Context: an optimization exercise on an open-source flow, tuned for small area. The choices shown serve that exercise and are no tape-out recipe. RTL that was checked went through simulation tests only; none was proved equivalent to the original. Some runs may be left out. An edit can pass the tests and still lose a function that they never use. The RTL of runs 5 and 11 to 13 was laid out without a check of its function. In runs 9 to 18 the design's own scripts or RTL, not TritonCTS, make the clock network. The clock port is modelled as an ideal driver, which makes a skipped or thinned clock tree look cheaper than it is; a real chip needs a root buffer or a tree. Power figures rest on the tool's default switching activity, not on a simulated workload.

==> run_1/cts.png <==
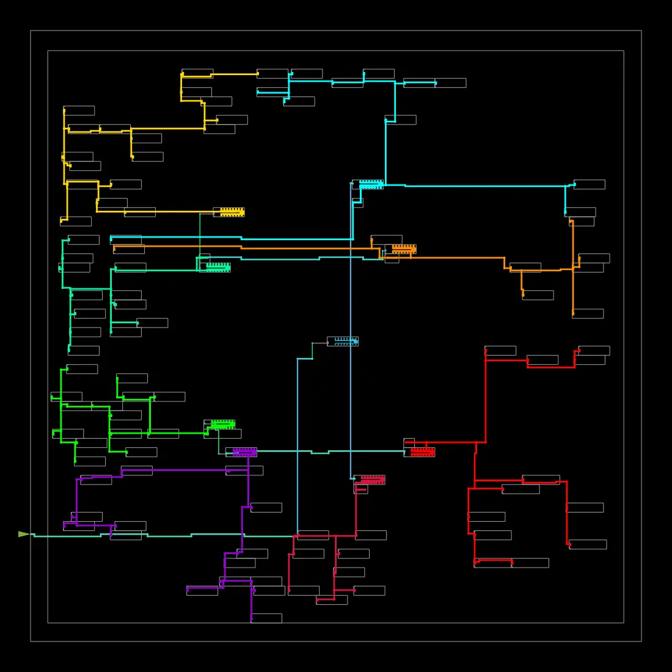
==> run_1/top_view.png <==
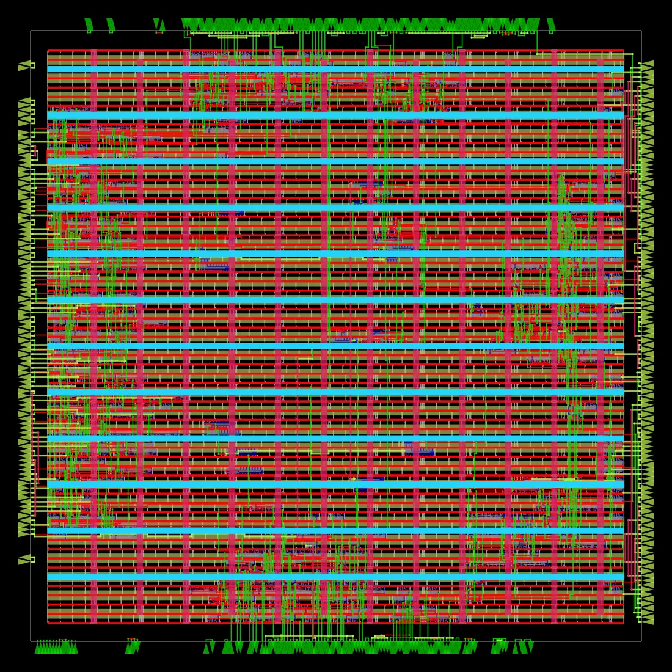
==> run_1/ff_map.png <==
Scale bar: 50 µm.
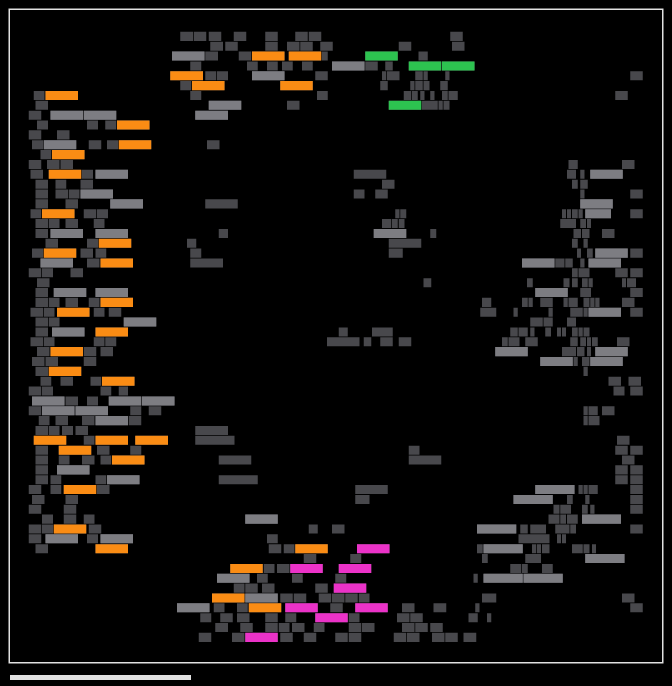
==> run_1/sizing.png <==
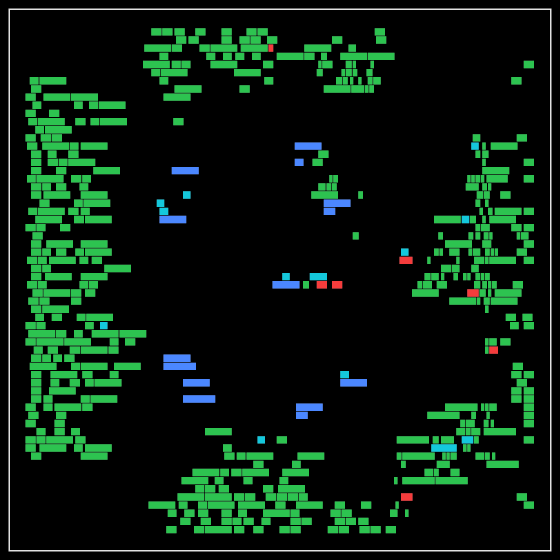
`design/flow/design.v`:
```
module axi4_master
(
    input  logic          clk,
    input  logic          arst,
    input  logic          io_interrupt,
    input  logic          i_write_req,
    input  logic          i_read_req,
    input  logic [ 31:0 ] i_addr,
    input  logic [ 63:0 ] i_write_data,
    input  logic [  7:0 ] i_axi_len,
    input  logic [  2:0 ] i_axi_size,
    input  logic [  1:0 ] i_axi_burst,
    input  logic [  7:0 ] i_axi_strb,
    output logic [ 63:0 ] o_read_data,
    output logic          o_axi_done,
    output logic          o_axi_handshake,
    input  logic          i_awready,
    output logic          o_awvalid,
    output logic [  3:0 ] o_awid,
    output logic [ 31:0 ] o_awaddr,
    output logic [  7:0 ] o_awlen,
    output logic [  2:0 ] o_awsize,
    output logic [  1:0 ] o_awburst,
    input  logic          i_wready,
    output logic          o_wvalid,
    output logic [ 63:0 ] o_wdata,
    output logic [  7:0 ] o_wstrb, 
    output logic          o_wlast,
    output logic          o_bready,
    input  logic          i_bvalid,
    input  logic [  3:0 ] i_bid,
    input  logic [  1:0 ] i_bresp,
    input  logic          i_arready,
    output logic          o_arvalid,
    output logic [  3:0 ] o_arid,
    output logic [ 31:0 ] o_araddr,
    output logic [  7:0 ] o_arlen,
    output logic [  2:0 ] o_arsize,
    output logic [  1:0 ] o_arburst,
    output logic          o_rready,
    input  logic          i_rvalid,
    input  logic [  3:0 ] i_rid, 
    input  logic [  1:0 ] i_rresp,
    input  logic [ 63:0 ] i_rdata,
    input  logic          i_rlast
);
    logic s_wlast;
    assign o_read_data = i_rdata;
    assign o_arlen     = i_axi_len;
    assign o_arsize    = i_axi_size;
    assign o_arburst   = i_axi_burst;
    assign o_awlen     = i_axi_len;
    assign o_awsize    = i_axi_size;
    assign o_awburst   = i_axi_burst;
    assign o_wdata     = i_write_data;
    typedef enum logic [ 2:0 ] {
        IDLE      = 3'b000,
        AW_WRITE  = 3'b001,
        WRITE     = 3'b010,
        BRESP     = 3'b011,
        AR_READ   = 3'b100,
        READ      = 3'b101
    } t_state;
    t_state PS;
    t_state NS;
    always_ff @( posedge clk, posedge arst ) begin 
        if ( arst ) begin
            PS <= IDLE;
        end
        else PS <= NS;
    end
    always_comb begin
        NS = PS;
        case ( PS )
            IDLE    : if ( i_write_req           ) NS = AW_WRITE;
                 else if ( i_read_req            ) NS = AR_READ;
            AW_WRITE: if ( o_awvalid & i_awready ) NS = WRITE;
            WRITE   : if ( o_wlast & i_wready    ) NS = BRESP;
            BRESP   : if ( i_bvalid & o_bready   ) NS = IDLE;
            AR_READ : if ( o_arvalid & i_arready ) NS = READ;
            READ    : if ( s_rlast               ) NS = IDLE;
            default : NS = PS;
        endcase
    end
    always_ff @( posedge clk, posedge arst ) begin
        if ( arst ) begin
            o_awvalid <= 1'b0;
            o_awid    <= '0;
            o_awaddr  <= '0;
            o_wvalid  <= 1'b0;
            o_wstrb   <= '0;
            o_bready  <= 1'b0;
            o_arvalid <= 1'b0;
            o_arid    <= '0;
            o_araddr  <= '0;
            o_rready  <= 1'b0;
        end
        else begin
            case ( PS )
                IDLE: begin
                    o_awvalid <= 1'b0;
                    o_awaddr  <= '0;
                    o_wvalid  <= 1'b0;
                    o_wstrb   <= i_axi_strb;
                    o_bready  <= 1'b0;
                    o_arvalid <= 1'b0;
                    o_araddr  <= '0;
                    o_rready  <= 1'b0;
                    if ( i_write_req ) begin
                        o_awvalid <= 1'b1;
                        o_awaddr  <= i_addr;
                    end
                    else if  ( i_read_req ) begin
                        o_arvalid <= 1'b1;
                        o_araddr  <= i_addr; 
                    end 
                end
                AW_WRITE: begin
                    if ( i_awready ) o_awvalid <= 1'b0;
                    o_wvalid  <= 1'b1;
                end 
                WRITE: begin
                    if ( o_wlast & i_wready ) begin
                        o_wvalid <= 1'b0;
                        o_bready <= 1'b1;
                    end
                end 
                BRESP: if ( i_bvalid ) begin 
                    o_bready <= 1'b0;
                    o_awid   <= o_awid + 4'b1;
                end
                AR_READ: begin
                    if ( i_arready ) o_arvalid <= 1'b0;
                    o_rready  <= 1'b1;
                end
                READ: if ( s_rlast ) begin
                    o_rready  <= 1'b0; 
                    o_arid    <= o_arid + 4'b1; 
                end
                default: begin
                    o_awvalid <= 1'b0;
                    o_awid    <= '0;
                    o_awaddr  <= '0;
                    o_wvalid  <= 1'b0;
                    o_wstrb   <= '0;
                    o_bready  <= 1'b0;
                    o_arvalid <= 1'b0;
                    o_arid    <= '0;
                    o_araddr  <= '0;
                    o_rready  <= 1'b0;
                end
            endcase
        end
    end
    logic [ 7:0 ] s_count;
    always_ff @( posedge clk ) begin
        if      (PS == AW_WRITE) s_count <= i_axi_len + 8'd0;
        else if (i_wready & o_wvalid) s_count <= s_count - 8'b1;
    end
    assign s_wlast = ( s_count == 8'b0 ) & ( PS == WRITE );
    assign o_wlast = s_wlast | ( ( i_axi_len == 8'b0 ) & ( PS == WRITE ) );
    assign o_axi_done = ( ( i_bvalid ) & ( i_bresp == 2'b0 ) & ( o_bready ) ) | ( ( s_rlast ) );
    assign o_axi_handshake = ( i_wready & o_wvalid ) | ( o_rready & i_rvalid );
    logic s_rlast;
    always_ff @( posedge clk ) begin
        s_rlast <= i_rlast;
    end
endmodule
```
`design/flow/run.sh`:
```
#!/bin/bash
# synth_recipe.tcl (not shown) runs the flow's synth.tcl, then flattens the netlist and writes it again
# the make line also repeats each setting of config.mk as NAME=value (left out here)
make -C /OpenROAD-flow-scripts/flow DESIGN_CONFIG=/design/flow/config.mk WORK_HOME=/design/flow/orfs CLKGATE_MAP_FILE= SYNTH_SCRIPT=/design/flow/synth_recipe.tcl finish
```
`design/flow/config.mk`:
```
export PLATFORM = sky130hd
export DESIGN_NAME = axi4_master
export DESIGN_NICKNAME = axi4_master
export VERILOG_FILES = /design/flow/design.v
export SDC_FILE = /design/flow/constraint.sdc
export NUM_CORES = 4
export LEC_CHECK = 0
export CAP_MARGIN = 20
export CORE_AREA = 5 5 175 175
export DIE_AREA = 0 0 180 180
export SLEW_MARGIN = 20
```
`design/flow/constraint.sdc`:
```
create_clock -name core_clock -period 5.0 [get_ports {clk}]
set_input_delay 1.0000 -clock core_clock [delete_from_list [all_inputs] [get_ports {clk}]]
set_output_delay 1.0000 -clock core_clock [all_outputs]
set_load 0.01 [all_outputs]
```
==> out/qor.txt, run 1 <==
VDD IR max: 244 µV
Required @ worst endpoint: 4000 ps
Synth async-reset ratio: 0.907
setup TNS: 0 ps
metal3 WL: 1340 µm
WL met2: 6710 µm
max layer used: met4
Non-CTS inverters: 15
fmax: 0.249 GHz
sequential area share after synthesis: 0.474
sequential share of power: 0.360
ys flop type: dfrtp_1
Post-Syn Area: 5190 µm²
routability cong.: 0.729
Critical Path Start: i_axi_len[2]
clock power share: 0.207
hold path depth: 1
Synth Area in Compound Gates: 0.184
Setup WS pre-CTS: 949 ps
CP peak stage delay: 610 ps
Combinational Power Share: 0.432
CP Data Arrival Time: 3020 ps
core area: 28,600 µm²
unrepaired setup endpoints after global routing: false
Placement Cell Area: 6120 µm²
met3 Use GR: 0.0398
Hold Path End: o_wstrb[5]
vias per cell: 3.95
post_cts resized: 0
Well Taps: 384
fillers: 3,018
status: timing/DRC/antenna clean
Detail Route Antenna Nets: 0
reg2reg start: PS[1]
multiplexer area fraction after synthesis: 0.00410
gr usage total: 0.0886
Crit Path Class: input port to output pin
most common cell after layout, fill and taps aside: clkdlybuf4s50_1
Buffers on Ports: 163
Notes on cts.png above:
FFs & Latches: 97
CTS root buf: clkbuf_16
CTS Buf Count: 9
Sink Count: 97

Notes on top_view.png above:
IO Count: 446
Final Cell Area: 6450 µm²
final core occ: 0.226
die area: 32,400 µm²

Notes on ff_map.png above:
`o_araddr`: shown in orange, sequential cells 32. `o_arid`: shown in green, sequential cells 4. `o_wstrb`: shown in magenta, sequential cells 8, where bottom centre.
Another 53 sequential cells are not coloured.
Seq area share: 0.381
Reg area: 2460 µm²
P_seq: 0.00140 W

Notes on sizing.png above:
x6 and larger: shown in blue, cells 14. x1 and smaller: shown in green, cells 463. x3 and x4: shown in cyan, cells 13. x2: shown in red, cells 7.
area delta synth->final: 24.3%
Final Worst Setup Slack: 976 ps
Repair and plain buffers: 171

==> run_1/layers.png <==
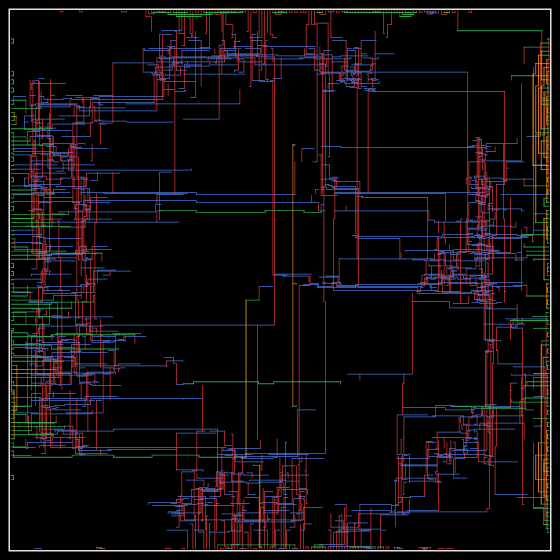

==> run 2, diff against run 1 <==
==> design/flow/design.v (replaced) <==
module axi4_master
(
    input  logic          clk,
    input  logic          arst,
    input  logic          io_interrupt,
    input  logic          i_write_req,
    input  logic          i_read_req,
    input  logic [ 31:0 ] i_addr,
    input  logic [ 63:0 ] i_write_data,
    input  logic [  7:0 ] i_axi_len,
    input  logic [  2:0 ] i_axi_size,
    input  logic [  1:0 ] i_axi_burst,
    input  logic [  7:0 ] i_axi_strb,
    output logic [ 63:0 ] o_read_data,
    output logic          o_axi_done,
    output logic          o_axi_handshake,
    input  logic          i_awready,
    output logic          o_awvalid,
    output logic [  3:0 ] o_awid,
    output logic [ 31:0 ] o_awaddr,
    output logic [  7:0 ] o_awlen,
    output logic [  2:0 ] o_awsize,
    output logic [  1:0 ] o_awburst,
    input  logic          i_wready,
    output logic          o_wvalid,
    output logic [ 63:0 ] o_wdata,
    output logic [  7:0 ] o_wstrb, 
    output logic          o_wlast,
    output logic          o_bready,
    input  logic          i_bvalid,
    input  logic [  3:0 ] i_bid,
    input  logic [  1:0 ] i_bresp,
    input  logic          i_arready,
    output logic          o_arvalid,
    output logic [  3:0 ] o_arid,
    output logic [ 31:0 ] o_araddr,
    output logic [  7:0 ] o_arlen,
    output logic [  2:0 ] o_arsize,
    output logic [  1:0 ] o_arburst,
    output logic          o_rready,
    input  logic          i_rvalid,
    input  logic [  3:0 ] i_rid, 
    input  logic [  1:0 ] i_rresp,
    input  logic [ 63:0 ] i_rdata,
    input  logic          i_rlast
);
    assign o_read_data = i_rdata;
    assign o_arlen     = i_axi_len;
    assign o_arsize    = i_axi_size;
    assign o_arburst   = i_axi_burst;
    assign o_awlen     = i_axi_len;
    assign o_awsize    = i_axi_size;
    assign o_awburst   = i_axi_burst;
    assign o_wdata     = i_write_data;
    logic s_idle;
    logic s_write;
    logic s_read;
    logic s_rlast;
    logic [ 7:0 ] s_count;
    logic [ 31:0 ] s_addr;
    assign s_idle  = ~( o_awvalid | o_wvalid | o_bready | o_arvalid | o_rready );
    assign s_write = o_wvalid & ~o_awvalid;
    assign s_read  = o_rready & ~o_arvalid;
    always_ff @( posedge clk, posedge arst ) begin
        if ( arst ) begin
            o_awvalid <= 1'b0;
            o_wvalid  <= 1'b0;
            o_bready  <= 1'b0;
            o_arvalid <= 1'b0;
            o_rready  <= 1'b0;
            o_awid    <= '0;
            o_arid    <= '0;
        end
        else begin
            o_awvalid <= ( s_idle & i_write_req ) | ( o_awvalid & ~i_awready );
            o_arvalid <= ( s_idle & ~i_write_req & i_read_req ) | ( o_arvalid & ~i_arready );
            o_wvalid  <= o_awvalid | ( o_wvalid & ~( o_wlast & i_wready ) );
            o_bready  <= ( o_wlast & i_wready ) | ( o_bready & ~i_bvalid );
            o_rready  <= o_arvalid | ( o_rready & ~s_rlast );
            if ( o_bready & i_bvalid ) o_awid <= o_awid + 4'b1;
            if ( s_read & s_rlast    ) o_arid <= o_arid + 4'b1;
        end
    end
    always_ff @( posedge clk ) begin
        if ( s_idle ) begin
            s_addr  <= i_addr;
            o_wstrb <= i_axi_strb;
        end
    end
    assign o_awaddr = s_addr;
    assign o_araddr = s_addr;
    always_ff @( posedge clk ) begin
        if      ( o_awvalid           ) s_count <= i_axi_len;
        else if ( i_wready & o_wvalid ) s_count <= s_count - 8'b1;
    end
    assign o_wlast = s_write & ( s_count == 8'b0 );
    assign o_axi_done = ( ( i_bvalid ) & ( i_bresp == 2'b0 ) & ( o_bready ) ) | ( ( s_rlast ) );
    assign o_axi_handshake = ( i_wready & o_wvalid ) | ( o_rready & i_rvalid );
    always_ff @( posedge clk ) begin
        s_rlast <= i_rlast;
    end
endmodule
==> run_2/layers.png <==
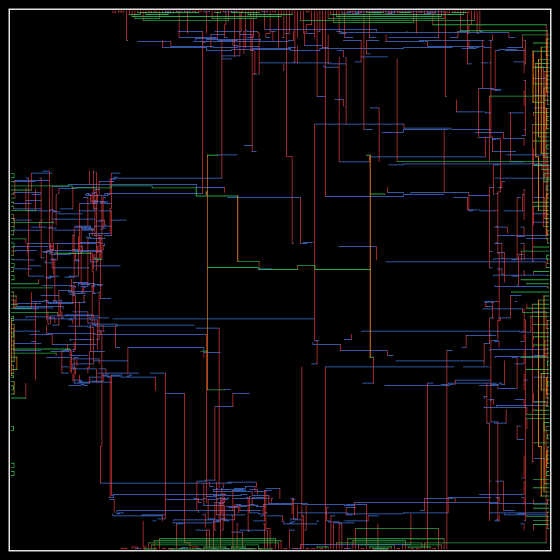
M3: shown in green, wire length 1,630 µm. M2: shown in red, wire length 4,250 µm. M4: shown in orange, wire length 546 µm. M1: shown in blue, wire length 3,770 µm.
final wirelength: 10,200 µm
via count: 1,994
gr usage total: 0.0622

==> run_2/route_heat.png <==
The die is cut into 36 by 36 equal tiles; black is low, pale yellow is high, scaled to the fullest tile. Values are wire area over tile area, all layers added.
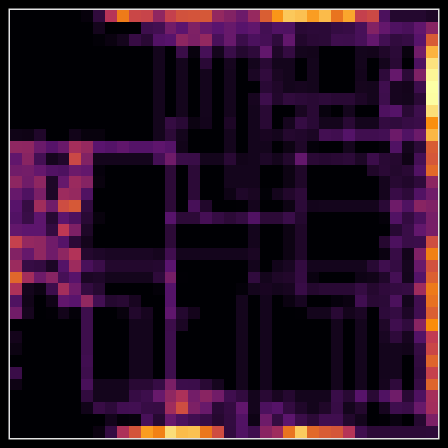
The emptiest ninth of the die: upper left. The mean over all tiles is 0.057. 40% of the tiles are nearly empty. The densest ninth of the die: upper right.
Routed WL per cell: 14.5 µm

==> out/qor.txt, run 2 <==
status: timing/DRC/antenna clean
Final Worst Setup Slack: 1460 ps (+481 ps)
Repair and plain buffers: 165 (-3.5%)
WL met2: 4250 µm (-37%)
fmax: 0.282 GHz (+14%)
unrepaired setup endpoints after global routing: false
clock power share: 0.293 (+0.086)
die area: 32,400 µm² (unchanged)
Crit Path Class: input port to output pin
IO Count: 446 (unchanged)
final core occ: 0.165 (-0.0604)
most common cell after layout, fill and taps aside: clkdlybuf4s50_1
setup TNS: 0 ps (unchanged)
vias per cell: 2.84 (-28%)
fillers: 3,142 (+4.1%)
Final Cell Area: 4730 µm² (-27%)
FFs & Latches: 62 (-36%)
Seq area share: 0.378 (-0.00349)
met3 Use GR: 0.0483 (+0.00849)
max layer used: met4
Non-CTS inverters: 11 (-4)
Hold Path End: o_arid[3]
hold path depth: 1 (unchanged)
multiplexer area fraction after synthesis: 0.00611 (+0.00201)
routability cong.: 0.653 (-10%)
CTS root buf: clkbuf_16
core area: 28,600 µm² (unchanged)
ys flop type: edfxtp_1
Required @ worst endpoint: 4000 ps (about the same)
==> run_2/cts.png <==
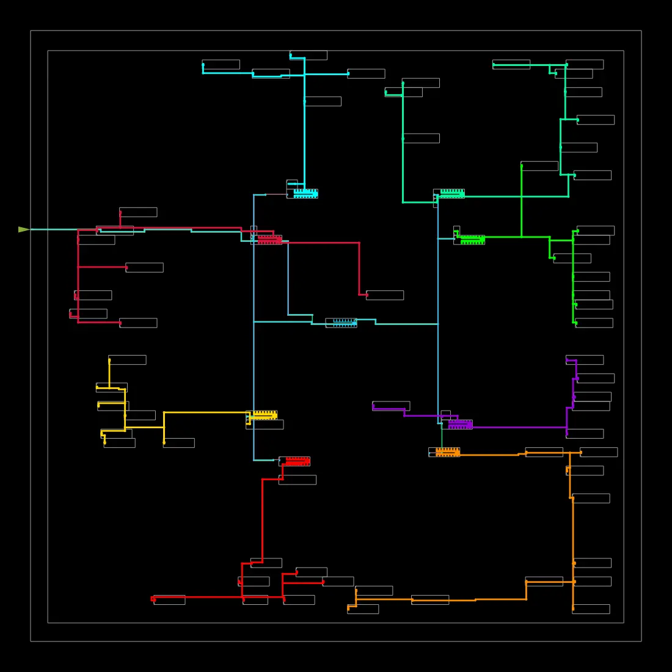

--- run 3 (changed files replaced; the others as in run 2) ---
removed: design/flow/run.sh
==> design/flow/design.v <==
module axi4_master
(
    input  logic          clk,
    input  logic          arst,
    input  logic          io_interrupt,
    input  logic          i_write_req,
    input  logic          i_read_req,
    input  logic [ 31:0 ] i_addr,
    input  logic [ 63:0 ] i_write_data,
    input  logic [  7:0 ] i_axi_len,
    input  logic [  2:0 ] i_axi_size,
    input  logic [  1:0 ] i_axi_burst,
    input  logic [  7:0 ] i_axi_strb,
    output logic [ 63:0 ] o_read_data,
    output logic          o_axi_done,
    output logic          o_axi_handshake,
    input  logic          i_awready,
    output logic          o_awvalid,
    output logic [  3:0 ] o_awid,
    output logic [ 31:0 ] o_awaddr,
    output logic [  7:0 ] o_awlen,
    output logic [  2:0 ] o_awsize,
    output logic [  1:0 ] o_awburst,
    input  logic          i_wready,
    output logic          o_wvalid,
    output logic [ 63:0 ] o_wdata,
    output logic [  7:0 ] o_wstrb, 
    output logic          o_wlast,
    output logic          o_bready,
    input  logic          i_bvalid,
    input  logic [  3:0 ] i_bid,
    input  logic [  1:0 ] i_bresp,
    input  logic          i_arready,
    output logic          o_arvalid,
    output logic [  3:0 ] o_arid,
    output logic [ 31:0 ] o_araddr,
    output logic [  7:0 ] o_arlen,
    output logic [  2:0 ] o_arsize,
    output logic [  1:0 ] o_arburst,
    output logic          o_rready,
    input  logic          i_rvalid,
    input  logic [  3:0 ] i_rid, 
    input  logic [  1:0 ] i_rresp,
    input  logic [ 63:0 ] i_rdata,
    input  logic          i_rlast
);
    assign o_read_data = i_rdata;
    assign o_arlen     = i_axi_len;
    assign o_arsize    = i_axi_size;
    assign o_arburst   = i_axi_burst;
    assign o_awlen     = i_axi_len;
    assign o_awsize    = i_axi_size;
    assign o_awburst   = i_axi_burst;
    assign o_wdata     = i_write_data;
    logic s_w;
    logic s_a;
    logic s_d;
    logic s_idle;
    logic s_write;
    logic s_rlast;
    logic [ 7:0 ] s_count;
    logic [ 31:0 ] s_addr;
    assign s_idle    = ~( s_w | s_a | s_d );
    assign s_write   = s_w & ~s_a & s_d;
    assign o_awvalid = s_w & s_a;
    assign o_wvalid  = s_w & s_d;
    assign o_bready  = s_w & ~s_a & ~s_d;
    assign o_arvalid = ~s_w & s_a;
    assign o_rready  = ~s_w & s_d;
    always_ff @( posedge clk, posedge arst ) begin
        if ( arst ) begin
            s_w    <= 1'b0;
            s_a    <= 1'b0;
            s_d    <= 1'b0;
            o_awid <= '0;
            o_arid <= '0;
        end
        else begin
            s_w <= ( s_idle & i_write_req ) | ( s_w & ~( o_bready & i_bvalid ) );
            s_a <= ( s_idle & ( i_write_req | i_read_req ) ) | ( s_a & ~( s_w ? i_awready : i_arready ) );
            s_d <= s_a | ( s_d & ~( s_w ? ( o_wlast & i_wready ) : s_rlast ) );
            if ( o_bready & i_bvalid          ) o_awid <= o_awid + 4'b1;
            if ( o_rready & ~s_a & s_rlast    ) o_arid <= o_arid + 4'b1;
        end
    end
    always_ff @( posedge clk ) begin
        if ( s_idle ) o_wstrb <= i_axi_strb;
    end
    always_ff @( posedge clk ) begin
        if ( s_idle ) s_addr[ 31:8 ] <= i_addr[ 31:8 ];
    end
    always_ff @( posedge clk ) begin
        if      ( s_idle                ) s_addr[ 7:0 ] <= i_addr[ 7:0 ];
        else if ( o_awvalid & i_awready ) s_addr[ 7:0 ] <= i_axi_len;
        else if ( i_wready & o_wvalid   ) s_addr[ 7:0 ] <= s_addr[ 7:0 ] - 8'b1;
    end
    assign o_awaddr = s_addr;
    assign o_araddr = s_addr;
    assign s_count  = s_addr[ 7:0 ];
    assign o_wlast = s_write & ( s_count == 8'b0 );
    assign o_axi_done = ( ( i_bvalid ) & ( i_bresp == 2'b0 ) & ( o_bready ) ) | ( ( s_rlast ) );
    assign o_axi_handshake = ( i_wready & o_wvalid ) | ( o_rready & i_rvalid );
    always_ff @( posedge clk ) begin
        s_rlast <= i_rlast;
    end
endmodule
==> design/flow/flow/run.sh <==
#!/bin/bash
# Standard layout with: port buffers of the smallest buffer cell, logic cells downsized after
# placement, and a clock tree built from one buffer size without dummy loads.
export BUFFER_PORTS_ARGS="-buffer_cell sky130_fd_sc_hd__buf_1"
export POST_RESIZE_TCL=$PWD/flow/downsize.tcl
export CTS_ARGS="-sink_clustering_enable -repair_clock_nets -buf_list sky130_fd_sc_hd__clkbuf_8 -dont_use_dummy_load"
bash standard.sh > standard.log 2>&1
==> design/flow/flow/downsize.tcl <==
# Swap each logic cell for the smallest-area cell of the same function (same name, lowest drive),
# then let repair_design fix any slew or capacitance limit this breaks.
proc my_downsize {} {
  set db [ord::get_db]
  set block [ord::get_db_block]
  set n 0
  foreach inst [$block getInsts] {
    set master [$inst getMaster]
    set name [$master getName]
    if {![regexp {^(sky130_fd_sc_hd__[a-z0-9]+)_([0-9]+)$} $name -> base drive]} { continue }
    if {[regexp {clkbuf|clkinv|clkdly|dly|tap|fill|decap|conb|diode} $base]} { continue }
    if {[$inst isFixed]} { continue }
    set best $master
    set best_area [expr {[$master getWidth] * [$master getHeight]}]
    foreach d {0 1 2 4} {
      set m [$db findMaster ${base}_$d]
      if {$m eq "NULL" || $m eq ""} { continue }
      set a [expr {[$m getWidth] * [$m getHeight]}]
      if {$a < $best_area} { set best $m; set best_area $a }
    }
    if {$best ne $master} {
      replace_cell [$inst getName] [$best getName]
      incr n
    }
  }
  puts "my_downsize: replaced $n cells"
}
my_downsize
estimate_parasitics -placement
repair_design
report_worst_slack -max
report_worst_slack -min
==> design/flow/standard.sh <==
#!/bin/bash
# synth_recipe.tcl (not shown) runs the flow's synth.tcl, then flattens the netlist and writes it again
# the make line also repeats each setting of config.mk as NAME=value (left out here)
make -C /OpenROAD-flow-scripts/flow DESIGN_CONFIG=/design/flow/config.mk WORK_HOME=/design/flow/orfs CLKGATE_MAP_FILE= SYNTH_SCRIPT=/design/flow/synth_recipe.tcl "${@:-finish}"
==> design/flow/config.mk <==
export PLATFORM = sky130hd
export DESIGN_NAME = axi4_master
export DESIGN_NICKNAME = axi4_master
export VERILOG_FILES = /design/flow/design.v
export SDC_FILE = /design/flow/constraint.sdc
export NUM_CORES = 4
export LEC_CHECK = 0
export CAP_MARGIN = 20
export CORE_AREA = 5 5 175 175
export CTS_BUF_LIST = sky130_fd_sc_hd__clkbuf_8
export DIE_AREA = 0 0 180 180
export SLEW_MARGIN = 20
==> run_3/cts.png <==
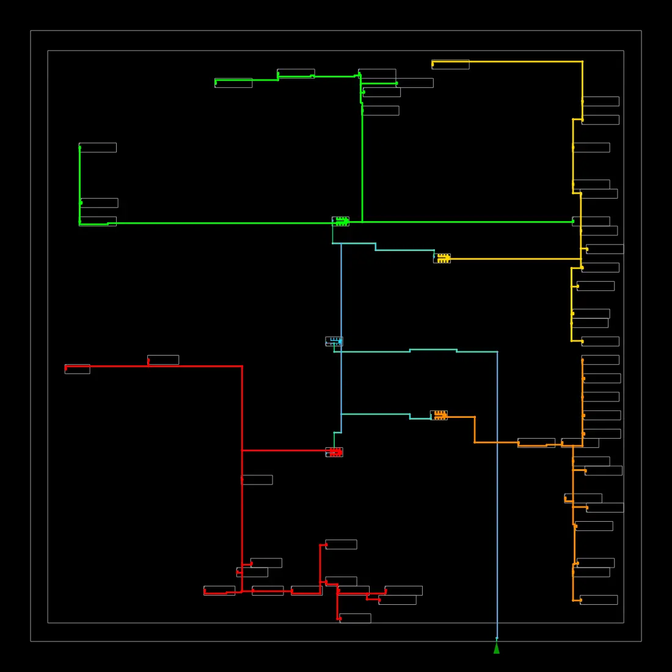
FFs & Latches: 52
CTS root buf: clkbuf_8
CTS Buf Count: 5
H-tree levels: 2
Sink Count: 52

==> run_3/layers.png <==
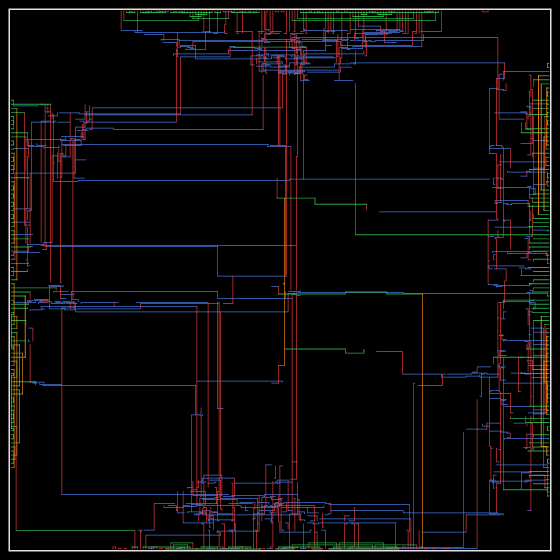
M3: shown in green, wire length 1,310 µm. M1: shown in blue, wire length 3,800 µm. M4: shown in orange, wire length 622 µm. M2: shown in red, wire length 4,100 µm.

==> out/qor.txt, run 3 <==
Crit Path Class: register to output pin
final wirelength: 9830 µm (-3.5%)
via count: 1,953 (-2.1%)
gr usage total: 0.0582 (-0.00401)
final core occ: 0.113 (-0.0523)
routability cong.: 0.713 (+9.2%)
fmax: 0.317 GHz (+12%)
Seq area share: 0.463 (+0.0852)
ys flop type: edfxtp_1
vias per cell: 2.81 (-0.93%)
most common cell after layout, fill and taps aside: buf_1
die area: 32,400 µm² (unchanged)
hold path depth: 1 (unchanged)
Routed WL per cell: 14.1 µm (-2.4%)
Required @ worst endpoint: 4000 ps (about the same)
Final Worst Setup Slack: 1840 ps (+386 ps)
fillers: 3,296 (+4.9%)
Repair and plain buffers: 164 (-0.61%)
Non-CTS inverters: 4 (-7)
setup TNS: 0 ps (unchanged)
status: timing/DRC/antenna clean
max layer used: met4
clock power share: 0.146 (-0.147)
core area: 28,600 µm² (unchanged)
unrepaired setup endpoints after global routing: false
met3 Use GR: 0.0338 (-0.0146)
multiplexer area fraction after synthesis: 0.0149 (+0.00884)
==> run_3/route_heat.png <==
The die is cut into 36 by 36 equal tiles; black is low, pale yellow is high, scaled to the fullest tile. Values are wire area over tile area, all layers added.
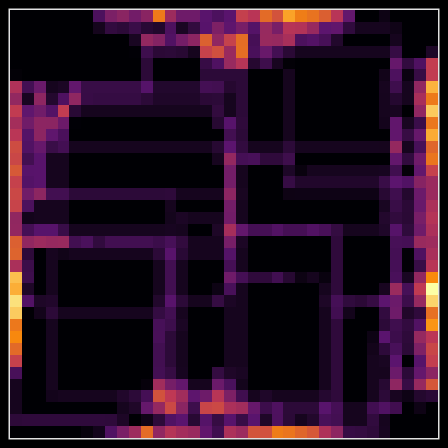

==> run 4, diff against run 3 <==
--- a/design/flow/flow/downsize.tcl
+++ b/design/flow/flow/downsize.tcl
@@ -8,7 +8,7 @@
     set master [$inst getMaster]
     set name [$master getName]
     if {![regexp {^(sky130_fd_sc_hd__[a-z0-9]+)_([0-9]+)$} $name -> base drive]} { continue }
-    if {[regexp {clkbuf|clkinv|clkdly|dly|tap|fill|decap|conb|diode} $base]} { continue }
+    if {[regexp {clkdly|dly|tap|fill|decap|conb|diode} $base]} { continue }
     if {[$inst isFixed]} { continue }
     set best $master
     set best_area [expr {[$master getWidth] * [$master getHeight]}]
==> run_4/route_heat.png <==
The die is cut into 36 by 36 equal tiles; black is low, pale yellow is high, scaled to the fullest tile. Values are wire area over tile area, all layers added.
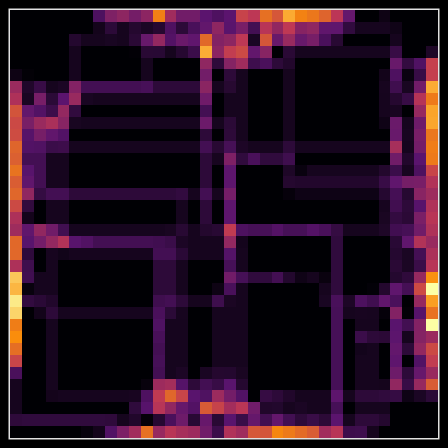
41% of the tiles are nearly empty. The mean over all tiles is 0.054. The densest ninth of the die: top centre. The fullest tile reaches 0.45. 5.1% of the tiles are over half the peak.
final wirelength: 9820 µm
via count: 1,986

==> run_4/layers.png <==
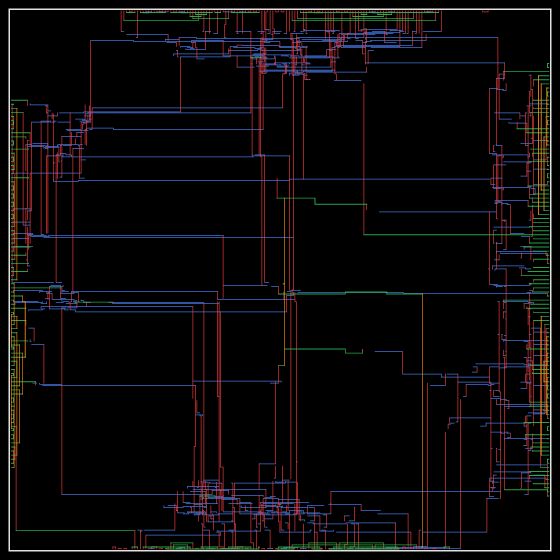
M1: shown in blue, wire length 3,760 µm. M3: shown in green, wire length 1,280 µm. M2: shown in red, wire length 4,160 µm. M4: shown in orange, wire length 621 µm.
gr usage total: 0.0585
Routed WL per cell: 14.1 µm

==> out/qor.txt, run 4 <==
clock buffer depth: 2
fmax: 0.316 GHz (-0.19%)
Non-CTS inverters: 4 (unchanged)
multiplexer area fraction after synthesis: 0.0149 (unchanged)
Repair and plain buffers: 164 (unchanged)
most common cell after layout, fill and taps aside: buf_1
Required @ worst endpoint: 4000 ps (about the same)
CTS Buf Count: 5 (unchanged)
Comb power: 0.000642 W
ys flop type: edfxtp_1
Sink Count: 52 (unchanged)
crit path launch type: register
die area: 32,400 µm² (unchanged)
status: timing/DRC/antenna clean
max layer used: met4
clock power share: 0.147 (about the same)
Crit Path Class: register to output pin
hold path depth: 1 (unchanged)
vias per cell: 2.86 (+1.7%)
setup TNS: 0 ps (unchanged)
routability cong.: 0.713 (unchanged)
Seq area share: 0.465 (+0.00180)
core area: 28,600 µm² (unchanged)
met3 Use GR: 0.0331 (-0.000606)
H-tree levels: 2 (unchanged)
internal power: 0.000965 W
unrepaired setup endpoints after global routing: false
fillers: 3,314 (+0.55%)
Worst-Margin Slew: 867 ps
FFs & Latches: 52 (unchanged)
Final Worst Setup Slack: 1840 ps (-6.02 ps)
==> run_4/sizing.png <==
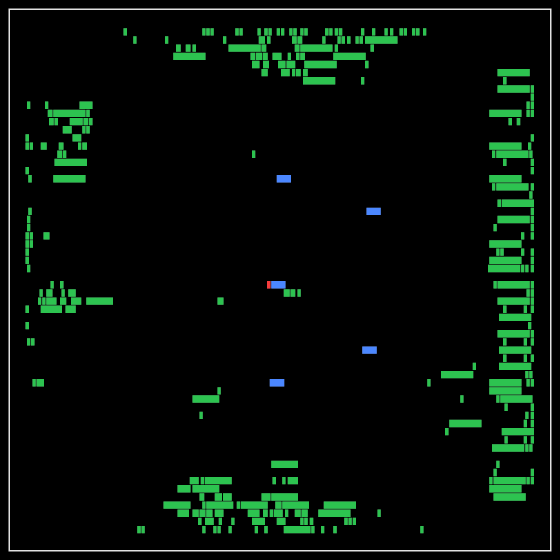

==> run 5, diff against run 4 <==
--- a/design/flow/design.v
+++ b/design/flow/design.v
@@ -56,12 +56,10 @@
     logic s_a;
     logic s_d;
     logic s_idle;
-    logic s_write;
     logic s_rlast;
     logic [ 7:0 ] s_count;
     logic [ 31:0 ] s_addr;
     assign s_idle    = ~( s_w | s_a | s_d );
-    assign s_write   = s_w & ~s_a & s_d;
     assign o_awvalid = s_w & s_a;
     assign o_wvalid  = s_w & s_d;
     assign o_bready  = s_w & ~s_a & ~s_d;
@@ -76,11 +74,11 @@
             o_arid <= '0;
         end
         else begin
-            s_w <= ( s_idle & i_write_req ) | ( s_w & ~( o_bready & i_bvalid ) );
+            s_w <= ( s_idle & i_write_req ) | ( s_w & ~i_bvalid );
             s_a <= ( s_idle & ( i_write_req | i_read_req ) ) | ( s_a & ~( s_w ? i_awready : i_arready ) );
-            s_d <= s_a | ( s_d & ~( s_w ? ( o_wlast & i_wready ) : s_rlast ) );
-            if ( o_bready & i_bvalid          ) o_awid <= o_awid + 4'b1;
-            if ( o_rready & ~s_a & s_rlast    ) o_arid <= o_arid + 4'b1;
+            s_d <= s_a | ( s_d & ~( ( s_count == 8'b0 ) & i_wready ) & ~s_rlast );
+            if ( i_bvalid ) o_awid <= o_awid + 4'b1;
+            if ( s_rlast  ) o_arid <= o_arid + 4'b1;
         end
     end
     always_ff @( posedge clk ) begin
@@ -92,14 +90,14 @@
     always_ff @( posedge clk ) begin
         if      ( s_idle                ) s_addr[ 7:0 ] <= i_addr[ 7:0 ];
         else if ( o_awvalid & i_awready ) s_addr[ 7:0 ] <= i_axi_len;
-        else if ( i_wready & o_wvalid   ) s_addr[ 7:0 ] <= s_addr[ 7:0 ] - 8'b1;
+        else if ( i_wready              ) s_addr[ 7:0 ] <= s_addr[ 7:0 ] - 8'b1;
     end
     assign o_awaddr = s_addr;
     assign o_araddr = s_addr;
     assign s_count  = s_addr[ 7:0 ];
-    assign o_wlast = s_write & ( s_count == 8'b0 );
-    assign o_axi_done = ( ( i_bvalid ) & ( i_bresp == 2'b0 ) & ( o_bready ) ) | ( ( s_rlast ) );
-    assign o_axi_handshake = ( i_wready & o_wvalid ) | ( o_rready & i_rvalid );
+    assign o_wlast = ~s_a & ( s_count == 8'b0 );
+    assign o_axi_done = ( i_bvalid & ( i_bresp == 2'b0 ) ) | s_rlast;
+    assign o_axi_handshake = i_wready | i_rvalid;
     always_ff @( posedge clk ) begin
         s_rlast <= i_rlast;
     end
==> run_5/sizing.png <==
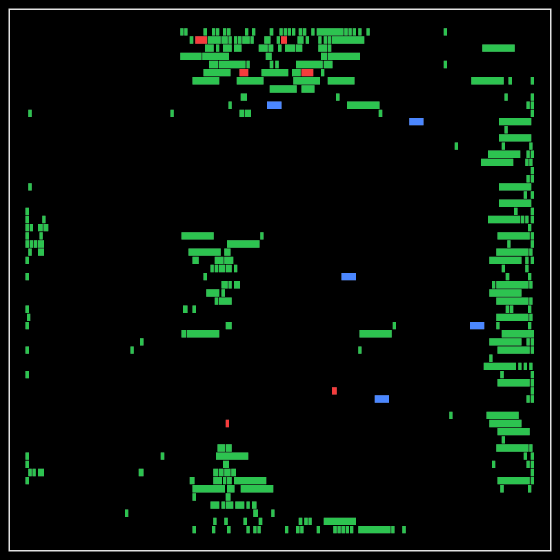
x6 and larger: shown in blue, cells 5. x1 and smaller: shown in green, cells 294. x2: shown in red, cells 6.
Final Cell Area: 3190 µm²
area delta synth->final: -7.81%
Final Worst Setup Slack: 1950 ps
Repair and plain buffers: 164

==> out/qor.txt, run 5 <==
status: timing/DRC/antenna clean
CLK BUF: 5
crit path launch type: register
Crit Path Class: register to output pin
multiplexer area fraction after synthesis: 0.00940 (-0.00554)
core area: 28,600 µm² (unchanged)
fillers: 3,272 (-1.3%)
Synth area leader: buf_4
Worst-Margin Slew: 831 ps (-35.1 ps)
Hold WC Path Type: register to register
final period utilization: 0.610
reg2reg start: s_a
IO Count: 446
clock power share: 0.127 (-0.020)
CTS Buf Count: 5 (unchanged)
grt ovf: 0
max layer used: met5
most common cell after layout, fill and taps aside: buf_1
fmax: 0.328 GHz (+3.7%)
routability cong.: 0.736 (+3.3%)
Routed WL per cell: 15.0 µm (+6.2%)
multi-input logic portion of the cell area: 0.159
hold path depth: 1 (unchanged)
Switching Fraction: 0.442
Sink Count: 52 (unchanged)
Hold Path End: o_awid[3]
gr usage total: 0.0611 (+0.00253)
die area: 32,400 µm² (unchanged)
H-tree levels: 2 (unchanged)
unrepaired setup endpoints after global routing: false
Comb power: 0.000756 W (+18%)
WL met2: 4850 µm
clock buffer depth: 2 (unchanged)
simple-gate area share of the yosys netlist: 0.0647
top-count cell post-synth: buf_4
FF+latch count, synth: 52
grt met1 use: 0.0553
Mapped Avg Cell Area: 10.6 µm²
Non-CTS inverters: 6 (+2)
internal power: 0.00105 W (+8.5%)
Synth Area in Compound Gates: 0.0358
met3 Use GR: 0.0380 (+0.00485)
Required @ worst endpoint: 4000 ps (about the same)
setup TNS: 0 ps (unchanged)
ys flop type: edfxtp_1
==> run_5/cts.png <==
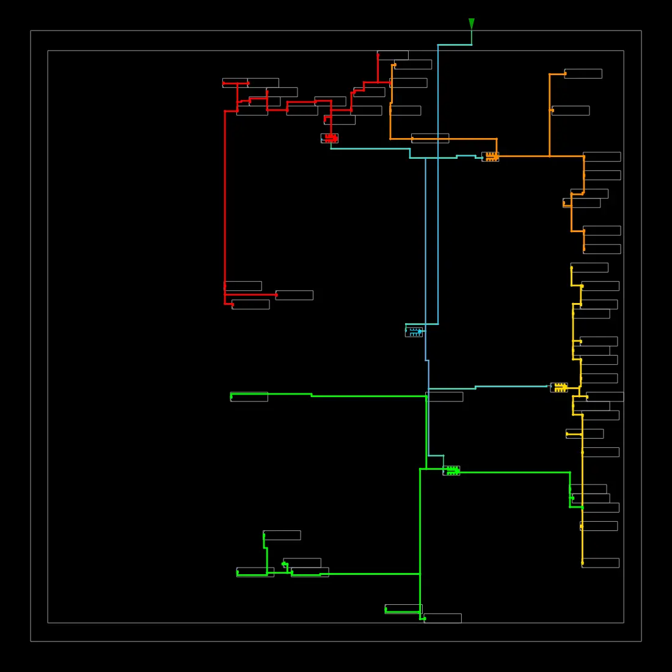

==> run_5/route_heat.png <==
The die is cut into 36 by 36 equal tiles; black is low, pale yellow is high, scaled to the fullest tile. Values are wire area over tile area, all layers added.
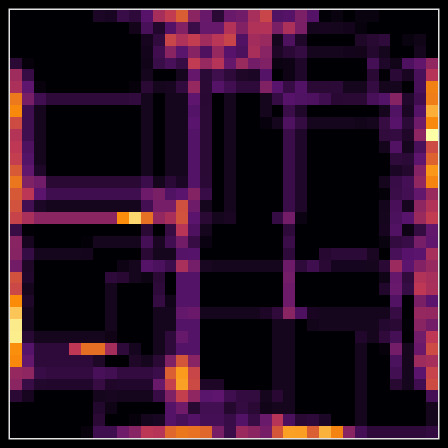

==> run 6, diff against run 5 <==
--- a/design/flow/design.v
+++ b/design/flow/design.v
@@ -76,7 +76,7 @@
         else begin
             s_w <= ( s_idle & i_write_req ) | ( s_w & ~i_bvalid );
             s_a <= ( s_idle & ( i_write_req | i_read_req ) ) | ( s_a & ~( s_w ? i_awready : i_arready ) );
-            s_d <= s_a | ( s_d & ~( ( s_count == 8'b0 ) & i_wready ) & ~s_rlast );
+            s_d <= s_a | ( s_d & ~( ( s_count == i_axi_len ) & i_wready ) & ~s_rlast );
             if ( i_bvalid ) o_awid <= o_awid + 4'b1;
             if ( s_rlast  ) o_arid <= o_arid + 4'b1;
         end
@@ -89,13 +89,13 @@
     end
     always_ff @( posedge clk ) begin
         if      ( s_idle                ) s_addr[ 7:0 ] <= i_addr[ 7:0 ];
-        else if ( o_awvalid & i_awready ) s_addr[ 7:0 ] <= i_axi_len;
-        else if ( i_wready              ) s_addr[ 7:0 ] <= s_addr[ 7:0 ] - 8'b1;
+        else if ( o_awvalid & i_awready ) s_addr[ 7:0 ] <= 8'b0;
+        else if ( i_wready              ) s_addr[ 7:0 ] <= s_addr[ 7:0 ] + 8'b1;
     end
     assign o_awaddr = s_addr;
     assign o_araddr = s_addr;
     assign s_count  = s_addr[ 7:0 ];
-    assign o_wlast = ~s_a & ( s_count == 8'b0 );
+    assign o_wlast = ~s_a & ( s_count == i_axi_len );
     assign o_axi_done = ( i_bvalid & ( i_bresp == 2'b0 ) ) | s_rlast;
     assign o_axi_handshake = i_wready | i_rvalid;
     always_ff @( posedge clk ) begin
==> run_6/route_heat.png <==
The die is cut into 36 by 36 equal tiles; black is low, pale yellow is high, scaled to the fullest tile. Values are wire area over tile area, all layers added.
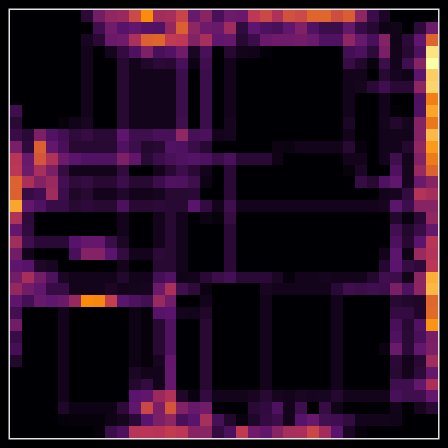
The mean over all tiles is 0.056. 3.5% of the tiles are over half the peak. 43% of the tiles are nearly empty. The fullest tile reaches 0.51.
via count: 1,903
gr usage total: 0.0586
Routed WL per cell: 14.7 µm
final wirelength: 10,100 µm

==> run_6/top_view.png <==
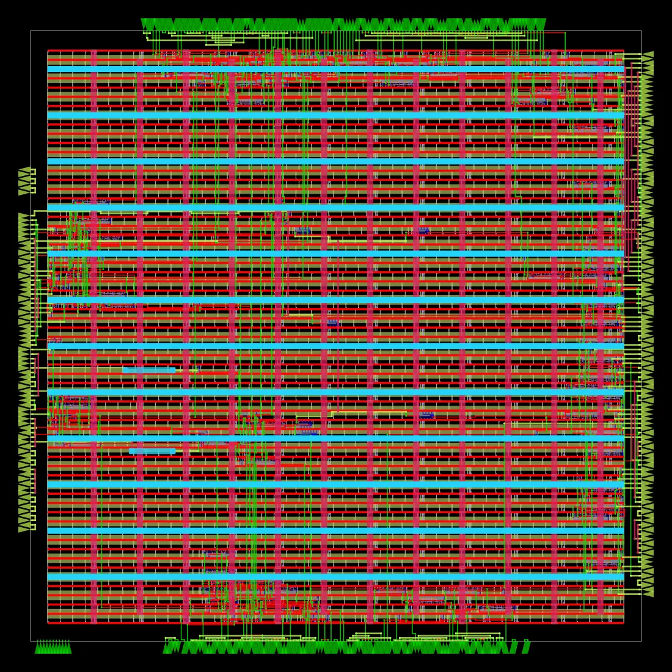
Final Cell Area: 3190 µm²
final core occ: 0.111
Finished Layout Cells: 683
Rows: 62
height of the die: 180 µm

==> out/qor.txt, run 6 <==
fmax: 0.287 GHz (-12%)
Sink Count: 52 (unchanged)
reg2reg start: s_a
unrepaired setup endpoints after global routing: false
IO Count: 446 (unchanged)
max layer used: met5
area delta synth->final: -6.63%
clock power share: 0.132 (+0.005)
most common cell after layout, fill and taps aside: buf_1
core area: 28,600 µm² (unchanged)
met3 Use GR: 0.0388 (+0.000808)
CTS Buf Count: 5 (unchanged)
internal power: 0.00106 W (+0.90%)
Crit Path Class: input port to output pin
final period utilization: 0.696 (+0.0863)
Required @ worst endpoint: 4000 ps (about the same)
setup TNS: 0 ps (unchanged)
ys flop type: edfxtp_1
grt met1 use: 0.0604 (+0.00515)
H-tree levels: 2 (unchanged)
grt ovf: 0 (unchanged)
Repair and plain buffers: 165 (+0.61%)
Switching Fraction: 0.437 (-0.00449)
Synth area leader: buf_4
WL met2: 4490 µm (-7.4%)
crit path launch type: input port
fillers: 3,292 (+0.61%)
Hold WC Path Type: register to register
status: timing/DRC/antenna clean
==> run_6/sizing.png <==
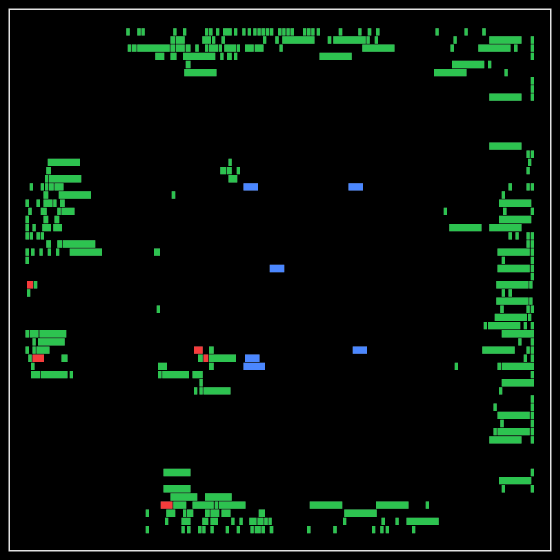

==> run 7, diff against run 6 <==
--- a/design/flow/flow/run.sh
+++ b/design/flow/flow/run.sh
@@ -4,4 +4,6 @@
 export BUFFER_PORTS_ARGS="-buffer_cell sky130_fd_sc_hd__buf_1"
 export POST_RESIZE_TCL=$PWD/flow/downsize.tcl
 export CTS_ARGS="-sink_clustering_enable -repair_clock_nets -buf_list sky130_fd_sc_hd__clkbuf_8 -dont_use_dummy_load"
+export POST_GLOBAL_PLACE_TCL=$PWD/flow/squeeze.tcl
+export FLOW_SQUEEZE=0.3
 bash standard.sh > standard.log 2>&1
==> design/flow/flow/squeeze.tcl (new file) <==
# Pull the design's own cells (not the port buffers) toward the middle of the core, so that the
# registers sit close together and a small clock tree reaches them all.
set block [ord::get_db_block]
set core [$block getCoreArea]
set cx [expr {([$core xMin] + [$core xMax]) / 2}]
set cy [expr {([$core yMin] + [$core yMax]) / 2}]
set f $::env(FLOW_SQUEEZE)
set n 0
foreach inst [$block getInsts] {
  if {[$inst isFixed]} { continue }
  if {[regexp {^(input|output)[0-9]+$} [$inst getName]]} { continue }
  if {[[$inst getMaster] getType] ne "CORE"} { continue }
  set loc [$inst getLocation]
  set x [expr {int($cx + $f * ([lindex $loc 0] - $cx))}]
  set y [expr {int($cy + $f * ([lindex $loc 1] - $cy))}]
  $inst setLocation $x $y
  incr n
}
puts "squeeze: moved $n cells by $f toward ($cx, $cy)"
==> run_7/sizing.png <==
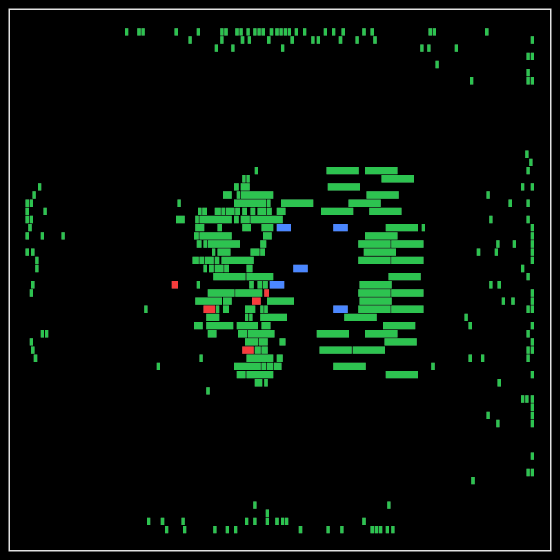
x1 and smaller: shown in green, cells 288. x2: shown in red, cells 5. x6 and larger: shown in blue, cells 5.
Final Cell Area: 3170 µm²
area delta synth->final: -7.21%

==> run_7/route_heat.png <==
The die is cut into 36 by 36 equal tiles; black is low, pale yellow is high, scaled to the fullest tile. Values are wire area over tile area, all layers added.
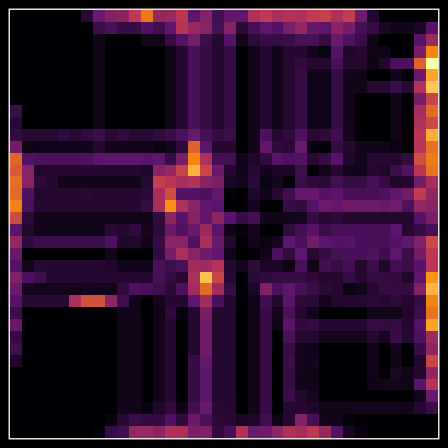
27% of the tiles are nearly empty. The fullest tile reaches 0.56. 3.6% of the tiles are over half the peak. The mean over all tiles is 0.074.

==> out/qor.txt, run 7 <==
core area: 28,600 µm² (unchanged)
Synth Area in Compound Gates: 0.0282
gr usage total: 0.0825 (+0.0240)
final period utilization: 0.711 (+0.0149)
height of the die: 180 µm (unchanged)
largest net degree at the start of global routing: 44
Routed WL per cell: 20.9 µm (+42%)
highest-count cells in the layout ignoring fill and taps: buf_1 (163), edfxtp_1 (40), nand2_1 (12), dfrtp_1 (11), xor2_1 (10)
Clock Network Area Fraction: 0.0217
Mapped Avg Cell Area: 10.8 µm²
most common cell after layout, fill and taps aside: buf_1
Well Taps: 384
first-pass GRT wire length: 18,300 µm
H-tree levels: 2 (unchanged)
Buffers on Ports: 163
Sink Count: 52 (unchanged)
fmax: 0.281 GHz (-2.1%)
Hold Path End: o_awid[3]
CTS Buf Count: 5 (unchanged)
setup TNS: 0 ps (unchanged)
final wirelength: 14,200 µm (+41%)
Hold WC Path Type: register to register
clk_skew: 7.31 ps
post-synth cell types: 31
ys flop type: edfxtp_1
WL met2: 6710 µm (+50%)
Comb power: 0.000720 W
Post-Syn Area: 3420 µm²
unrepaired setup endpoints after global routing: false
crit path launch type: input port
GR peak layer: met2
Switching Fraction: 0.445 (+0.00746)
FF+latch count, synth: 52
grt ovf: 0 (unchanged)
Finished Layout Cells: 682 (-0.15%)
met3 Use GR: 0.0352 (-0.00364)
Repair and plain buffers: 164 (-0.61%)
IO Count: 446 (unchanged)
via count: 1,992 (+4.7%)
WL met1: 5630 µm
final core occ: 0.111 (-0.000700)
Combinational Power Share: 0.382
max layer used: met5
Syn. warnings: 1
clock power share: 0.111 (-0.021)
Reg with most FFs: s_addr
Fin. Hold Viols: 0
Slew HR: 0.327
grt met1 use: 0.0948 (+0.0344)
Required @ worst endpoint: 4000 ps (about the same)
status: timing/DRC/antenna clean
hold path depth: 1
Crit Path Class: input port to output pin
Synth area leader: buf_4
Rows: 62 (unchanged)
fillers: 3,318 (+0.79%)
Adder-Cell Fraction of Synth Area: 0.0110
reg2reg start: s_a
DRC Markers: 0
internal power: 0.00105 W (-1.0%)
==> run_7/cts.png <==
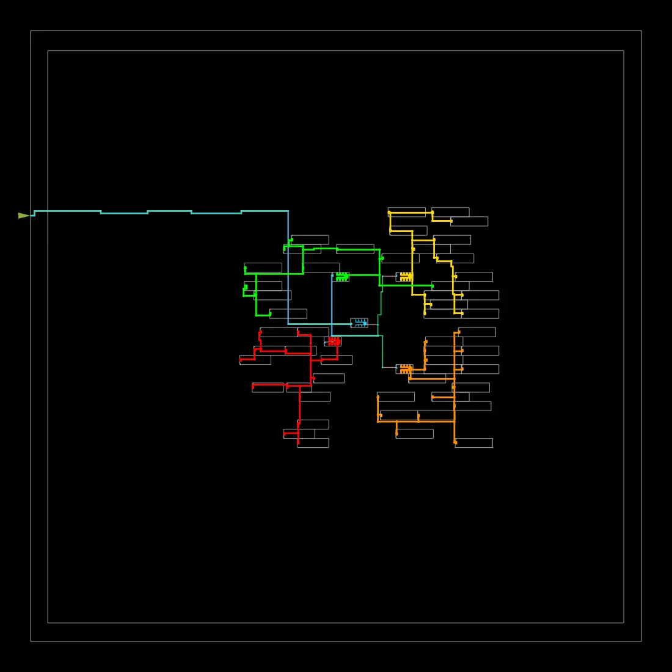

==> run 8, diff against run 7 <==
--- a/design/flow/flow/run.sh
+++ b/design/flow/flow/run.sh
@@ -5,5 +5,5 @@
 export POST_RESIZE_TCL=$PWD/flow/downsize.tcl
 export CTS_ARGS="-sink_clustering_enable -repair_clock_nets -buf_list sky130_fd_sc_hd__clkbuf_8 -dont_use_dummy_load"
 export POST_GLOBAL_PLACE_TCL=$PWD/flow/squeeze.tcl
-export FLOW_SQUEEZE=0.3
+export FLOW_SQUEEZE=0.5
 bash standard.sh > standard.log 2>&1
==> run_8/cts.png <==
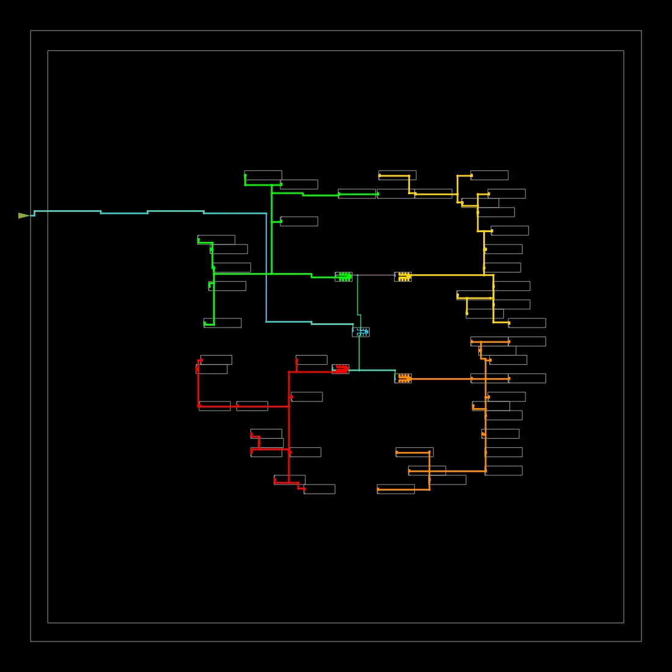

==> run_8/top_view.png <==
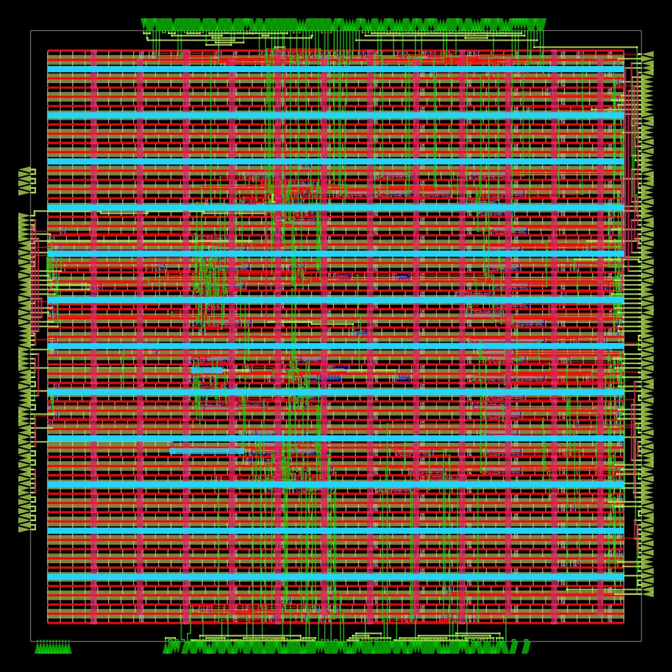
Final Cell Area: 3200 µm²
Die W: 180 µm
final wirelength: 12,600 µm
final core occ: 0.112

==> out/qor.txt, run 8 <==
status: timing/DRC/antenna clean
Crit Path Class: input port to output pin
Switching Fraction: 0.436 (-0.00830)
clock power share: 0.116 (+0.005)
WL met1: 4790 µm (-15%)
Hold Path End: o_awid[3]
Clock Network Area Fraction: 0.0215 (-0.000204)
ys flop type: edfxtp_1
first-pass GRT wire length: 16,600 µm (-9.0%)
WL met2: 5810 µm (-13%)
Adder-Cell Fraction of Synth Area: 0.0110 (unchanged)
IO Count: 446 (unchanged)
grt met1 use: 0.0793 (-0.0155)
Routed WL per cell: 18.5 µm (-12%)
GR peak layer: met2
Synth area leader: buf_4
Required @ worst endpoint: 4000 ps (about the same)
CTS Buf Count: 5 (unchanged)
clk_skew: 8.56 ps (+1.26 ps)
hold path depth: 1 (unchanged)
Comb power: 0.000753 W (+4.6%)
H-tree levels: 2 (unchanged)
unrepaired setup endpoints after global routing: false
met3 Use GR: 0.0408 (+0.00566)
Rows: 62 (unchanged)
largest net degree at the start of global routing: 26 (-41%)
FF+latch count, synth: 52 (unchanged)
Sink Count: 52 (unchanged)
Reg with most FFs: s_addr
max layer used: met5
fillers: 3,303 (-0.45%)
Combinational Power Share: 0.398 (+0.016)
Well Taps: 384 (unchanged)
==> run_8/layers.png <==
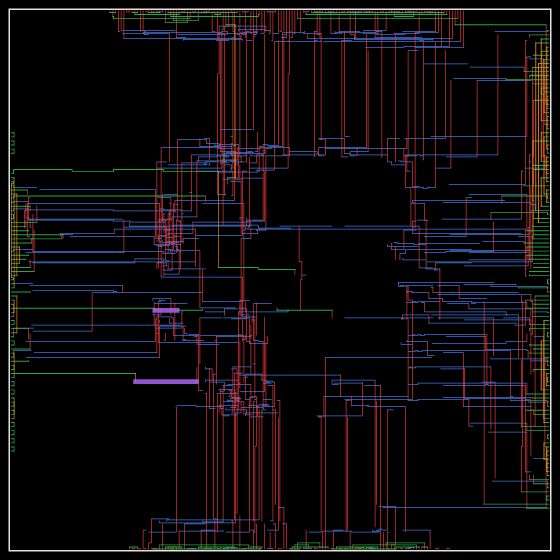

==> run 9, diff against run 8 <==
==> design/flow/flow/run.sh (replaced) <==
#!/bin/bash
# Standard layout (standard.sh) with these changes:
#  - port buffers made from the smallest buffer cell (buf_1);
#  - after global placement the design's own cells are pulled toward the core's centre;
#  - after placement resizing, logic cells are swapped for their smallest-area variant;
#  - the clock reaches the registers through a few clock buffers, one per group of registers,
#    driven from the clock port (clkbuf.tcl), instead of TritonCTS's tree.
export FLOW_FLOW_DIR=$PWD/flow
export BUFFER_PORTS_ARGS="-buffer_cell sky130_fd_sc_hd__buf_1"
export POST_GLOBAL_PLACE_TCL=$FLOW_FLOW_DIR/squeeze.tcl
export FLOW_SQUEEZE=0.3
export POST_RESIZE_TCL=$FLOW_FLOW_DIR/downsize.tcl
export PRE_CTS_TCL=$FLOW_FLOW_DIR/cts_hook.tcl
export FLOW_CLK_CELL=sky130_fd_sc_hd__clkbuf_8
export FLOW_CLK_K=4
bash standard.sh > standard.log 2>&1
==> design/flow/flow/clkbuf.tcl (new file) <==
proc my_clock_tree {cell k} {
  set db [ord::get_db]
  set block [ord::get_db_block]
  set clknet [$block findNet clk]
  $clknet setSigType CLOCK
  set master [$db findMaster $cell]
  set its {}
  set xs {}
  set ys {}
  foreach it [$clknet getITerms] {
    set loc [[$it getInst] getLocation]
    lappend its $it
    lappend xs [lindex $loc 0]
    lappend ys [lindex $loc 1]
  }
  set n [llength $its]
  # initial centres: spread along the sorted x order
  set order [lsort -integer -indices $xs]
  set cxs {}; set cys {}
  for {set c 0} {$c < $k} {incr c} {
    set i [lindex $order [expr {int(($c + 0.5) * $n / $k)}]]
    lappend cxs [lindex $xs $i]; lappend cys [lindex $ys $i]
  }
  for {set iter 0} {$iter < 50} {incr iter} {
    set asg {}
    for {set i 0} {$i < $n} {incr i} {
      set best 0; set bd 1e30
      for {set c 0} {$c < $k} {incr c} {
        set d [expr {abs([lindex $xs $i] - [lindex $cxs $c]) + abs([lindex $ys $i] - [lindex $cys $c])}]
        if {$d < $bd} { set bd $d; set best $c }
      }
      lappend asg $best
    }
    set ncx {}; set ncy {}
    for {set c 0} {$c < $k} {incr c} {
      set sx 0; set sy 0; set m 0
      for {set i 0} {$i < $n} {incr i} {
        if {[lindex $asg $i] == $c} { set sx [expr {$sx + [lindex $xs $i]}]; set sy [expr {$sy + [lindex $ys $i]}]; incr m }
      }
      if {$m == 0} { lappend ncx [lindex $cxs $c]; lappend ncy [lindex $cys $c] } else { lappend ncx [expr {$sx / $m}]; lappend ncy [expr {$sy / $m}] }
    }
    set cxs $ncx; set cys $ncy
  }
  for {set c 0} {$c < $k} {incr c} {
    set inst [odb::dbInst_create $block $master clkbuf_leaf_$c]
    set net [odb::dbNet_create $block clk_leaf_$c]
    $net setSigType CLOCK
    [$inst findITerm A] connect $clknet
    [$inst findITerm X] connect $net
    $inst setLocation [lindex $cxs $c] [lindex $cys $c]
    $inst setPlacementStatus PLACED
    set m 0
    for {set i 0} {$i < $n} {incr i} {
      if {[lindex $asg $i] == $c} { set it [lindex $its $i]; $it disconnect; $it connect $net; incr m }
    }
    puts "my_clock_tree: $cell clkbuf_leaf_$c drives $m clock pins"
  }
}
==> design/flow/flow/cts_hook.tcl (new file) <==
# Build the clock distribution with my_clock_tree (clkbuf.tcl) instead of TritonCTS: cts.tcl
# calls clock_tree_synthesis, so that command is replaced here; the rest of cts.tcl (placement
# legalisation and timing repair) runs as usual.
source $::env(FLOW_FLOW_DIR)/clkbuf.tcl
rename clock_tree_synthesis my_tritoncts
proc clock_tree_synthesis {args} {
  my_clock_tree $::env(FLOW_CLK_CELL) $::env(FLOW_CLK_K)
  set_propagated_clock [all_clocks]
}
==> run_9/layers.png <==
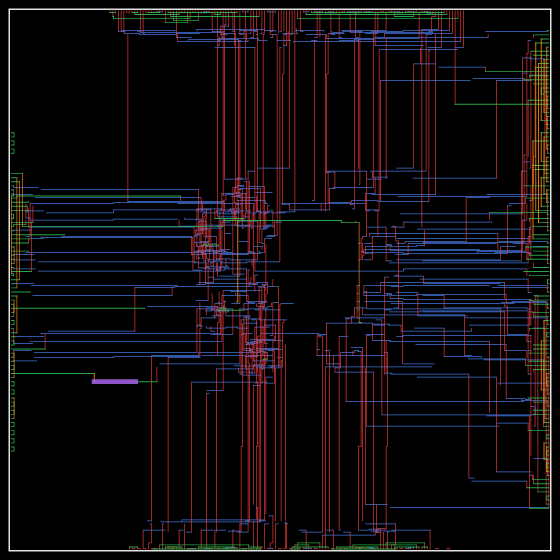
M1: shown in blue, wire length 5,540 µm. M2: shown in red, wire length 6,690 µm. M3: shown in green, wire length 1,360 µm. M5: shown in purple, wire length 13.8 µm. M4: shown in orange, wire length 551 µm.
final wirelength: 14,100 µm
via count: 1,978
gr usage total: 0.0797

==> out/qor.txt, run 9 <==
status: timing/DRC/antenna clean
pwr dens: 584 nW/µm²
Comb power: 0.000720 W (-4.4%)
Post-Syn Area: 3420 µm²
clock power share: 0.092 (-0.024)
VDD IR max: 188 µV
Switching Fraction: 0.442 (+0.00590)
fillers: 3,315 (+0.36%)
met3 Use GR: 0.0287 (-0.0121)
Synth area leader: buf_4
clk_skew: 23.2 ps (+14.6 ps)
WL met2: 6690 µm (+15%)
IO Count: 446 (unchanged)
first-pass GRT wire length: 18,100 µm (+9.0%)
Rows: 62 (unchanged)
Reg with most FFs: s_addr
Required @ worst endpoint: 4000 ps (about the same)
max layer used: met5
WL met1: 5540 µm (+16%)
#MultiIn Comb: 72
Adder-Cell Fraction of Synth Area: 0.0110 (unchanged)
Combinational Power Share: 0.391 (-0.007)
hold path depth: 1 (unchanged)
Final Cell Area: 3160 µm² (-1.4%)
Hold WC Path Type: register to register
ys flop type: edfxtp_1
Well Taps: 384 (unchanged)
unrepaired setup endpoints after global routing: false
grt met1 use: 0.0936 (+0.0143)
==> run_9/sizing.png <==
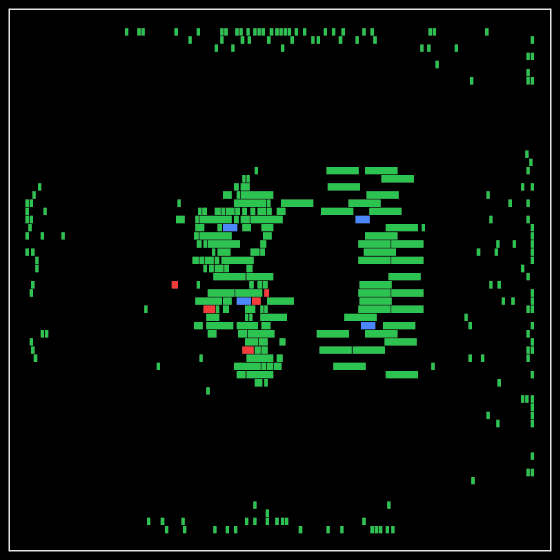
x6 and larger: shown in blue, cells 4. x1 and smaller: shown in green, cells 288. x2: shown in red, cells 5.

==> run_9/top_view.png <==
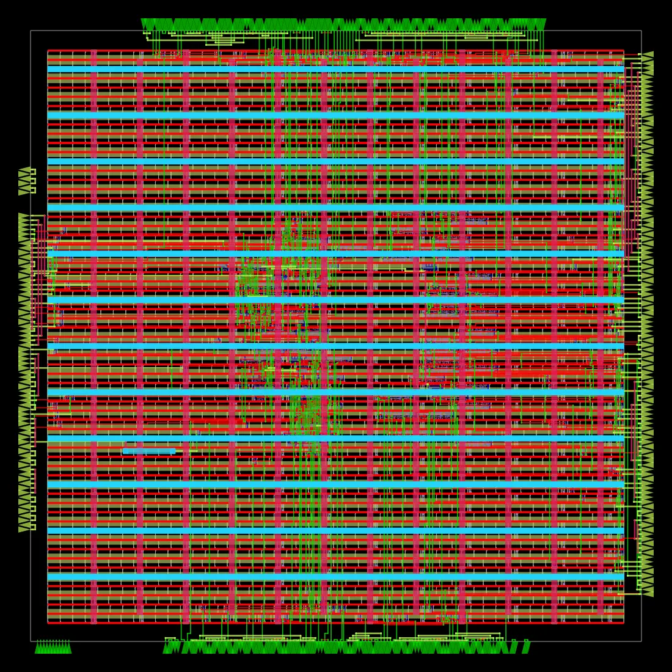

==> run 10, diff against run 9 <==
--- a/design/flow/flow/run.sh
+++ b/design/flow/flow/run.sh
@@ -11,6 +11,6 @@
 export FLOW_SQUEEZE=0.3
 export POST_RESIZE_TCL=$FLOW_FLOW_DIR/downsize.tcl
 export PRE_CTS_TCL=$FLOW_FLOW_DIR/cts_hook.tcl
-export FLOW_CLK_CELL=sky130_fd_sc_hd__clkbuf_8
-export FLOW_CLK_K=4
+export FLOW_CLK_CELL=sky130_fd_sc_hd__clkbuf_16
+export FLOW_CLK_K=2
 bash standard.sh > standard.log 2>&1
==> run_10/top_view.png <==
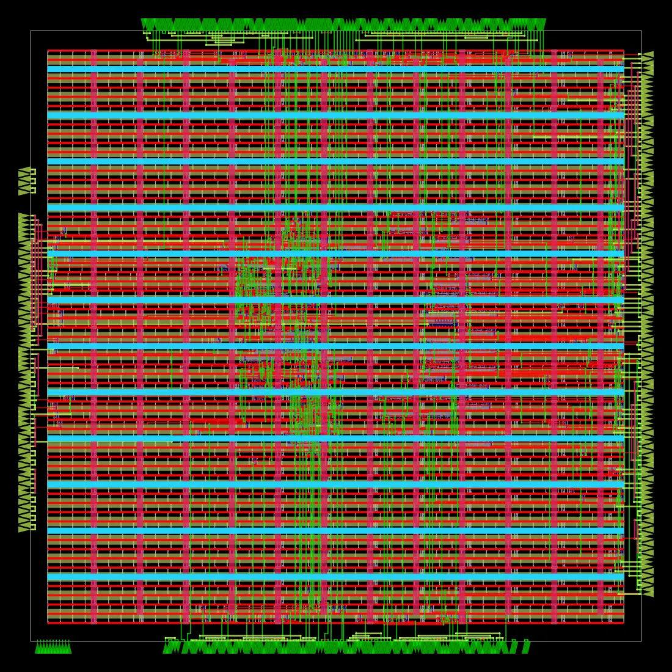
final core occ: 0.110
final wirelength: 14,200 µm
Finished Layout Cells: 679
Final Cell Area: 3150 µm²

==> out/qor.txt, run 10 <==
max layer used: met4
#MultiIn Comb: 72 (unchanged)
Initial Util: 0.119
Setup crit end kind: output pin
grt met1 use: 0.0944 (+0.000864)
Comb power: 0.000721 W (about the same)
WL met2: 6740 µm (+0.78%)
status: timing/DRC/antenna clean
pwr dens: 586 nW/µm² (+0.28%)
fin nets: 504
Critical Path Start: i_axi_len[1]
Combinational Power Share: 0.391 (about the same)
# diodes: 0
CP max-delay cell: nor4_1
via count: 1,952 (-1.3%)
gr usage total: 0.0797 (about the same)
Synth area leader: buf_4
stages on the worst setup path: 5
hold path depth: 1 (unchanged)
unrepaired setup endpoints after global routing: false
met3 Use GR: 0.0275 (-0.00121)
Required @ worst endpoint: 4000 ps (about the same)
ys flop type: edfxtp_1
GR peak layer: met2
Reg with most FFs: s_addr
M2 GR Usage: 0.136
sequential area share after synthesis: 0.438
Post-CTS Setup Repair Bufs: 0
sequential share of power: 0.516
Well Taps: 384 (unchanged)
Adder-Cell Fraction of Synth Area: 0.0110 (unchanged)
IO Count: 446 (unchanged)
Post-Syn Area: 3420 µm² (unchanged)
Switching Fraction: 0.443 (+0.000826)
fillers: 3,315 (unchanged)
Rows: 62 (unchanged)
WL met1: 5560 µm (+0.40%)
==> run_10/ff_map.png <==
Scale bar: 50 µm.
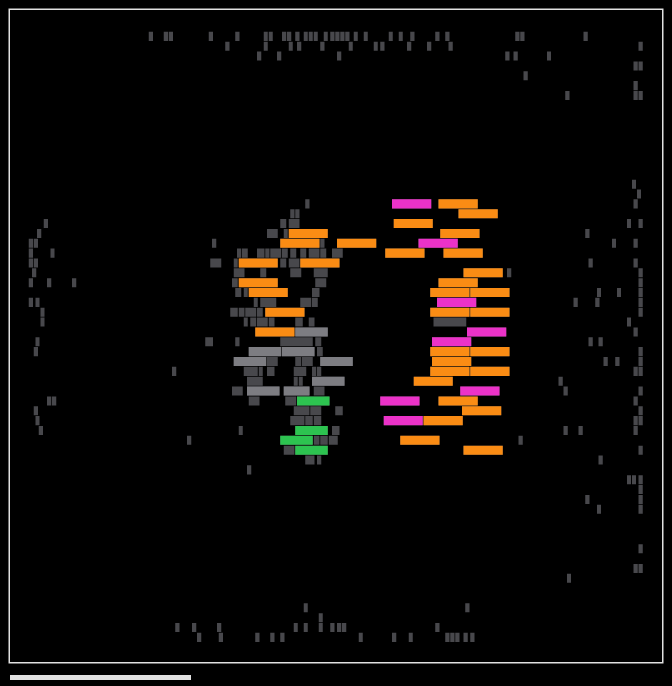
`o_wstrb`: shown in magenta, sequential cells 8. `o_arid`: shown in green, sequential cells 4. `s_addr`: shown in orange, sequential cells 32.
Another 8 sequential cells are not coloured.
P_seq: 0.000953 W
Reg area: 1500 µm²
Seq area share: 0.475

==> run_10/route_heat.png <==
The die is cut into 36 by 36 equal tiles; black is low, pale yellow is high, scaled to the fullest tile. Values are wire area over tile area, all layers added.
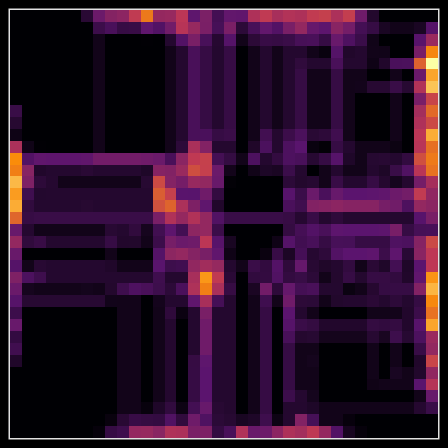

==> run 11, diff against run 10 <==
--- a/design/flow/design.v
+++ b/design/flow/design.v
@@ -77,8 +77,8 @@
             s_w <= ( s_idle & i_write_req ) | ( s_w & ~i_bvalid );
             s_a <= ( s_idle & ( i_write_req | i_read_req ) ) | ( s_a & ~( s_w ? i_awready : i_arready ) );
             s_d <= s_a | ( s_d & ~( ( s_count == i_axi_len ) & i_wready ) & ~s_rlast );
-            if ( i_bvalid ) o_awid <= o_awid + 4'b1;
-            if ( s_rlast  ) o_arid <= o_arid + 4'b1;
+            o_awid <= o_awid + { 3'b0, i_bvalid };
+            o_arid <= o_arid + { 3'b0, s_rlast };
         end
     end
     always_ff @( posedge clk ) begin
@@ -90,7 +90,7 @@
     always_ff @( posedge clk ) begin
         if      ( s_idle                ) s_addr[ 7:0 ] <= i_addr[ 7:0 ];
         else if ( o_awvalid & i_awready ) s_addr[ 7:0 ] <= 8'b0;
-        else if ( i_wready              ) s_addr[ 7:0 ] <= s_addr[ 7:0 ] + 8'b1;
+        else                              s_addr[ 7:0 ] <= s_addr[ 7:0 ] + { 7'b0, i_wready };
     end
     assign o_awaddr = s_addr;
     assign o_araddr = s_addr;
==> run_11/route_heat.png <==
The die is cut into 36 by 36 equal tiles; black is low, pale yellow is high, scaled to the fullest tile. Values are wire area over tile area, all layers added.
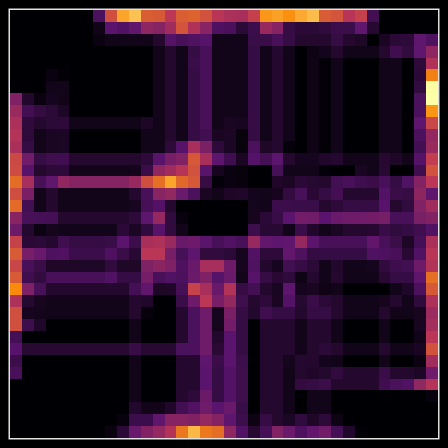
4.0% of the tiles are over half the peak. The fullest tile reaches 0.56. The mean over all tiles is 0.074.
via count: 1,877
final wirelength: 14,300 µm
Routed WL per cell: 21.4 µm
gr usage total: 0.0816

==> out/qor.txt, run 11 <==
layout cells sized above 1: 0.0141
IO Count: 446 (unchanged)
sequential area share after synthesis: 0.428 (-0.00980)
Critical Path Start: i_axi_len[0]
met3 Use GR: 0.0323 (+0.00485)
GR peak layer: met2
status: timing/DRC/antenna clean
Setup crit end kind: output pin
Well Taps: 384 (unchanged)
largest family of logic cells by synthesized area: buffers and inverters
Final Worst Setup Slack: 1370 ps
Reg area: 1420 µm² (-5.4%)
CP max-delay cell: nor4_1
Placement Cell Area: 3000 µm²
# diodes: 0 (unchanged)
fillers: 3,294 (-0.63%)
CP peak stage delay: 570 ps
Post-CTS Setup Repair Bufs: 0 (unchanged)
Synth area leader: buf_4
multiplexer area fraction after synthesis: 0.00303
unrepaired setup endpoints after global routing: false
hold slack: 513 ps
Post-Syn Area: 3310 µm² (-3.2%)
P_seq: 0.000901 W (-5.5%)
fin nets: 495 (-1.8%)
Top Registers: s_addr (32), o_wstrb (8)
Reg with most FFs: s_addr
Synth Area in Compound Gates: 0.0325
WL met2: 6550 µm (-2.8%)
Adder-Cell Fraction of Synth Area: 0.0227 (+0.0117)
minimum clock period: 3630 ps
pwr dens: 578 nW/µm² (-1.2%)
critical path buffer and inverter count: 2
Hold Path End: o_arid[0]
grt met1 use: 0.0983 (+0.00383)
FFs & Latches: 52
max layer used: met4
WL met1: 5660 µm (+1.9%)
Synth async-reset ratio: 0.212
Required @ worst endpoint: 4000 ps (about the same)
hold path depth: 1 (unchanged)
stages on the worst setup path: 5 (unchanged)
Buffers on Ports: 163
sequential share of power: 0.511 (-0.005)
metal3 WL: 1560 µm
#MultiIn Comb: 61 (-15%)
Rows: 62 (unchanged)
Seq area share: 0.465 (-0.00991)
Worst Min Path Start: s_rlast
Initial Util: 0.116 (-0.00380)
ys flop type: edfxtp_1
most common cell after layout, fill and taps aside: buf_1
reg2reg end: s_addr[0]
Combinational Power Share: 0.387 (-0.004)
Comb power: 0.000682 W (-5.4%)
M2 GR Usage: 0.134 (-0.00196)
Switching Fraction: 0.445 (+0.00145)
Slew Limit Fails: 0
==> run_11/top_view.png <==
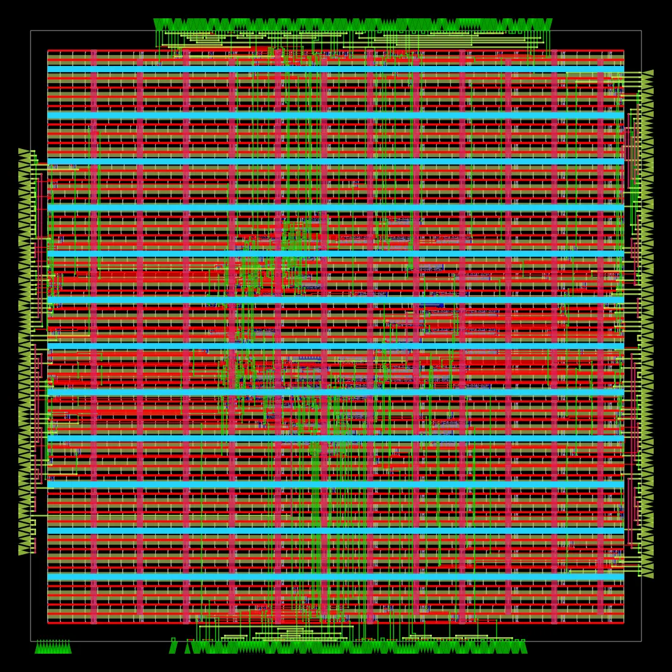
Final Cell Area: 3050 µm²
final core occ: 0.106
Finished Layout Cells: 667

==> run_11/ff_map.png <==
Scale bar: 50 µm.
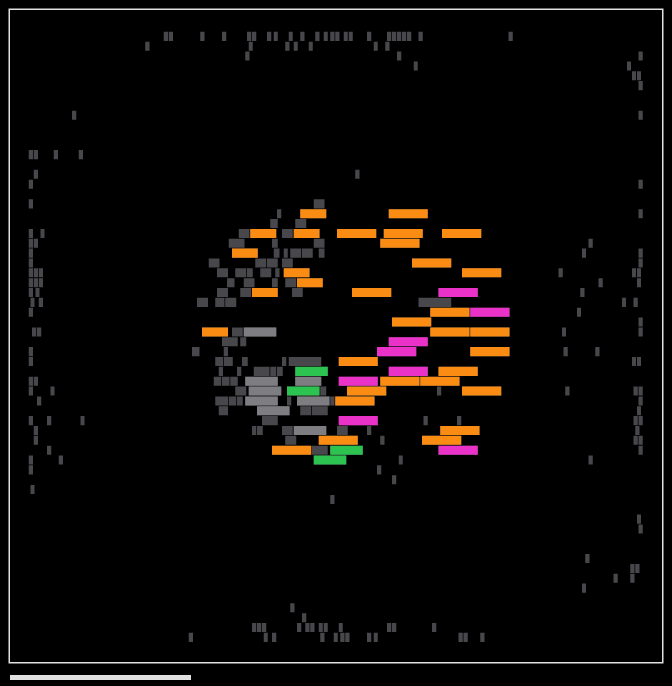

==> run 12, diff against run 11 <==
--- a/design/flow/flow/run.sh
+++ b/design/flow/flow/run.sh
@@ -8,9 +8,9 @@
 export FLOW_FLOW_DIR=$PWD/flow
 export BUFFER_PORTS_ARGS="-buffer_cell sky130_fd_sc_hd__buf_1"
 export POST_GLOBAL_PLACE_TCL=$FLOW_FLOW_DIR/squeeze.tcl
-export FLOW_SQUEEZE=0.3
+export FLOW_SQUEEZE=0.15
 export POST_RESIZE_TCL=$FLOW_FLOW_DIR/downsize.tcl
 export PRE_CTS_TCL=$FLOW_FLOW_DIR/cts_hook.tcl
-export FLOW_CLK_CELL=sky130_fd_sc_hd__clkbuf_16
-export FLOW_CLK_K=2
+export FLOW_CLK_CELL=sky130_fd_sc_hd__clkbuf_8
+export FLOW_CLK_K=3
 bash standard.sh > standard.log 2>&1
==> run_12/ff_map.png <==
Scale bar: 50 µm.
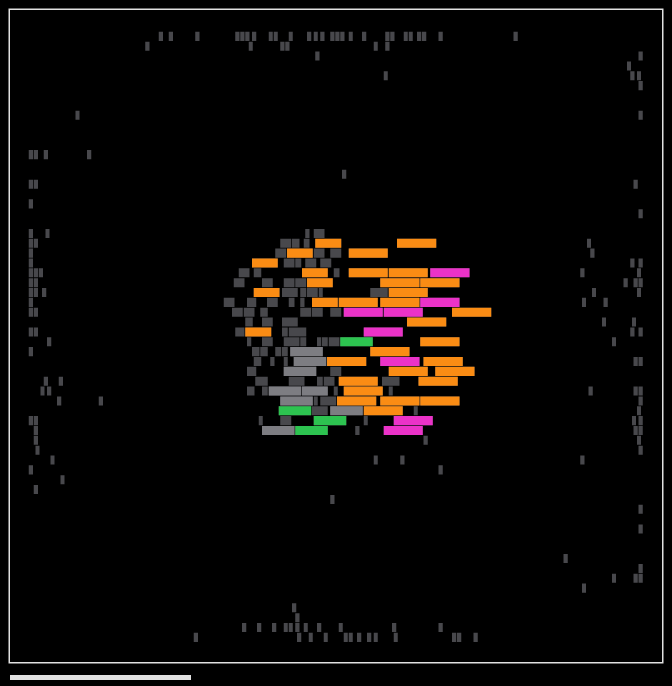
`s_addr`: shown in orange, sequential cells 32, where centre. `o_arid`: shown in green, sequential cells 4. `o_wstrb`: shown in magenta, sequential cells 8, where centre.

==> run_12/layers.png <==
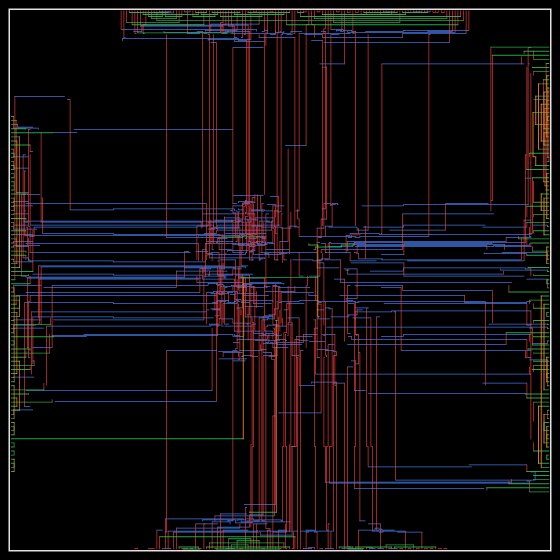
M2: shown in red, wire length 6,940 µm. M3: shown in green, wire length 1,540 µm. M1: shown in blue, wire length 6,250 µm. M4: shown in orange, wire length 593 µm.
gr usage total: 0.0877
Routed WL per cell: 22.9 µm

==> out/qor.txt, run 12 <==
fillers: 3,317 (+0.70%)
layout cells sized above 1: 0.0176 (+0.00347)
Buffers on Ports: 163 (unchanged)
status: timing/DRC/antenna clean
max layer used: met4
Top Registers: s_addr (32), o_wstrb (8)
final core occ: 0.106 (-0.000306)
Required @ worst endpoint: 4000 ps (about the same)
IO Count: 446 (unchanged)
pwr dens: 577 nW/µm² (-0.27%)
met3 Use GR: 0.0325 (+0.000202)
Post-Syn Area: 3310 µm² (unchanged)
#MultiIn Comb: 61 (unchanged)
Finished Layout Cells: 668 (+0.15%)
Switching Fraction: 0.452 (+0.00765)
stages on the worst setup path: 5 (unchanged)
most common cell after layout, fill and taps aside: buf_1
fin nets: 496 (+0.20%)
Comb power: 0.000683 W (about the same)
Reg area: 1420 µm² (unchanged)
Synth area leader: buf_4
Seq area share: 0.466 (+0.00134)
Adder-Cell Fraction of Synth Area: 0.0227 (unchanged)
# diodes: 0 (unchanged)
GR peak layer: met2
via count: 1,904 (+1.4%)
CP peak stage delay: 780 ps (+210 ps)
hold slack: 494 ps (-19.4 ps)
WL met2: 6940 µm (+6.0%)
P_seq: 0.000916 W (+2%)
largest family of logic cells by synthesized area: buffers and inverters
Final Worst Setup Slack: 1190 ps (-180 ps)
Hold Path End: o_arid[0]
metal3 WL: 1540 µm (-1.7%)
Placement Cell Area: 3000 µm² (unchanged)
Post-CTS Setup Repair Bufs: 0 (unchanged)
Worst Min Path Start: s_rlast
unrepaired setup endpoints after global routing: false
Synth async-reset ratio: 0.212 (unchanged)
sequential area share after synthesis: 0.428 (unchanged)
==> run_12/route_heat.png <==
The die is cut into 36 by 36 equal tiles; black is low, pale yellow is high, scaled to the fullest tile. Values are wire area over tile area, all layers added.
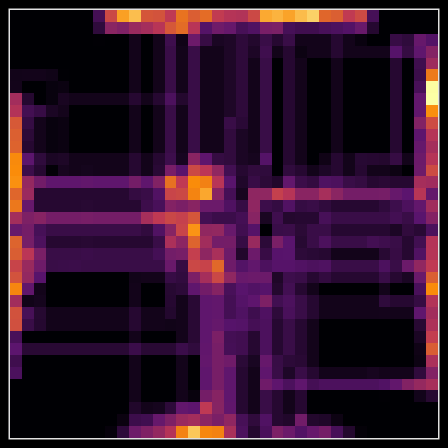

==> run 13, diff against run 12 <==
--- a/design/flow/flow/run.sh
+++ b/design/flow/flow/run.sh
@@ -8,7 +8,7 @@
 export FLOW_FLOW_DIR=$PWD/flow
 export BUFFER_PORTS_ARGS="-buffer_cell sky130_fd_sc_hd__buf_1"
 export POST_GLOBAL_PLACE_TCL=$FLOW_FLOW_DIR/squeeze.tcl
-export FLOW_SQUEEZE=0.15
+export FLOW_SQUEEZE=0.3
 export POST_RESIZE_TCL=$FLOW_FLOW_DIR/downsize.tcl
 export PRE_CTS_TCL=$FLOW_FLOW_DIR/cts_hook.tcl
 export FLOW_CLK_CELL=sky130_fd_sc_hd__clkbuf_8
==> run_13/route_heat.png <==
The die is cut into 36 by 36 equal tiles; black is low, pale yellow is high, scaled to the fullest tile. Values are wire area over tile area, all layers added.
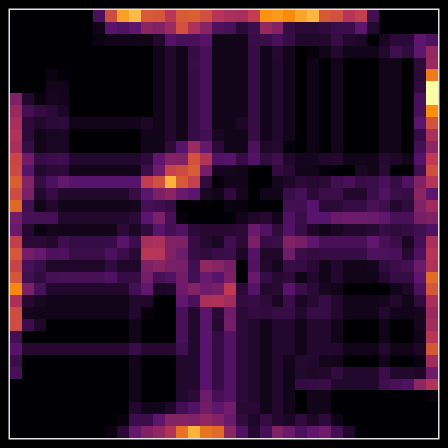
The emptiest ninth of the die: lower left. 4.2% of the tiles are over half the peak. The mean over all tiles is 0.074. The fullest tile reaches 0.57. 26% of the tiles are nearly empty.

==> out/qor.txt, run 13 <==
status: timing/DRC/antenna clean
CP peak stage delay: 570 ps (-210 ps)
# diodes: 0 (unchanged)
WL met2: 6590 µm (-5.0%)
Adder-Cell Fraction of Synth Area: 0.0227 (unchanged)
Top Registers: s_addr (32), o_wstrb (8)
Switching Fraction: 0.447 (-0.00560)
hold slack: 514 ps (+20.1 ps)
met3 Use GR: 0.0325 (unchanged)
pwr dens: 571 nW/µm² (-0.94%)
layout cells sized above 1: 0.0176 (unchanged)
unrepaired setup endpoints after global routing: false
Synth area leader: buf_4
P_seq: 0.000899 W (-2%)
Required @ worst endpoint: 4000 ps (about the same)
Hold Path End: o_arid[0]
Post-CTS Setup Repair Bufs: 0 (unchanged)
fin nets: 496 (unchanged)
GR peak layer: met2
largest family of logic cells by synthesized area: buffers and inverters
Buffers on Ports: 163 (unchanged)
Synth async-reset ratio: 0.212 (unchanged)
via count: 1,891 (-0.68%)
most common cell after layout, fill and taps aside: buf_1
IO Count: 446 (unchanged)
#MultiIn Comb: 61 (unchanged)
Post-Syn Area: 3310 µm² (unchanged)
stages on the worst setup path: 5 (unchanged)
Placement Cell Area: 3000 µm² (unchanged)
Comb power: 0.000681 W (about the same)
==> run_13/ff_map.png <==
Scale bar: 50 µm.
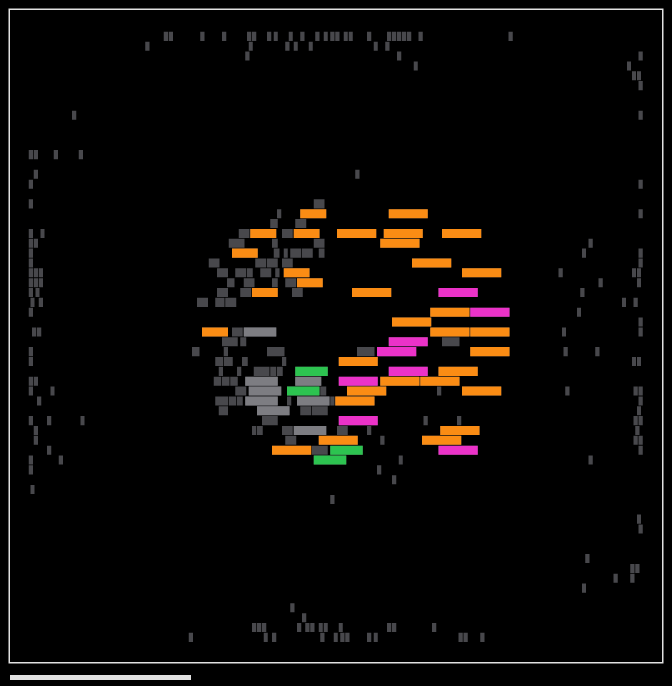
`o_arid`: shown in green, sequential cells 4. `s_addr`: shown in orange, sequential cells 32. `o_wstrb`: shown in magenta, sequential cells 8, where centre.
Another 8 sequential cells are not coloured.
Seq area share: 0.466
Reg area: 1420 µm²
final core occ: 0.106

==> run_13/sizing.png <==
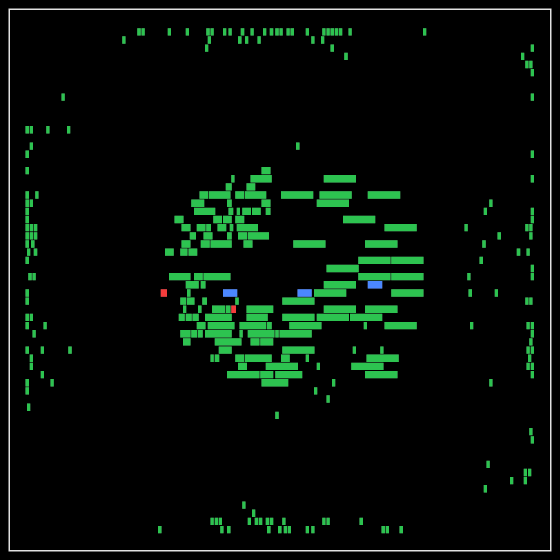

==> run 14, diff against run 13 <==
--- a/design/flow/design.v
+++ b/design/flow/design.v
@@ -56,10 +56,12 @@
     logic s_a;
     logic s_d;
     logic s_idle;
+    logic s_hold;
     logic s_rlast;
     logic [ 7:0 ] s_count;
     logic [ 31:0 ] s_addr;
     assign s_idle    = ~( s_w | s_a | s_d );
+    assign s_hold    = ~( s_idle & ( i_write_req | i_read_req ) );
     assign o_awvalid = s_w & s_a;
     assign o_wvalid  = s_w & s_d;
     assign o_bready  = s_w & ~s_a & ~s_d;
@@ -82,10 +84,10 @@
         end
     end
     always_ff @( posedge clk ) begin
-        if ( s_idle ) o_wstrb <= i_axi_strb;
+        o_wstrb <= ( i_axi_strb & { 8{ s_idle } } ) | ( o_wstrb & { 8{ s_hold } } );
     end
     always_ff @( posedge clk ) begin
-        if ( s_idle ) s_addr[ 31:8 ] <= i_addr[ 31:8 ];
+        s_addr[ 31:8 ] <= ( i_addr[ 31:8 ] & { 24{ s_idle } } ) | ( s_addr[ 31:8 ] & { 24{ s_hold } } );
     end
     always_ff @( posedge clk ) begin
         if      ( s_idle                ) s_addr[ 7:0 ] <= i_addr[ 7:0 ];
==> run_14/sizing.png <==
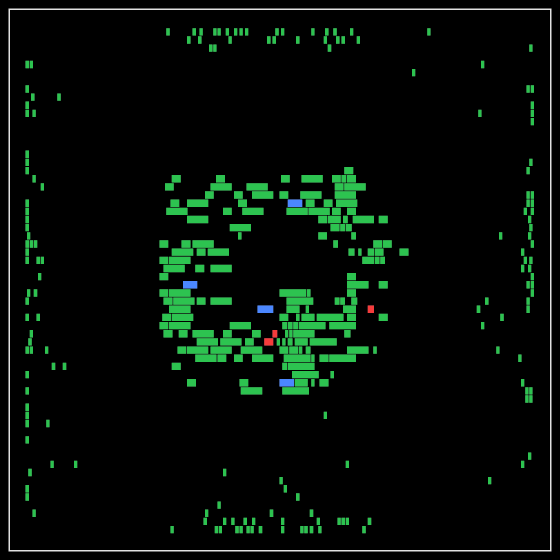
x2: shown in red, cells 3. x6 and larger: shown in blue, cells 4. x1 and smaller: shown in green, cells 313.
Final Worst Setup Slack: 1500 ps
Final Cell Area: 3010 µm²

==> out/qor.txt, run 14 <==
CP dominant cell by count: buf_1
status: timing/DRC/antenna clean
fin nets: 532 (+7.3%)
met3 Use GR: 0.0196 (-0.0129)
P_seq: 0.000960 W (+6.8%)
sequential share of power: 0.451
Hold Path End: o_arid[0]
IO Count: 446 (unchanged)
crit path launch type: input port
Comb power: 0.00101 W (+48%)
Buffers on Ports: 163 (unchanged)
Top Registers: s_addr (32), o_wstrb (8)
WL met2: 7390 µm (+12%)
most common cell after layout, fill and taps aside: buf_1
Switching Fraction: 0.480 (+0.0332)
Synth async-reset ratio: 0.212 (unchanged)
Final Power: 0.00213 W
gr usage total: 0.0867
Reg area: 1100 µm² (-23%)
synth top area cells: buf_4 (42%), dfxtp_1 (25%), a22o_1 (11%)
pwr dens: 706 nW/µm² (+24%)
unrepaired setup endpoints after global routing: false
FF-to-FF path depth: 5
highest-count cells in the layout ignoring fill and taps: buf_1 (164), dfxtp_1 (41), a22o_1 (40), xnor2_1 (11), dfrtp_1 (11)
Synth area leader: buf_4
Top class by area: sequential cells
Seq area share: 0.364 (-0.103)
Required @ worst endpoint: 4000 ps (about the same)
Post-CTS Setup Repair Bufs: 0 (unchanged)
Adder-Cell Fraction of Synth Area: 0.0228 (+0.0000689)
Placement Cell Area: 2970 µm² (-0.75%)
First DRT Iteration DRCs: 112
simple-gate area share of the yosys netlist: 0.0391
largest family of logic cells by synthesized area: buffers and inverters
layout cells sized above 1: 0.0219 (+0.00427)
GR peak layer: met2
Post-Syn Area: 3300 µm² (-0.30%)
#MultiIn Comb: 93 (+52%)
top-count cell post-synth: buf_4
CP peak stage delay: 530 ps (-40 ps)
==> run_14/top_view.png <==
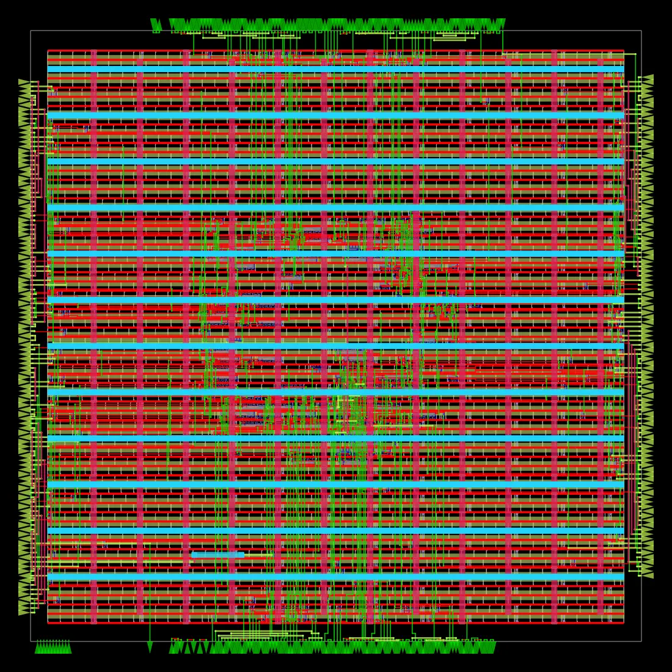
final wirelength: 15,300 µm
final core occ: 0.105

==> run_14/layers.png <==
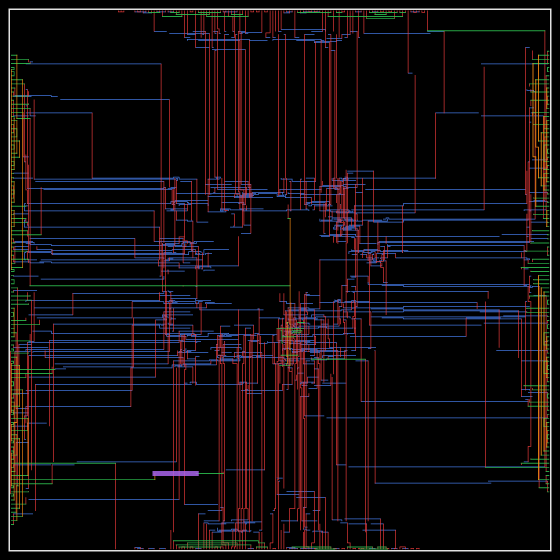

==> run 15, diff against run 14 <==
--- a/design/flow/flow/run.sh
+++ b/design/flow/flow/run.sh
@@ -5,12 +5,15 @@
 #  - after placement resizing, logic cells are swapped for their smallest-area variant;
 #  - the clock reaches the registers through a few clock buffers, one per group of registers,
 #    driven from the clock port (clkbuf.tcl), instead of TritonCTS's tree.
+#  - after placement resizing and after the clock step, cells are downsized further as long as
+#    slew, capacitance and setup keep a margin (downsize2.tcl).
 export FLOW_FLOW_DIR=$PWD/flow
 export BUFFER_PORTS_ARGS="-buffer_cell sky130_fd_sc_hd__buf_1"
 export POST_GLOBAL_PLACE_TCL=$FLOW_FLOW_DIR/squeeze.tcl
 export FLOW_SQUEEZE=0.3
 export POST_RESIZE_TCL=$FLOW_FLOW_DIR/downsize.tcl
 export PRE_CTS_TCL=$FLOW_FLOW_DIR/cts_hook.tcl
+export POST_CTS_TCL=$FLOW_FLOW_DIR/post_cts.tcl
 export FLOW_CLK_CELL=sky130_fd_sc_hd__clkbuf_8
 export FLOW_CLK_K=3
 bash standard.sh > standard.log 2>&1
--- a/design/flow/flow/downsize.tcl
+++ b/design/flow/flow/downsize.tcl
@@ -30,3 +30,5 @@
 repair_design
 report_worst_slack -max
 report_worst_slack -min
+source $::env(FLOW_FLOW_DIR)/downsize2.tcl
+my_downsize2
==> design/flow/flow/downsize2.tcl (new file) <==
# Swap cells for smaller cells of the same function while the design keeps a margin on slew,
# capacitance and setup timing; a swap that breaks the margin is undone.
proc my_margin_ok {} {
  if {[sta::max_slew_check_slack_limit] < 0.25} { return 0 }
  if {[sta::max_capacitance_check_slack_limit] < 0.25} { return 0 }
  if {[worst_slack -max] < 0.5} { return 0 }
  return 1
}
proc my_downsize2 {} {
  set db [ord::get_db]
  set block [ord::get_db_block]
  estimate_parasitics -placement
  set n 0
  set saved 0
  foreach inst [$block getInsts] {
    set master [$inst getMaster]
    if {[$master getType] ne "CORE"} { continue }
    set name [$master getName]
    if {![regexp {^(sky130_fd_sc_hd__[a-z0-9]+)_([0-9]+)$} $name -> base drive]} { continue }
    if {[regexp {^sky130_fd_sc_hd__(clkdly|dly|tap|fill|decap|conb|diode|df|edf|sdf)} $base]} { continue }
    if {[string match clkbuf_leaf_* [$inst getName]]} { continue }
    set area [expr {[$master getWidth] * [$master getHeight]}]
    set cands {}
    foreach d {0 1 2 4 6 8 12 16} {
      set m [$db findMaster ${base}_$d]
      if {$m eq "NULL" || $m eq ""} { continue }
      set a [expr {[$m getWidth] * [$m getHeight]}]
      if {$a < $area} { lappend cands [list $a $m] }
    }
    foreach c [lsort -real -index 0 $cands] {
      set m [lindex $c 1]
      replace_cell [$inst getName] [$m getName]
      if {[my_margin_ok]} {
        set saved [expr {$saved + $area - [lindex $c 0]}]
        incr n
        break
      }
      replace_cell [$inst getName] $name
    }
  }
  puts "my_downsize2: swapped $n cells, saved [expr {$saved / 1e6}] um2"
}
==> design/flow/flow/post_cts.tcl (new file) <==
source $::env(FLOW_FLOW_DIR)/downsize2.tcl
my_downsize2
==> run_15/layers.png <==
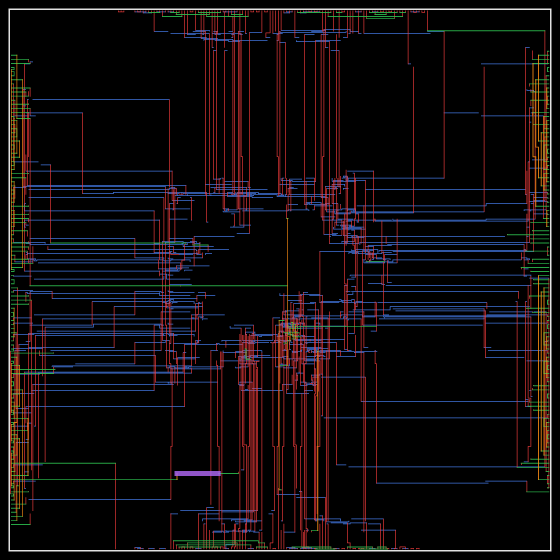
M4: shown in orange, wire length 970 µm. M5: shown in purple, wire length 13.8 µm. M2: shown in red, wire length 7,280 µm. M3: shown in green, wire length 1,240 µm. M1: shown in blue, wire length 5,670 µm.

==> run_15/top_view.png <==
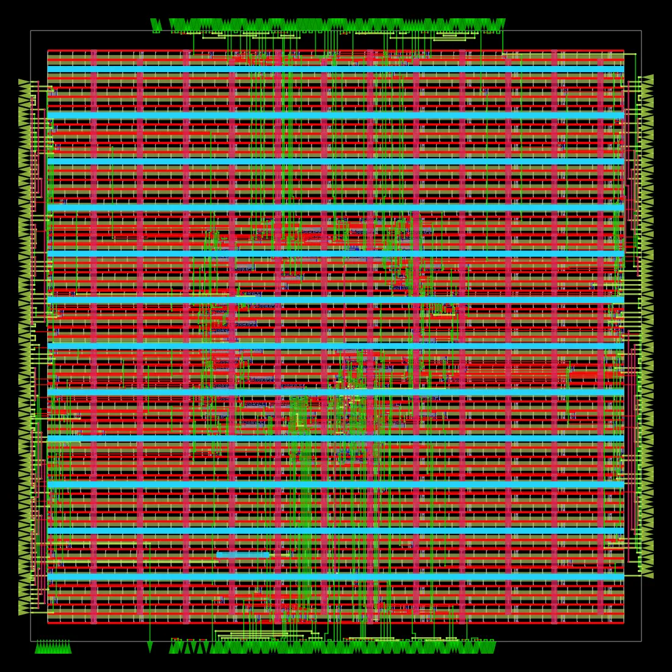
final core occ: 0.105
final wirelength: 15,200 µm
Final Cell Area: 3000 µm²
Finished Layout Cells: 704

==> out/qor.txt, run 15 <==
Critical Path Start: i_axi_len[7]
Top class by area: sequential cells
WL met2: 7280 µm (-1.5%)
layout cells sized above 1: 0.0188 (-0.00312)
metal3 WL: 1240 µm
sequential share of power: 0.455 (+0.004)
FF-to-FF path depth: 5 (unchanged)
worst reg-to-reg setup slack: 2840 ps
met3 Use GR: 0.0196 (unchanged)
CP dominant cell by count: buf_1
simple-gate area share of the yosys netlist: 0.0391 (unchanged)
status: timing/DRC/antenna clean
max reg flops: 32
GR peak layer: met2
Synth top area share: 0.423
largest family of logic cells by synthesized area: buffers and inverters
fin nets: 532 (unchanged)
Reg area: 1100 µm² (unchanged)
clock-pin slew on the worst setup and hold paths: 120 ps
CP peak stage delay: 520 ps (about the same)
pwr dens: 707 nW/µm² (+0.20%)
P_seq: 0.000966 W (+0.6%)
Top Registers: s_addr (32), o_wstrb (8)
First DRT Iteration DRCs: 138 (+23%)
IO Count: 446 (unchanged)
Hold Path End: o_arid[0]
Final Power: 0.00212 W (-0.26%)
Comb power: 0.000999 W (about the same)
Slew Limit Fails: 0
crit path launch type: input port
highest-count cells in the layout ignoring fill and taps: buf_1 (164), dfxtp_1 (41), a22o_1 (40), xnor2_1 (11), dfrtp_1 (11)
Required @ worst endpoint: 4000 ps (about the same)
Placement Cell Area: 2960 µm² (-0.50%)
stages on the worst setup path: 5
Adder-Cell Fraction of Synth Area: 0.0228 (unchanged)
most common cell after layout, fill and taps aside: buf_1
Routed WL per cell: 21.5 µm
Switching Fraction: 0.482 (+0.00251)
Final Worst Setup Slack: 1520 ps (+22.3 ps)
#MultiIn Comb: 93 (unchanged)
synth top area cells: buf_4 (42%), dfxtp_1 (25%), a22o_1 (11%)
Synth area leader: buf_4
unrepaired setup endpoints after global routing: false
Buffers on Ports: 163 (unchanged)
gr usage total: 0.0865 (-0.000218)
Post-Syn Area: 3300 µm² (unchanged)
Worst Min Path Start: s_rlast
top-count cell post-synth: buf_4
==> run_15/ff_map.png <==
Scale bar: 50 µm.
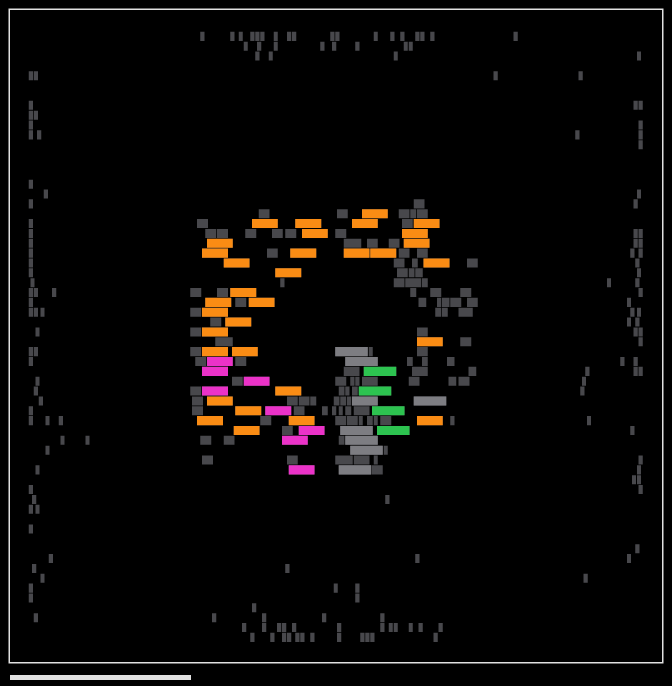

==> run 16, diff against run 15 <==
--- a/design/flow/flow/clkbuf.tcl
+++ b/design/flow/flow/clkbuf.tcl
@@ -21,15 +21,32 @@
     set i [lindex $order [expr {int(($c + 0.5) * $n / $k)}]]
     lappend cxs [lindex $xs $i]; lappend cys [lindex $ys $i]
   }
+  # balanced k-means: each group takes at most ceil(n/k) pins; pins whose nearest and
+  # second-nearest centres differ most choose first
+  set cap [expr {($n + $k - 1) / $k}]
   for {set iter 0} {$iter < 50} {incr iter} {
-    set asg {}
+    set prefs {}
     for {set i 0} {$i < $n} {incr i} {
-      set best 0; set bd 1e30
+      set ds {}
       for {set c 0} {$c < $k} {incr c} {
-        set d [expr {abs([lindex $xs $i] - [lindex $cxs $c]) + abs([lindex $ys $i] - [lindex $cys $c])}]
-        if {$d < $bd} { set bd $d; set best $c }
+        lappend ds [list [expr {abs([lindex $xs $i] - [lindex $cxs $c]) + abs([lindex $ys $i] - [lindex $cys $c])}] $c]
       }
-      lappend asg $best
+      set ds [lsort -real -index 0 $ds]
+      set regret [expr {$k > 1 ? [lindex $ds 1 0] - [lindex $ds 0 0] : 0}]
+      lappend prefs [list $regret $i $ds]
+    }
+    set asg [lrepeat $n 0]
+    set used [lrepeat $k 0]
+    foreach p [lsort -real -decreasing -index 0 $prefs] {
+      set i [lindex $p 1]
+      foreach d [lindex $p 2] {
+        set c [lindex $d 1]
+        if {[lindex $used $c] < $cap} {
+          lset asg $i $c
+          lset used $c [expr {[lindex $used $c] + 1}]
+          break
+        }
+      }
     }
     set ncx {}; set ncy {}
     for {set c 0} {$c < $k} {incr c} {
==> run_16/ff_map.png <==
Scale bar: 50 µm.
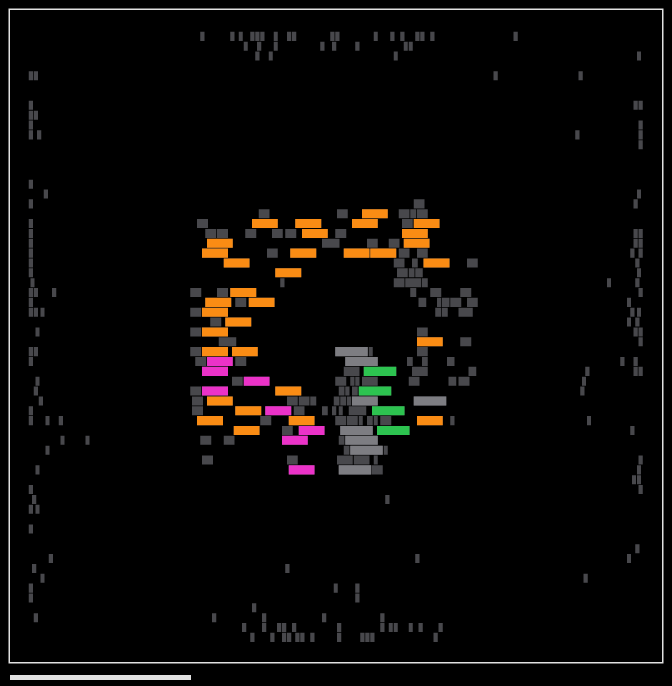
`s_addr`: shown in orange, sequential cells 32. `o_arid`: shown in green, sequential cells 4, where centre. `o_wstrb`: shown in magenta, sequential cells 8, where centre.
P_seq: 0.000968 W
Seq area share: 0.365
Reg area: 1100 µm²

==> run_16/route_heat.png <==
The die is cut into 36 by 36 equal tiles; black is low, pale yellow is high, scaled to the fullest tile. Values are wire area over tile area, all layers added.
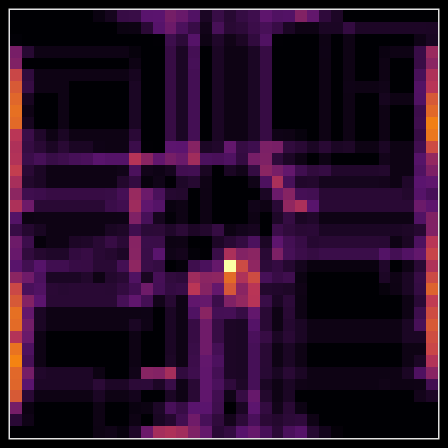
The mean over all tiles is 0.079. 27% of the tiles are nearly empty. The fullest tile reaches 0.74. 2.5% of the tiles are over half the peak. The emptiest ninth of the die: lower right.
Routed WL per cell: 21.7 µm
gr usage total: 0.0873

==> out/qor.txt, run 16 <==
final core occ: 0.105 (unchanged)
Top Registers: s_addr (32), o_wstrb (8)
CP Data Arrival Time: 2470 ps
Placement Cell Area: 2960 µm² (unchanged)
layout cells sized above 1: 0.0188 (unchanged)
WL met2: 7350 µm (+0.91%)
fin nets: 532 (unchanged)
Critical Path Start: i_axi_len[7]
max reg flops: 32 (unchanged)
CP peak stage delay: 520 ps (about the same)
sequential share of power: 0.454 (about the same)
Post-Syn Area: 3300 µm² (unchanged)
largest family of logic cells by synthesized area: buffers and inverters
simple-gate area share of the yosys netlist: 0.0391 (unchanged)
CP dominant cell by count: buf_1
Finished Layout Cells: 704 (unchanged)
met3 Use GR: 0.0200 (+0.000404)
Rows: 62
final wirelength: 15,300 µm (+0.67%)
Required @ worst endpoint: 4000 ps (about the same)
crit path launch type: input port
Slew Limit Fails: 0 (unchanged)
Final Cell Area: 3000 µm² (unchanged)
worst reg-to-reg setup slack: 2860 ps (+20 ps)
metal3 WL: 1190 µm (-4.3%)
IO Count: 446 (unchanged)
top-count cell post-synth: buf_4
unrepaired setup endpoints after global routing: false
Worst Min Path Start: o_arid[3]
FF-to-FF path depth: 5 (unchanged)
most common cell after layout, fill and taps aside: buf_1
GR peak layer: met2
Synth area leader: buf_4
clock-pin slew on the worst setup and hold paths: 100 ps (-20 ps)
Hold Path End: o_arid[3]
reg2reg start: s_a
Final Power: 0.00213 W (+0.51%)
synth top area cells: buf_4 (42%), dfxtp_1 (25%), a22o_1 (11%)
#MultiIn Comb: 93 (unchanged)
Synth top area share: 0.423 (unchanged)
stages on the worst setup path: 5 (unchanged)
Final Worst Setup Slack: 1530 ps (+2.29 ps)
Top class by area: sequential cells
Switching Fraction: 0.485 (+0.00215)
Mapped Avg Cell Area: 9.59 µm²
Adder-Cell Fraction of Synth Area: 0.0228 (unchanged)
Comb power: 0.00101 W (about the same)
status: timing/DRC/antenna clean
==> run 17, diff against run 16 <==
--- a/design/flow/flow/downsize2.tcl
+++ b/design/flow/flow/downsize2.tcl
@@ -1,15 +1,20 @@
 # Swap cells for smaller cells of the same function while the design keeps a margin on slew,
 # capacitance and setup timing; a swap that breaks the margin is undone.
+# A swap is kept when slew and capacitance stay at least 15% below their limits (or no worse than
+# before the downsizing, if they already were closer) and setup slack stays at least 0.5 ns.
 proc my_margin_ok {} {
-  if {[sta::max_slew_check_slack_limit] < 0.25} { return 0 }
-  if {[sta::max_capacitance_check_slack_limit] < 0.25} { return 0 }
-  if {[worst_slack -max] < 0.5} { return 0 }
+  if {[sta::max_slew_check_slack_limit] < $::my_slew_thr} { return 0 }
+  if {[sta::max_capacitance_check_slack_limit] < $::my_cap_thr} { return 0 }
+  if {[worst_slack -max] < $::my_setup_thr} { return 0 }
   return 1
 }
 proc my_downsize2 {} {
   set db [ord::get_db]
   set block [ord::get_db_block]
   estimate_parasitics -placement
+  set ::my_slew_thr [expr {min(0.15, [sta::max_slew_check_slack_limit])}]
+  set ::my_cap_thr [expr {min(0.15, [sta::max_capacitance_check_slack_limit])}]
+  set ::my_setup_thr [expr {min(0.5, [worst_slack -max])}]
   set n 0
   set saved 0
   foreach inst [$block getInsts] {
==> run_17/top_view.png <==
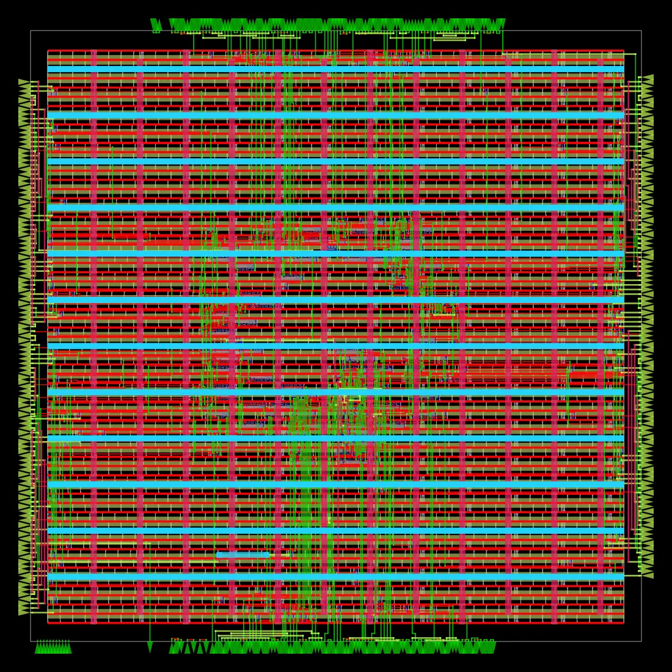
final wirelength: 15,300 µm

==> out/qor.txt, run 17 <==
Post-Syn Area: 3300 µm² (unchanged)
Placement Cell Area: 2960 µm² (unchanged)
Switching Fraction: 0.485 (unchanged)
synth top area cells: buf_4 (42%), dfxtp_1 (25%), a22o_1 (11%)
max reg flops: 32 (unchanged)
CP peak stage delay: 520 ps (about the same)
fin nets: 532 (unchanged)
Adder-Cell Fraction of Synth Area: 0.0228 (unchanged)
Required @ worst endpoint: 4000 ps (about the same)
metal3 WL: 1190 µm (unchanged)
Top Registers: s_addr (32), o_wstrb (8)
Final Power: 0.00213 W (unchanged)
reg2reg start: s_a
status: timing/DRC/antenna clean
critical path buffer and inverter count: 2
FF-to-FF path depth: 5 (unchanged)
WL met2: 7350 µm (unchanged)
layout cells sized above 1: 0.0188 (unchanged)
max layer used: met5
crit path launch type: input port
simple-gate area share of the yosys netlist: 0.0391 (unchanged)
worst reg-to-reg setup slack: 2860 ps (about the same)
largest family of logic cells by synthesized area: buffers and inverters
Top class by area: sequential cells
CP Data Arrival Time: 2470 ps (about the same)
Critical Path Start: i_axi_len[7]
Seq area share: 0.365 (unchanged)
CP dominant cell by count: buf_1
top-count cell post-synth: buf_4
Reg area: 1100 µm² (unchanged)
Finished Layout Cells: 704 (unchanged)
Final Worst Setup Slack: 1530 ps (unchanged)
core area: 28,600 µm²
#MultiIn Comb: 93 (unchanged)
P_seq: 0.000968 W (about the same)
gr usage total: 0.0873 (unchanged)
final core occ: 0.105 (unchanged)
Worst Min Path Start: o_arid[3]
Rows: 62 (unchanged)
vias per cell: 3.13
Routed WL per cell: 21.7 µm (unchanged)
GR peak layer: met2
hpwl dp: 13,500 µm
Mapped Avg Cell Area: 9.59 µm² (unchanged)
Final Cell Area: 3000 µm² (unchanged)
clock-pin slew on the worst setup and hold paths: 100 ps (about the same)
sequential share of power: 0.454 (about the same)
Synth area leader: buf_4
IO Count: 446 (unchanged)
Slew Limit Fails: 0 (unchanged)
Leak: 1.07 nW
stages on the worst setup path: 5 (unchanged)
Comb power: 0.00101 W (about the same)
most common cell after layout, fill and taps aside: buf_1
Detail Route Antenna Nets: 0
unrepaired setup endpoints after global routing: false
Synth top area share: 0.423 (unchanged)
Hold Path End: o_arid[3]
==> run_17/layers.png <==
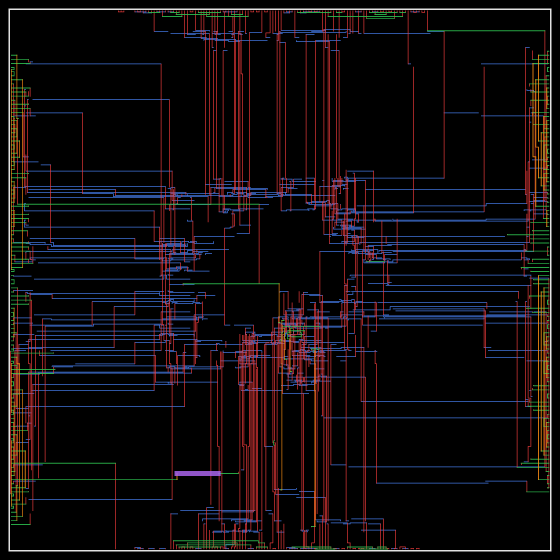
M3: shown in green, wire length 1,190 µm. M2: shown in red, wire length 7,350 µm. M1: shown in blue, wire length 5,790 µm. M4: shown in orange, wire length 936 µm. M5: shown in purple, wire length 13.8 µm.

==> run_17/sizing.png <==
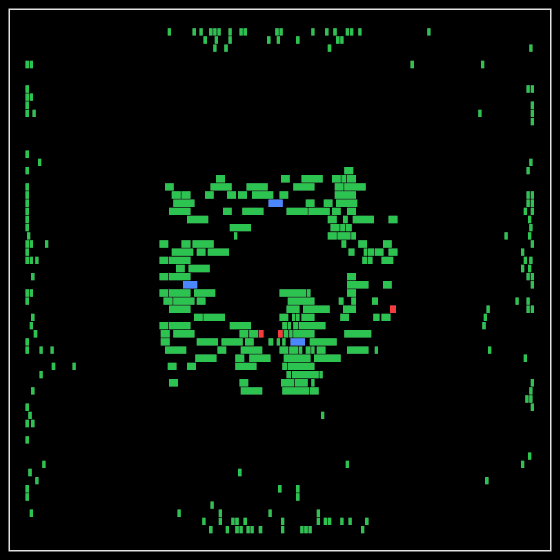

==> run 18, diff against run 17 <==
==> design/flow/flow/run.sh (replaced) <==
#!/bin/bash
# Standard layout (standard.sh) with these changes:
#  - after the standard synthesis, its combinational logic is re-mapped for area with ABC; the
#    registers stay exactly as the standard synthesis made them (reopt.sh);
#  - port buffers made from the smallest buffer cell (buf_1);
#  - after global placement the design's own cells are pulled toward the core's centre;
#  - after placement resizing, logic cells are swapped for their smallest-area variant, then
#    downsized further as long as slew, capacitance and setup keep a margin (downsize2.tcl);
#  - the clock reaches the registers through a few clock buffers, one per group of registers,
#    driven from the clock port (clkbuf.tcl), instead of TritonCTS's tree.
set -euo pipefail
export FLOW_FLOW_DIR=$PWD/flow
export BUFFER_PORTS_ARGS="-buffer_cell sky130_fd_sc_hd__buf_1"
export POST_GLOBAL_PLACE_TCL=$FLOW_FLOW_DIR/squeeze.tcl
export FLOW_SQUEEZE=0.3
export POST_RESIZE_TCL=$FLOW_FLOW_DIR/downsize.tcl
export PRE_CTS_TCL=$FLOW_FLOW_DIR/cts_hook.tcl
export POST_CTS_TCL=$FLOW_FLOW_DIR/post_cts.tcl
export FLOW_CLK_CELL=sky130_fd_sc_hd__clkbuf_8
export FLOW_CLK_K=3
bash standard.sh synth > standard_synth.log 2>&1
res=$PWD/orfs/results/sky130hd/axi4_master/base
cp $res/1_2_yosys.v $PWD/standard_synth_netlist.v
bash $FLOW_FLOW_DIR/reopt.sh $PWD/standard_synth_netlist.v $PWD/reopt_netlist.v $PWD
cp $PWD/reopt_netlist.v $res/1_2_yosys.v
rm -f $res/1_synth.odb $res/1_synth.sdc
bash standard.sh > standard.log 2>&1
==> design/flow/flow/reopt.sh (new file) <==
#!/bin/bash
# Re-map the combinational logic of the standard synthesis netlist for area with ABC (strash; dch;
# amap). Registers are kept as they are (same instances, names and cell types): they are treated
# as black boxes, so only the logic between them is re-mapped.
# usage: reopt.sh IN.v OUT.v WORKDIR
set -euo pipefail
in=$1; out=$2; w=$3
lib=$FLOW_HOME/platforms/sky130hd/lib/sky130_fd_sc_hd__tt_025C_1v80.lib
du=""
for c in sky130_fd_sc_hd__probe_p_8 sky130_fd_sc_hd__probec_p_8 $(grep -o 'sky130_fd_sc_hd__lpflow_[a-z0-9_]*' $FLOW_HOME/platforms/sky130hd/config.mk | sort -u); do
  du="$du -dont_use $c"
done
flops=$(grep -o 'sky130_fd_sc_hd__[a-z0-9_]*' $in | sort -u | grep -E '__(df|edf|sdf|dl)' | tr '\n' ' ')
cat > $w/reopt1.ys <<EOS
read_liberty -ignore_miss_func -ignore_miss_dir $lib
read_verilog $in
hierarchy -top axi4_master
setattr -mod -set blackbox 1 $flops
flatten
opt_clean -purge
abc -liberty $lib $du -script "+strash; dch; amap"
opt_clean -purge
rename -enumerate -pattern ro_% axi4_master
select axi4_master
write_verilog -noattr -selected $w/reopt_mid.v
EOS
cat > $w/reopt2.ys <<EOS
read_liberty -lib $lib
read_verilog $w/reopt_mid.v
hierarchy -top axi4_master
splitnets
opt_clean -purge
insbuf -buf sky130_fd_sc_hd__buf_4 A X
rename -enumerate -pattern rb_%
stat -liberty $lib
check -assert -mapped
write_verilog -noattr $out
EOS
yosys -p "script $w/reopt1.ys" > $w/reopt1.log 2>&1
yosys -p "script $w/reopt2.ys" > $w/reopt2.log 2>&1
==> run_18/sizing.png <==
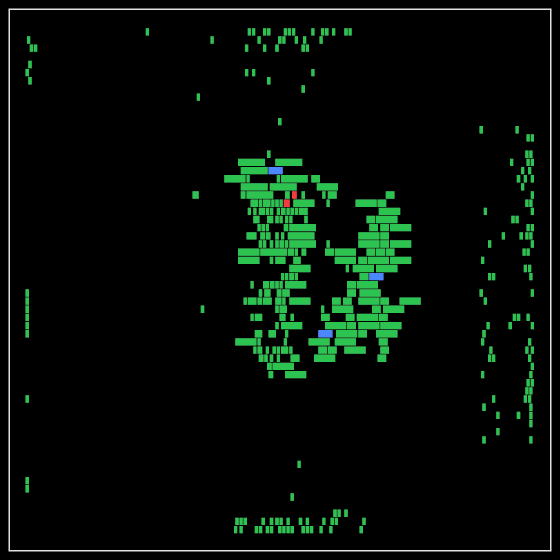
x6 and larger: shown in blue, cells 3. x1 and smaller: shown in green, cells 344. x2: shown in red, cells 2.
Final Cell Area: 2990 µm²
Final Worst Setup Slack: 1470 ps
area delta synth->final: -16.9%

==> run_18/layers.png <==
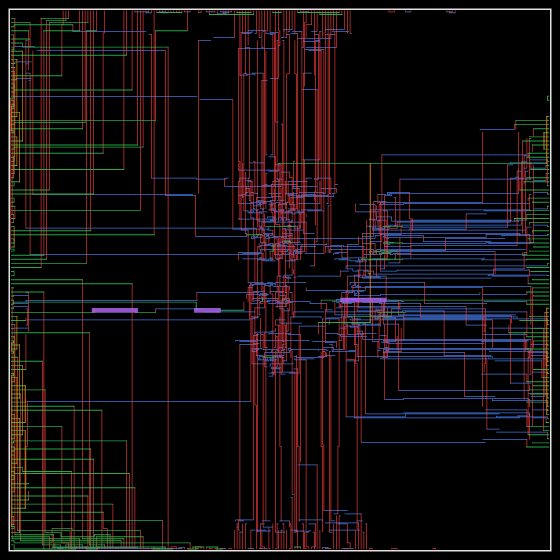
M5: shown in purple, wire length 35.0 µm. M1: shown in blue, wire length 5,510 µm. M2: shown in red, wire length 9,120 µm. M4: shown in orange, wire length 489 µm. M3: shown in green, wire length 2,550 µm.

==> out/qor.txt, run 18 <==
status: timing/DRC/antenna clean
final wirelength: 17,700 µm (+16%)
metal3 WL: 2550 µm (+110%)
final core occ: 0.104 (-0.000394)
stages on the worst setup path: 6 (+1)
max reg flops: 32 (unchanged)
Top Registers: s_addr (32), o_wstrb (8)
layout cells sized above 1: 0.0143 (-0.00442)
Seq area share: 0.367 (+0.00138)
#MultiIn Comb: 113 (+22%)
Switching Fraction: 0.484 (about the same)
Slew Limit Fails: 0 (unchanged)
Leak: 0.978 nW (-8.9%)
Worst Min Path Start: o_wstrb[2]
most common cell after layout, fill and taps aside: buf_1
Reg area: 1100 µm² (unchanged)
critical path buffer and inverter count: 3 (+1)
hpwl dp: 16,400 µm (+21%)
max layer used: met5
WL met2: 9120 µm (+24%)
FF-to-FF path depth: 5 (unchanged)
Final Power: 0.00204 W (-4.2%)
Required @ worst endpoint: 4000 ps (about the same)
CP Data Arrival Time: 2530 ps (+60 ps)
Hold Path End: o_wstrb[2]
CP dominant cell by count: buf_1
Detail Route Antenna Nets: 0 (unchanged)
fin nets: 555 (+4.3%)
gr usage total: 0.0993 (+0.0120)
Post-Syn Area: 3600 µm² (+9.1%)
vias per cell: 3.27 (+4.6%)
clock-pin slew on the worst setup and hold paths: 100 ps (about the same)
unrepaired setup endpoints after global routing: false
core area: 28,600 µm² (unchanged)
Finished Layout Cells: 733 (+4.1%)
Rows: 62 (unchanged)
IO Count: 446 (unchanged)
Comb power: 0.000973 W (-4%)
Mapped Avg Cell Area: 8.69 µm² (-9.4%)
Top class by area: sequential cells
Critical Path Start: i_axi_len[0]

-- afterwards: timing with drivers on the ports --
How much do the figures lean on ideal ports? The routed layouts below were timed once more, with nothing changed but the port constraints.
Step 1 assumes that a clkbuf_16 drives the clock port and a buf_2 every other input.
Step 2, shift: input delay + t, output delay - t, t = (earliest + latest rising clock arrival at the registers) / 2. This alone moves slack from input paths to output paths.
Slacks: ideal ports / drivers / drivers and shift; pairs: ideal ports / drivers.
run | t, ns | slack for setup (ns) | hold WS [ns]
run 1 | 0.389 | 0.976 / 0.951 / 0.951 | 0.508 / 0.508 / 0.508
run 2 | 0.369 | 1.457 / 1.431 / 1.431 | 0.474 / 0.474 / 0.474
run 3 | 0.354 | 1.843 / 1.807 / 2.161 | 0.484 / 0.484 / 0.484
run 4 | 0.354 | 1.837 / 1.801 / 2.049 | 0.484 / 0.484 / 0.484
run 5 | 0.353 | 1.951 / 1.921 / 2.273 | 0.485 / 0.485 / 0.485
run 6 | 0.346 | 1.520 / 1.487 / 1.487 | 0.477 / 0.477 / 0.477
run 7 | 0.325 | 1.445 / 1.408 / 1.408 | 0.526 / 0.526 / 0.526
run 8 | 0.326 | 1.574 / 1.543 / 1.543 | 0.501 / 0.501 / 0.501
run 9 | 0.202 | 1.484 / 1.447 / 1.447 | 0.523 / 0.523 / 0.523
run 10 | 0.215 | 1.401 / 1.364 / 1.364 | 0.518 / 0.518 / 0.518
run 11 | 0.215 | 1.372 / 1.348 / 1.348 | 0.513 / 0.513 / 0.513
run 12 | 0.211 | 1.191 / 1.170 / 1.170 | 0.494 / 0.494 / 0.494
run 13 | 0.209 | 1.371 / 1.348 / 1.348 | 0.514 / 0.514 / 0.514
run 14 | 0.220 | 1.501 / 1.478 / 1.478 | 0.511 / 0.511 / 0.511
run 15 | 0.220 | 1.524 / 1.500 / 1.500 | 0.505 / 0.505 / 0.505
run 16 | 0.218 | 1.526 / 1.502 / 1.502 | 0.526 / 0.526 / 0.526
run 17 | 0.218 | 1.526 / 1.502 / 1.502 | 0.526 / 0.526 / 0.526
run 18 | 0.213 | 1.473 / 1.443 / 1.443 | 0.534 / 0.534 / 0.534
After both steps setup and hold are still met in every run listed.
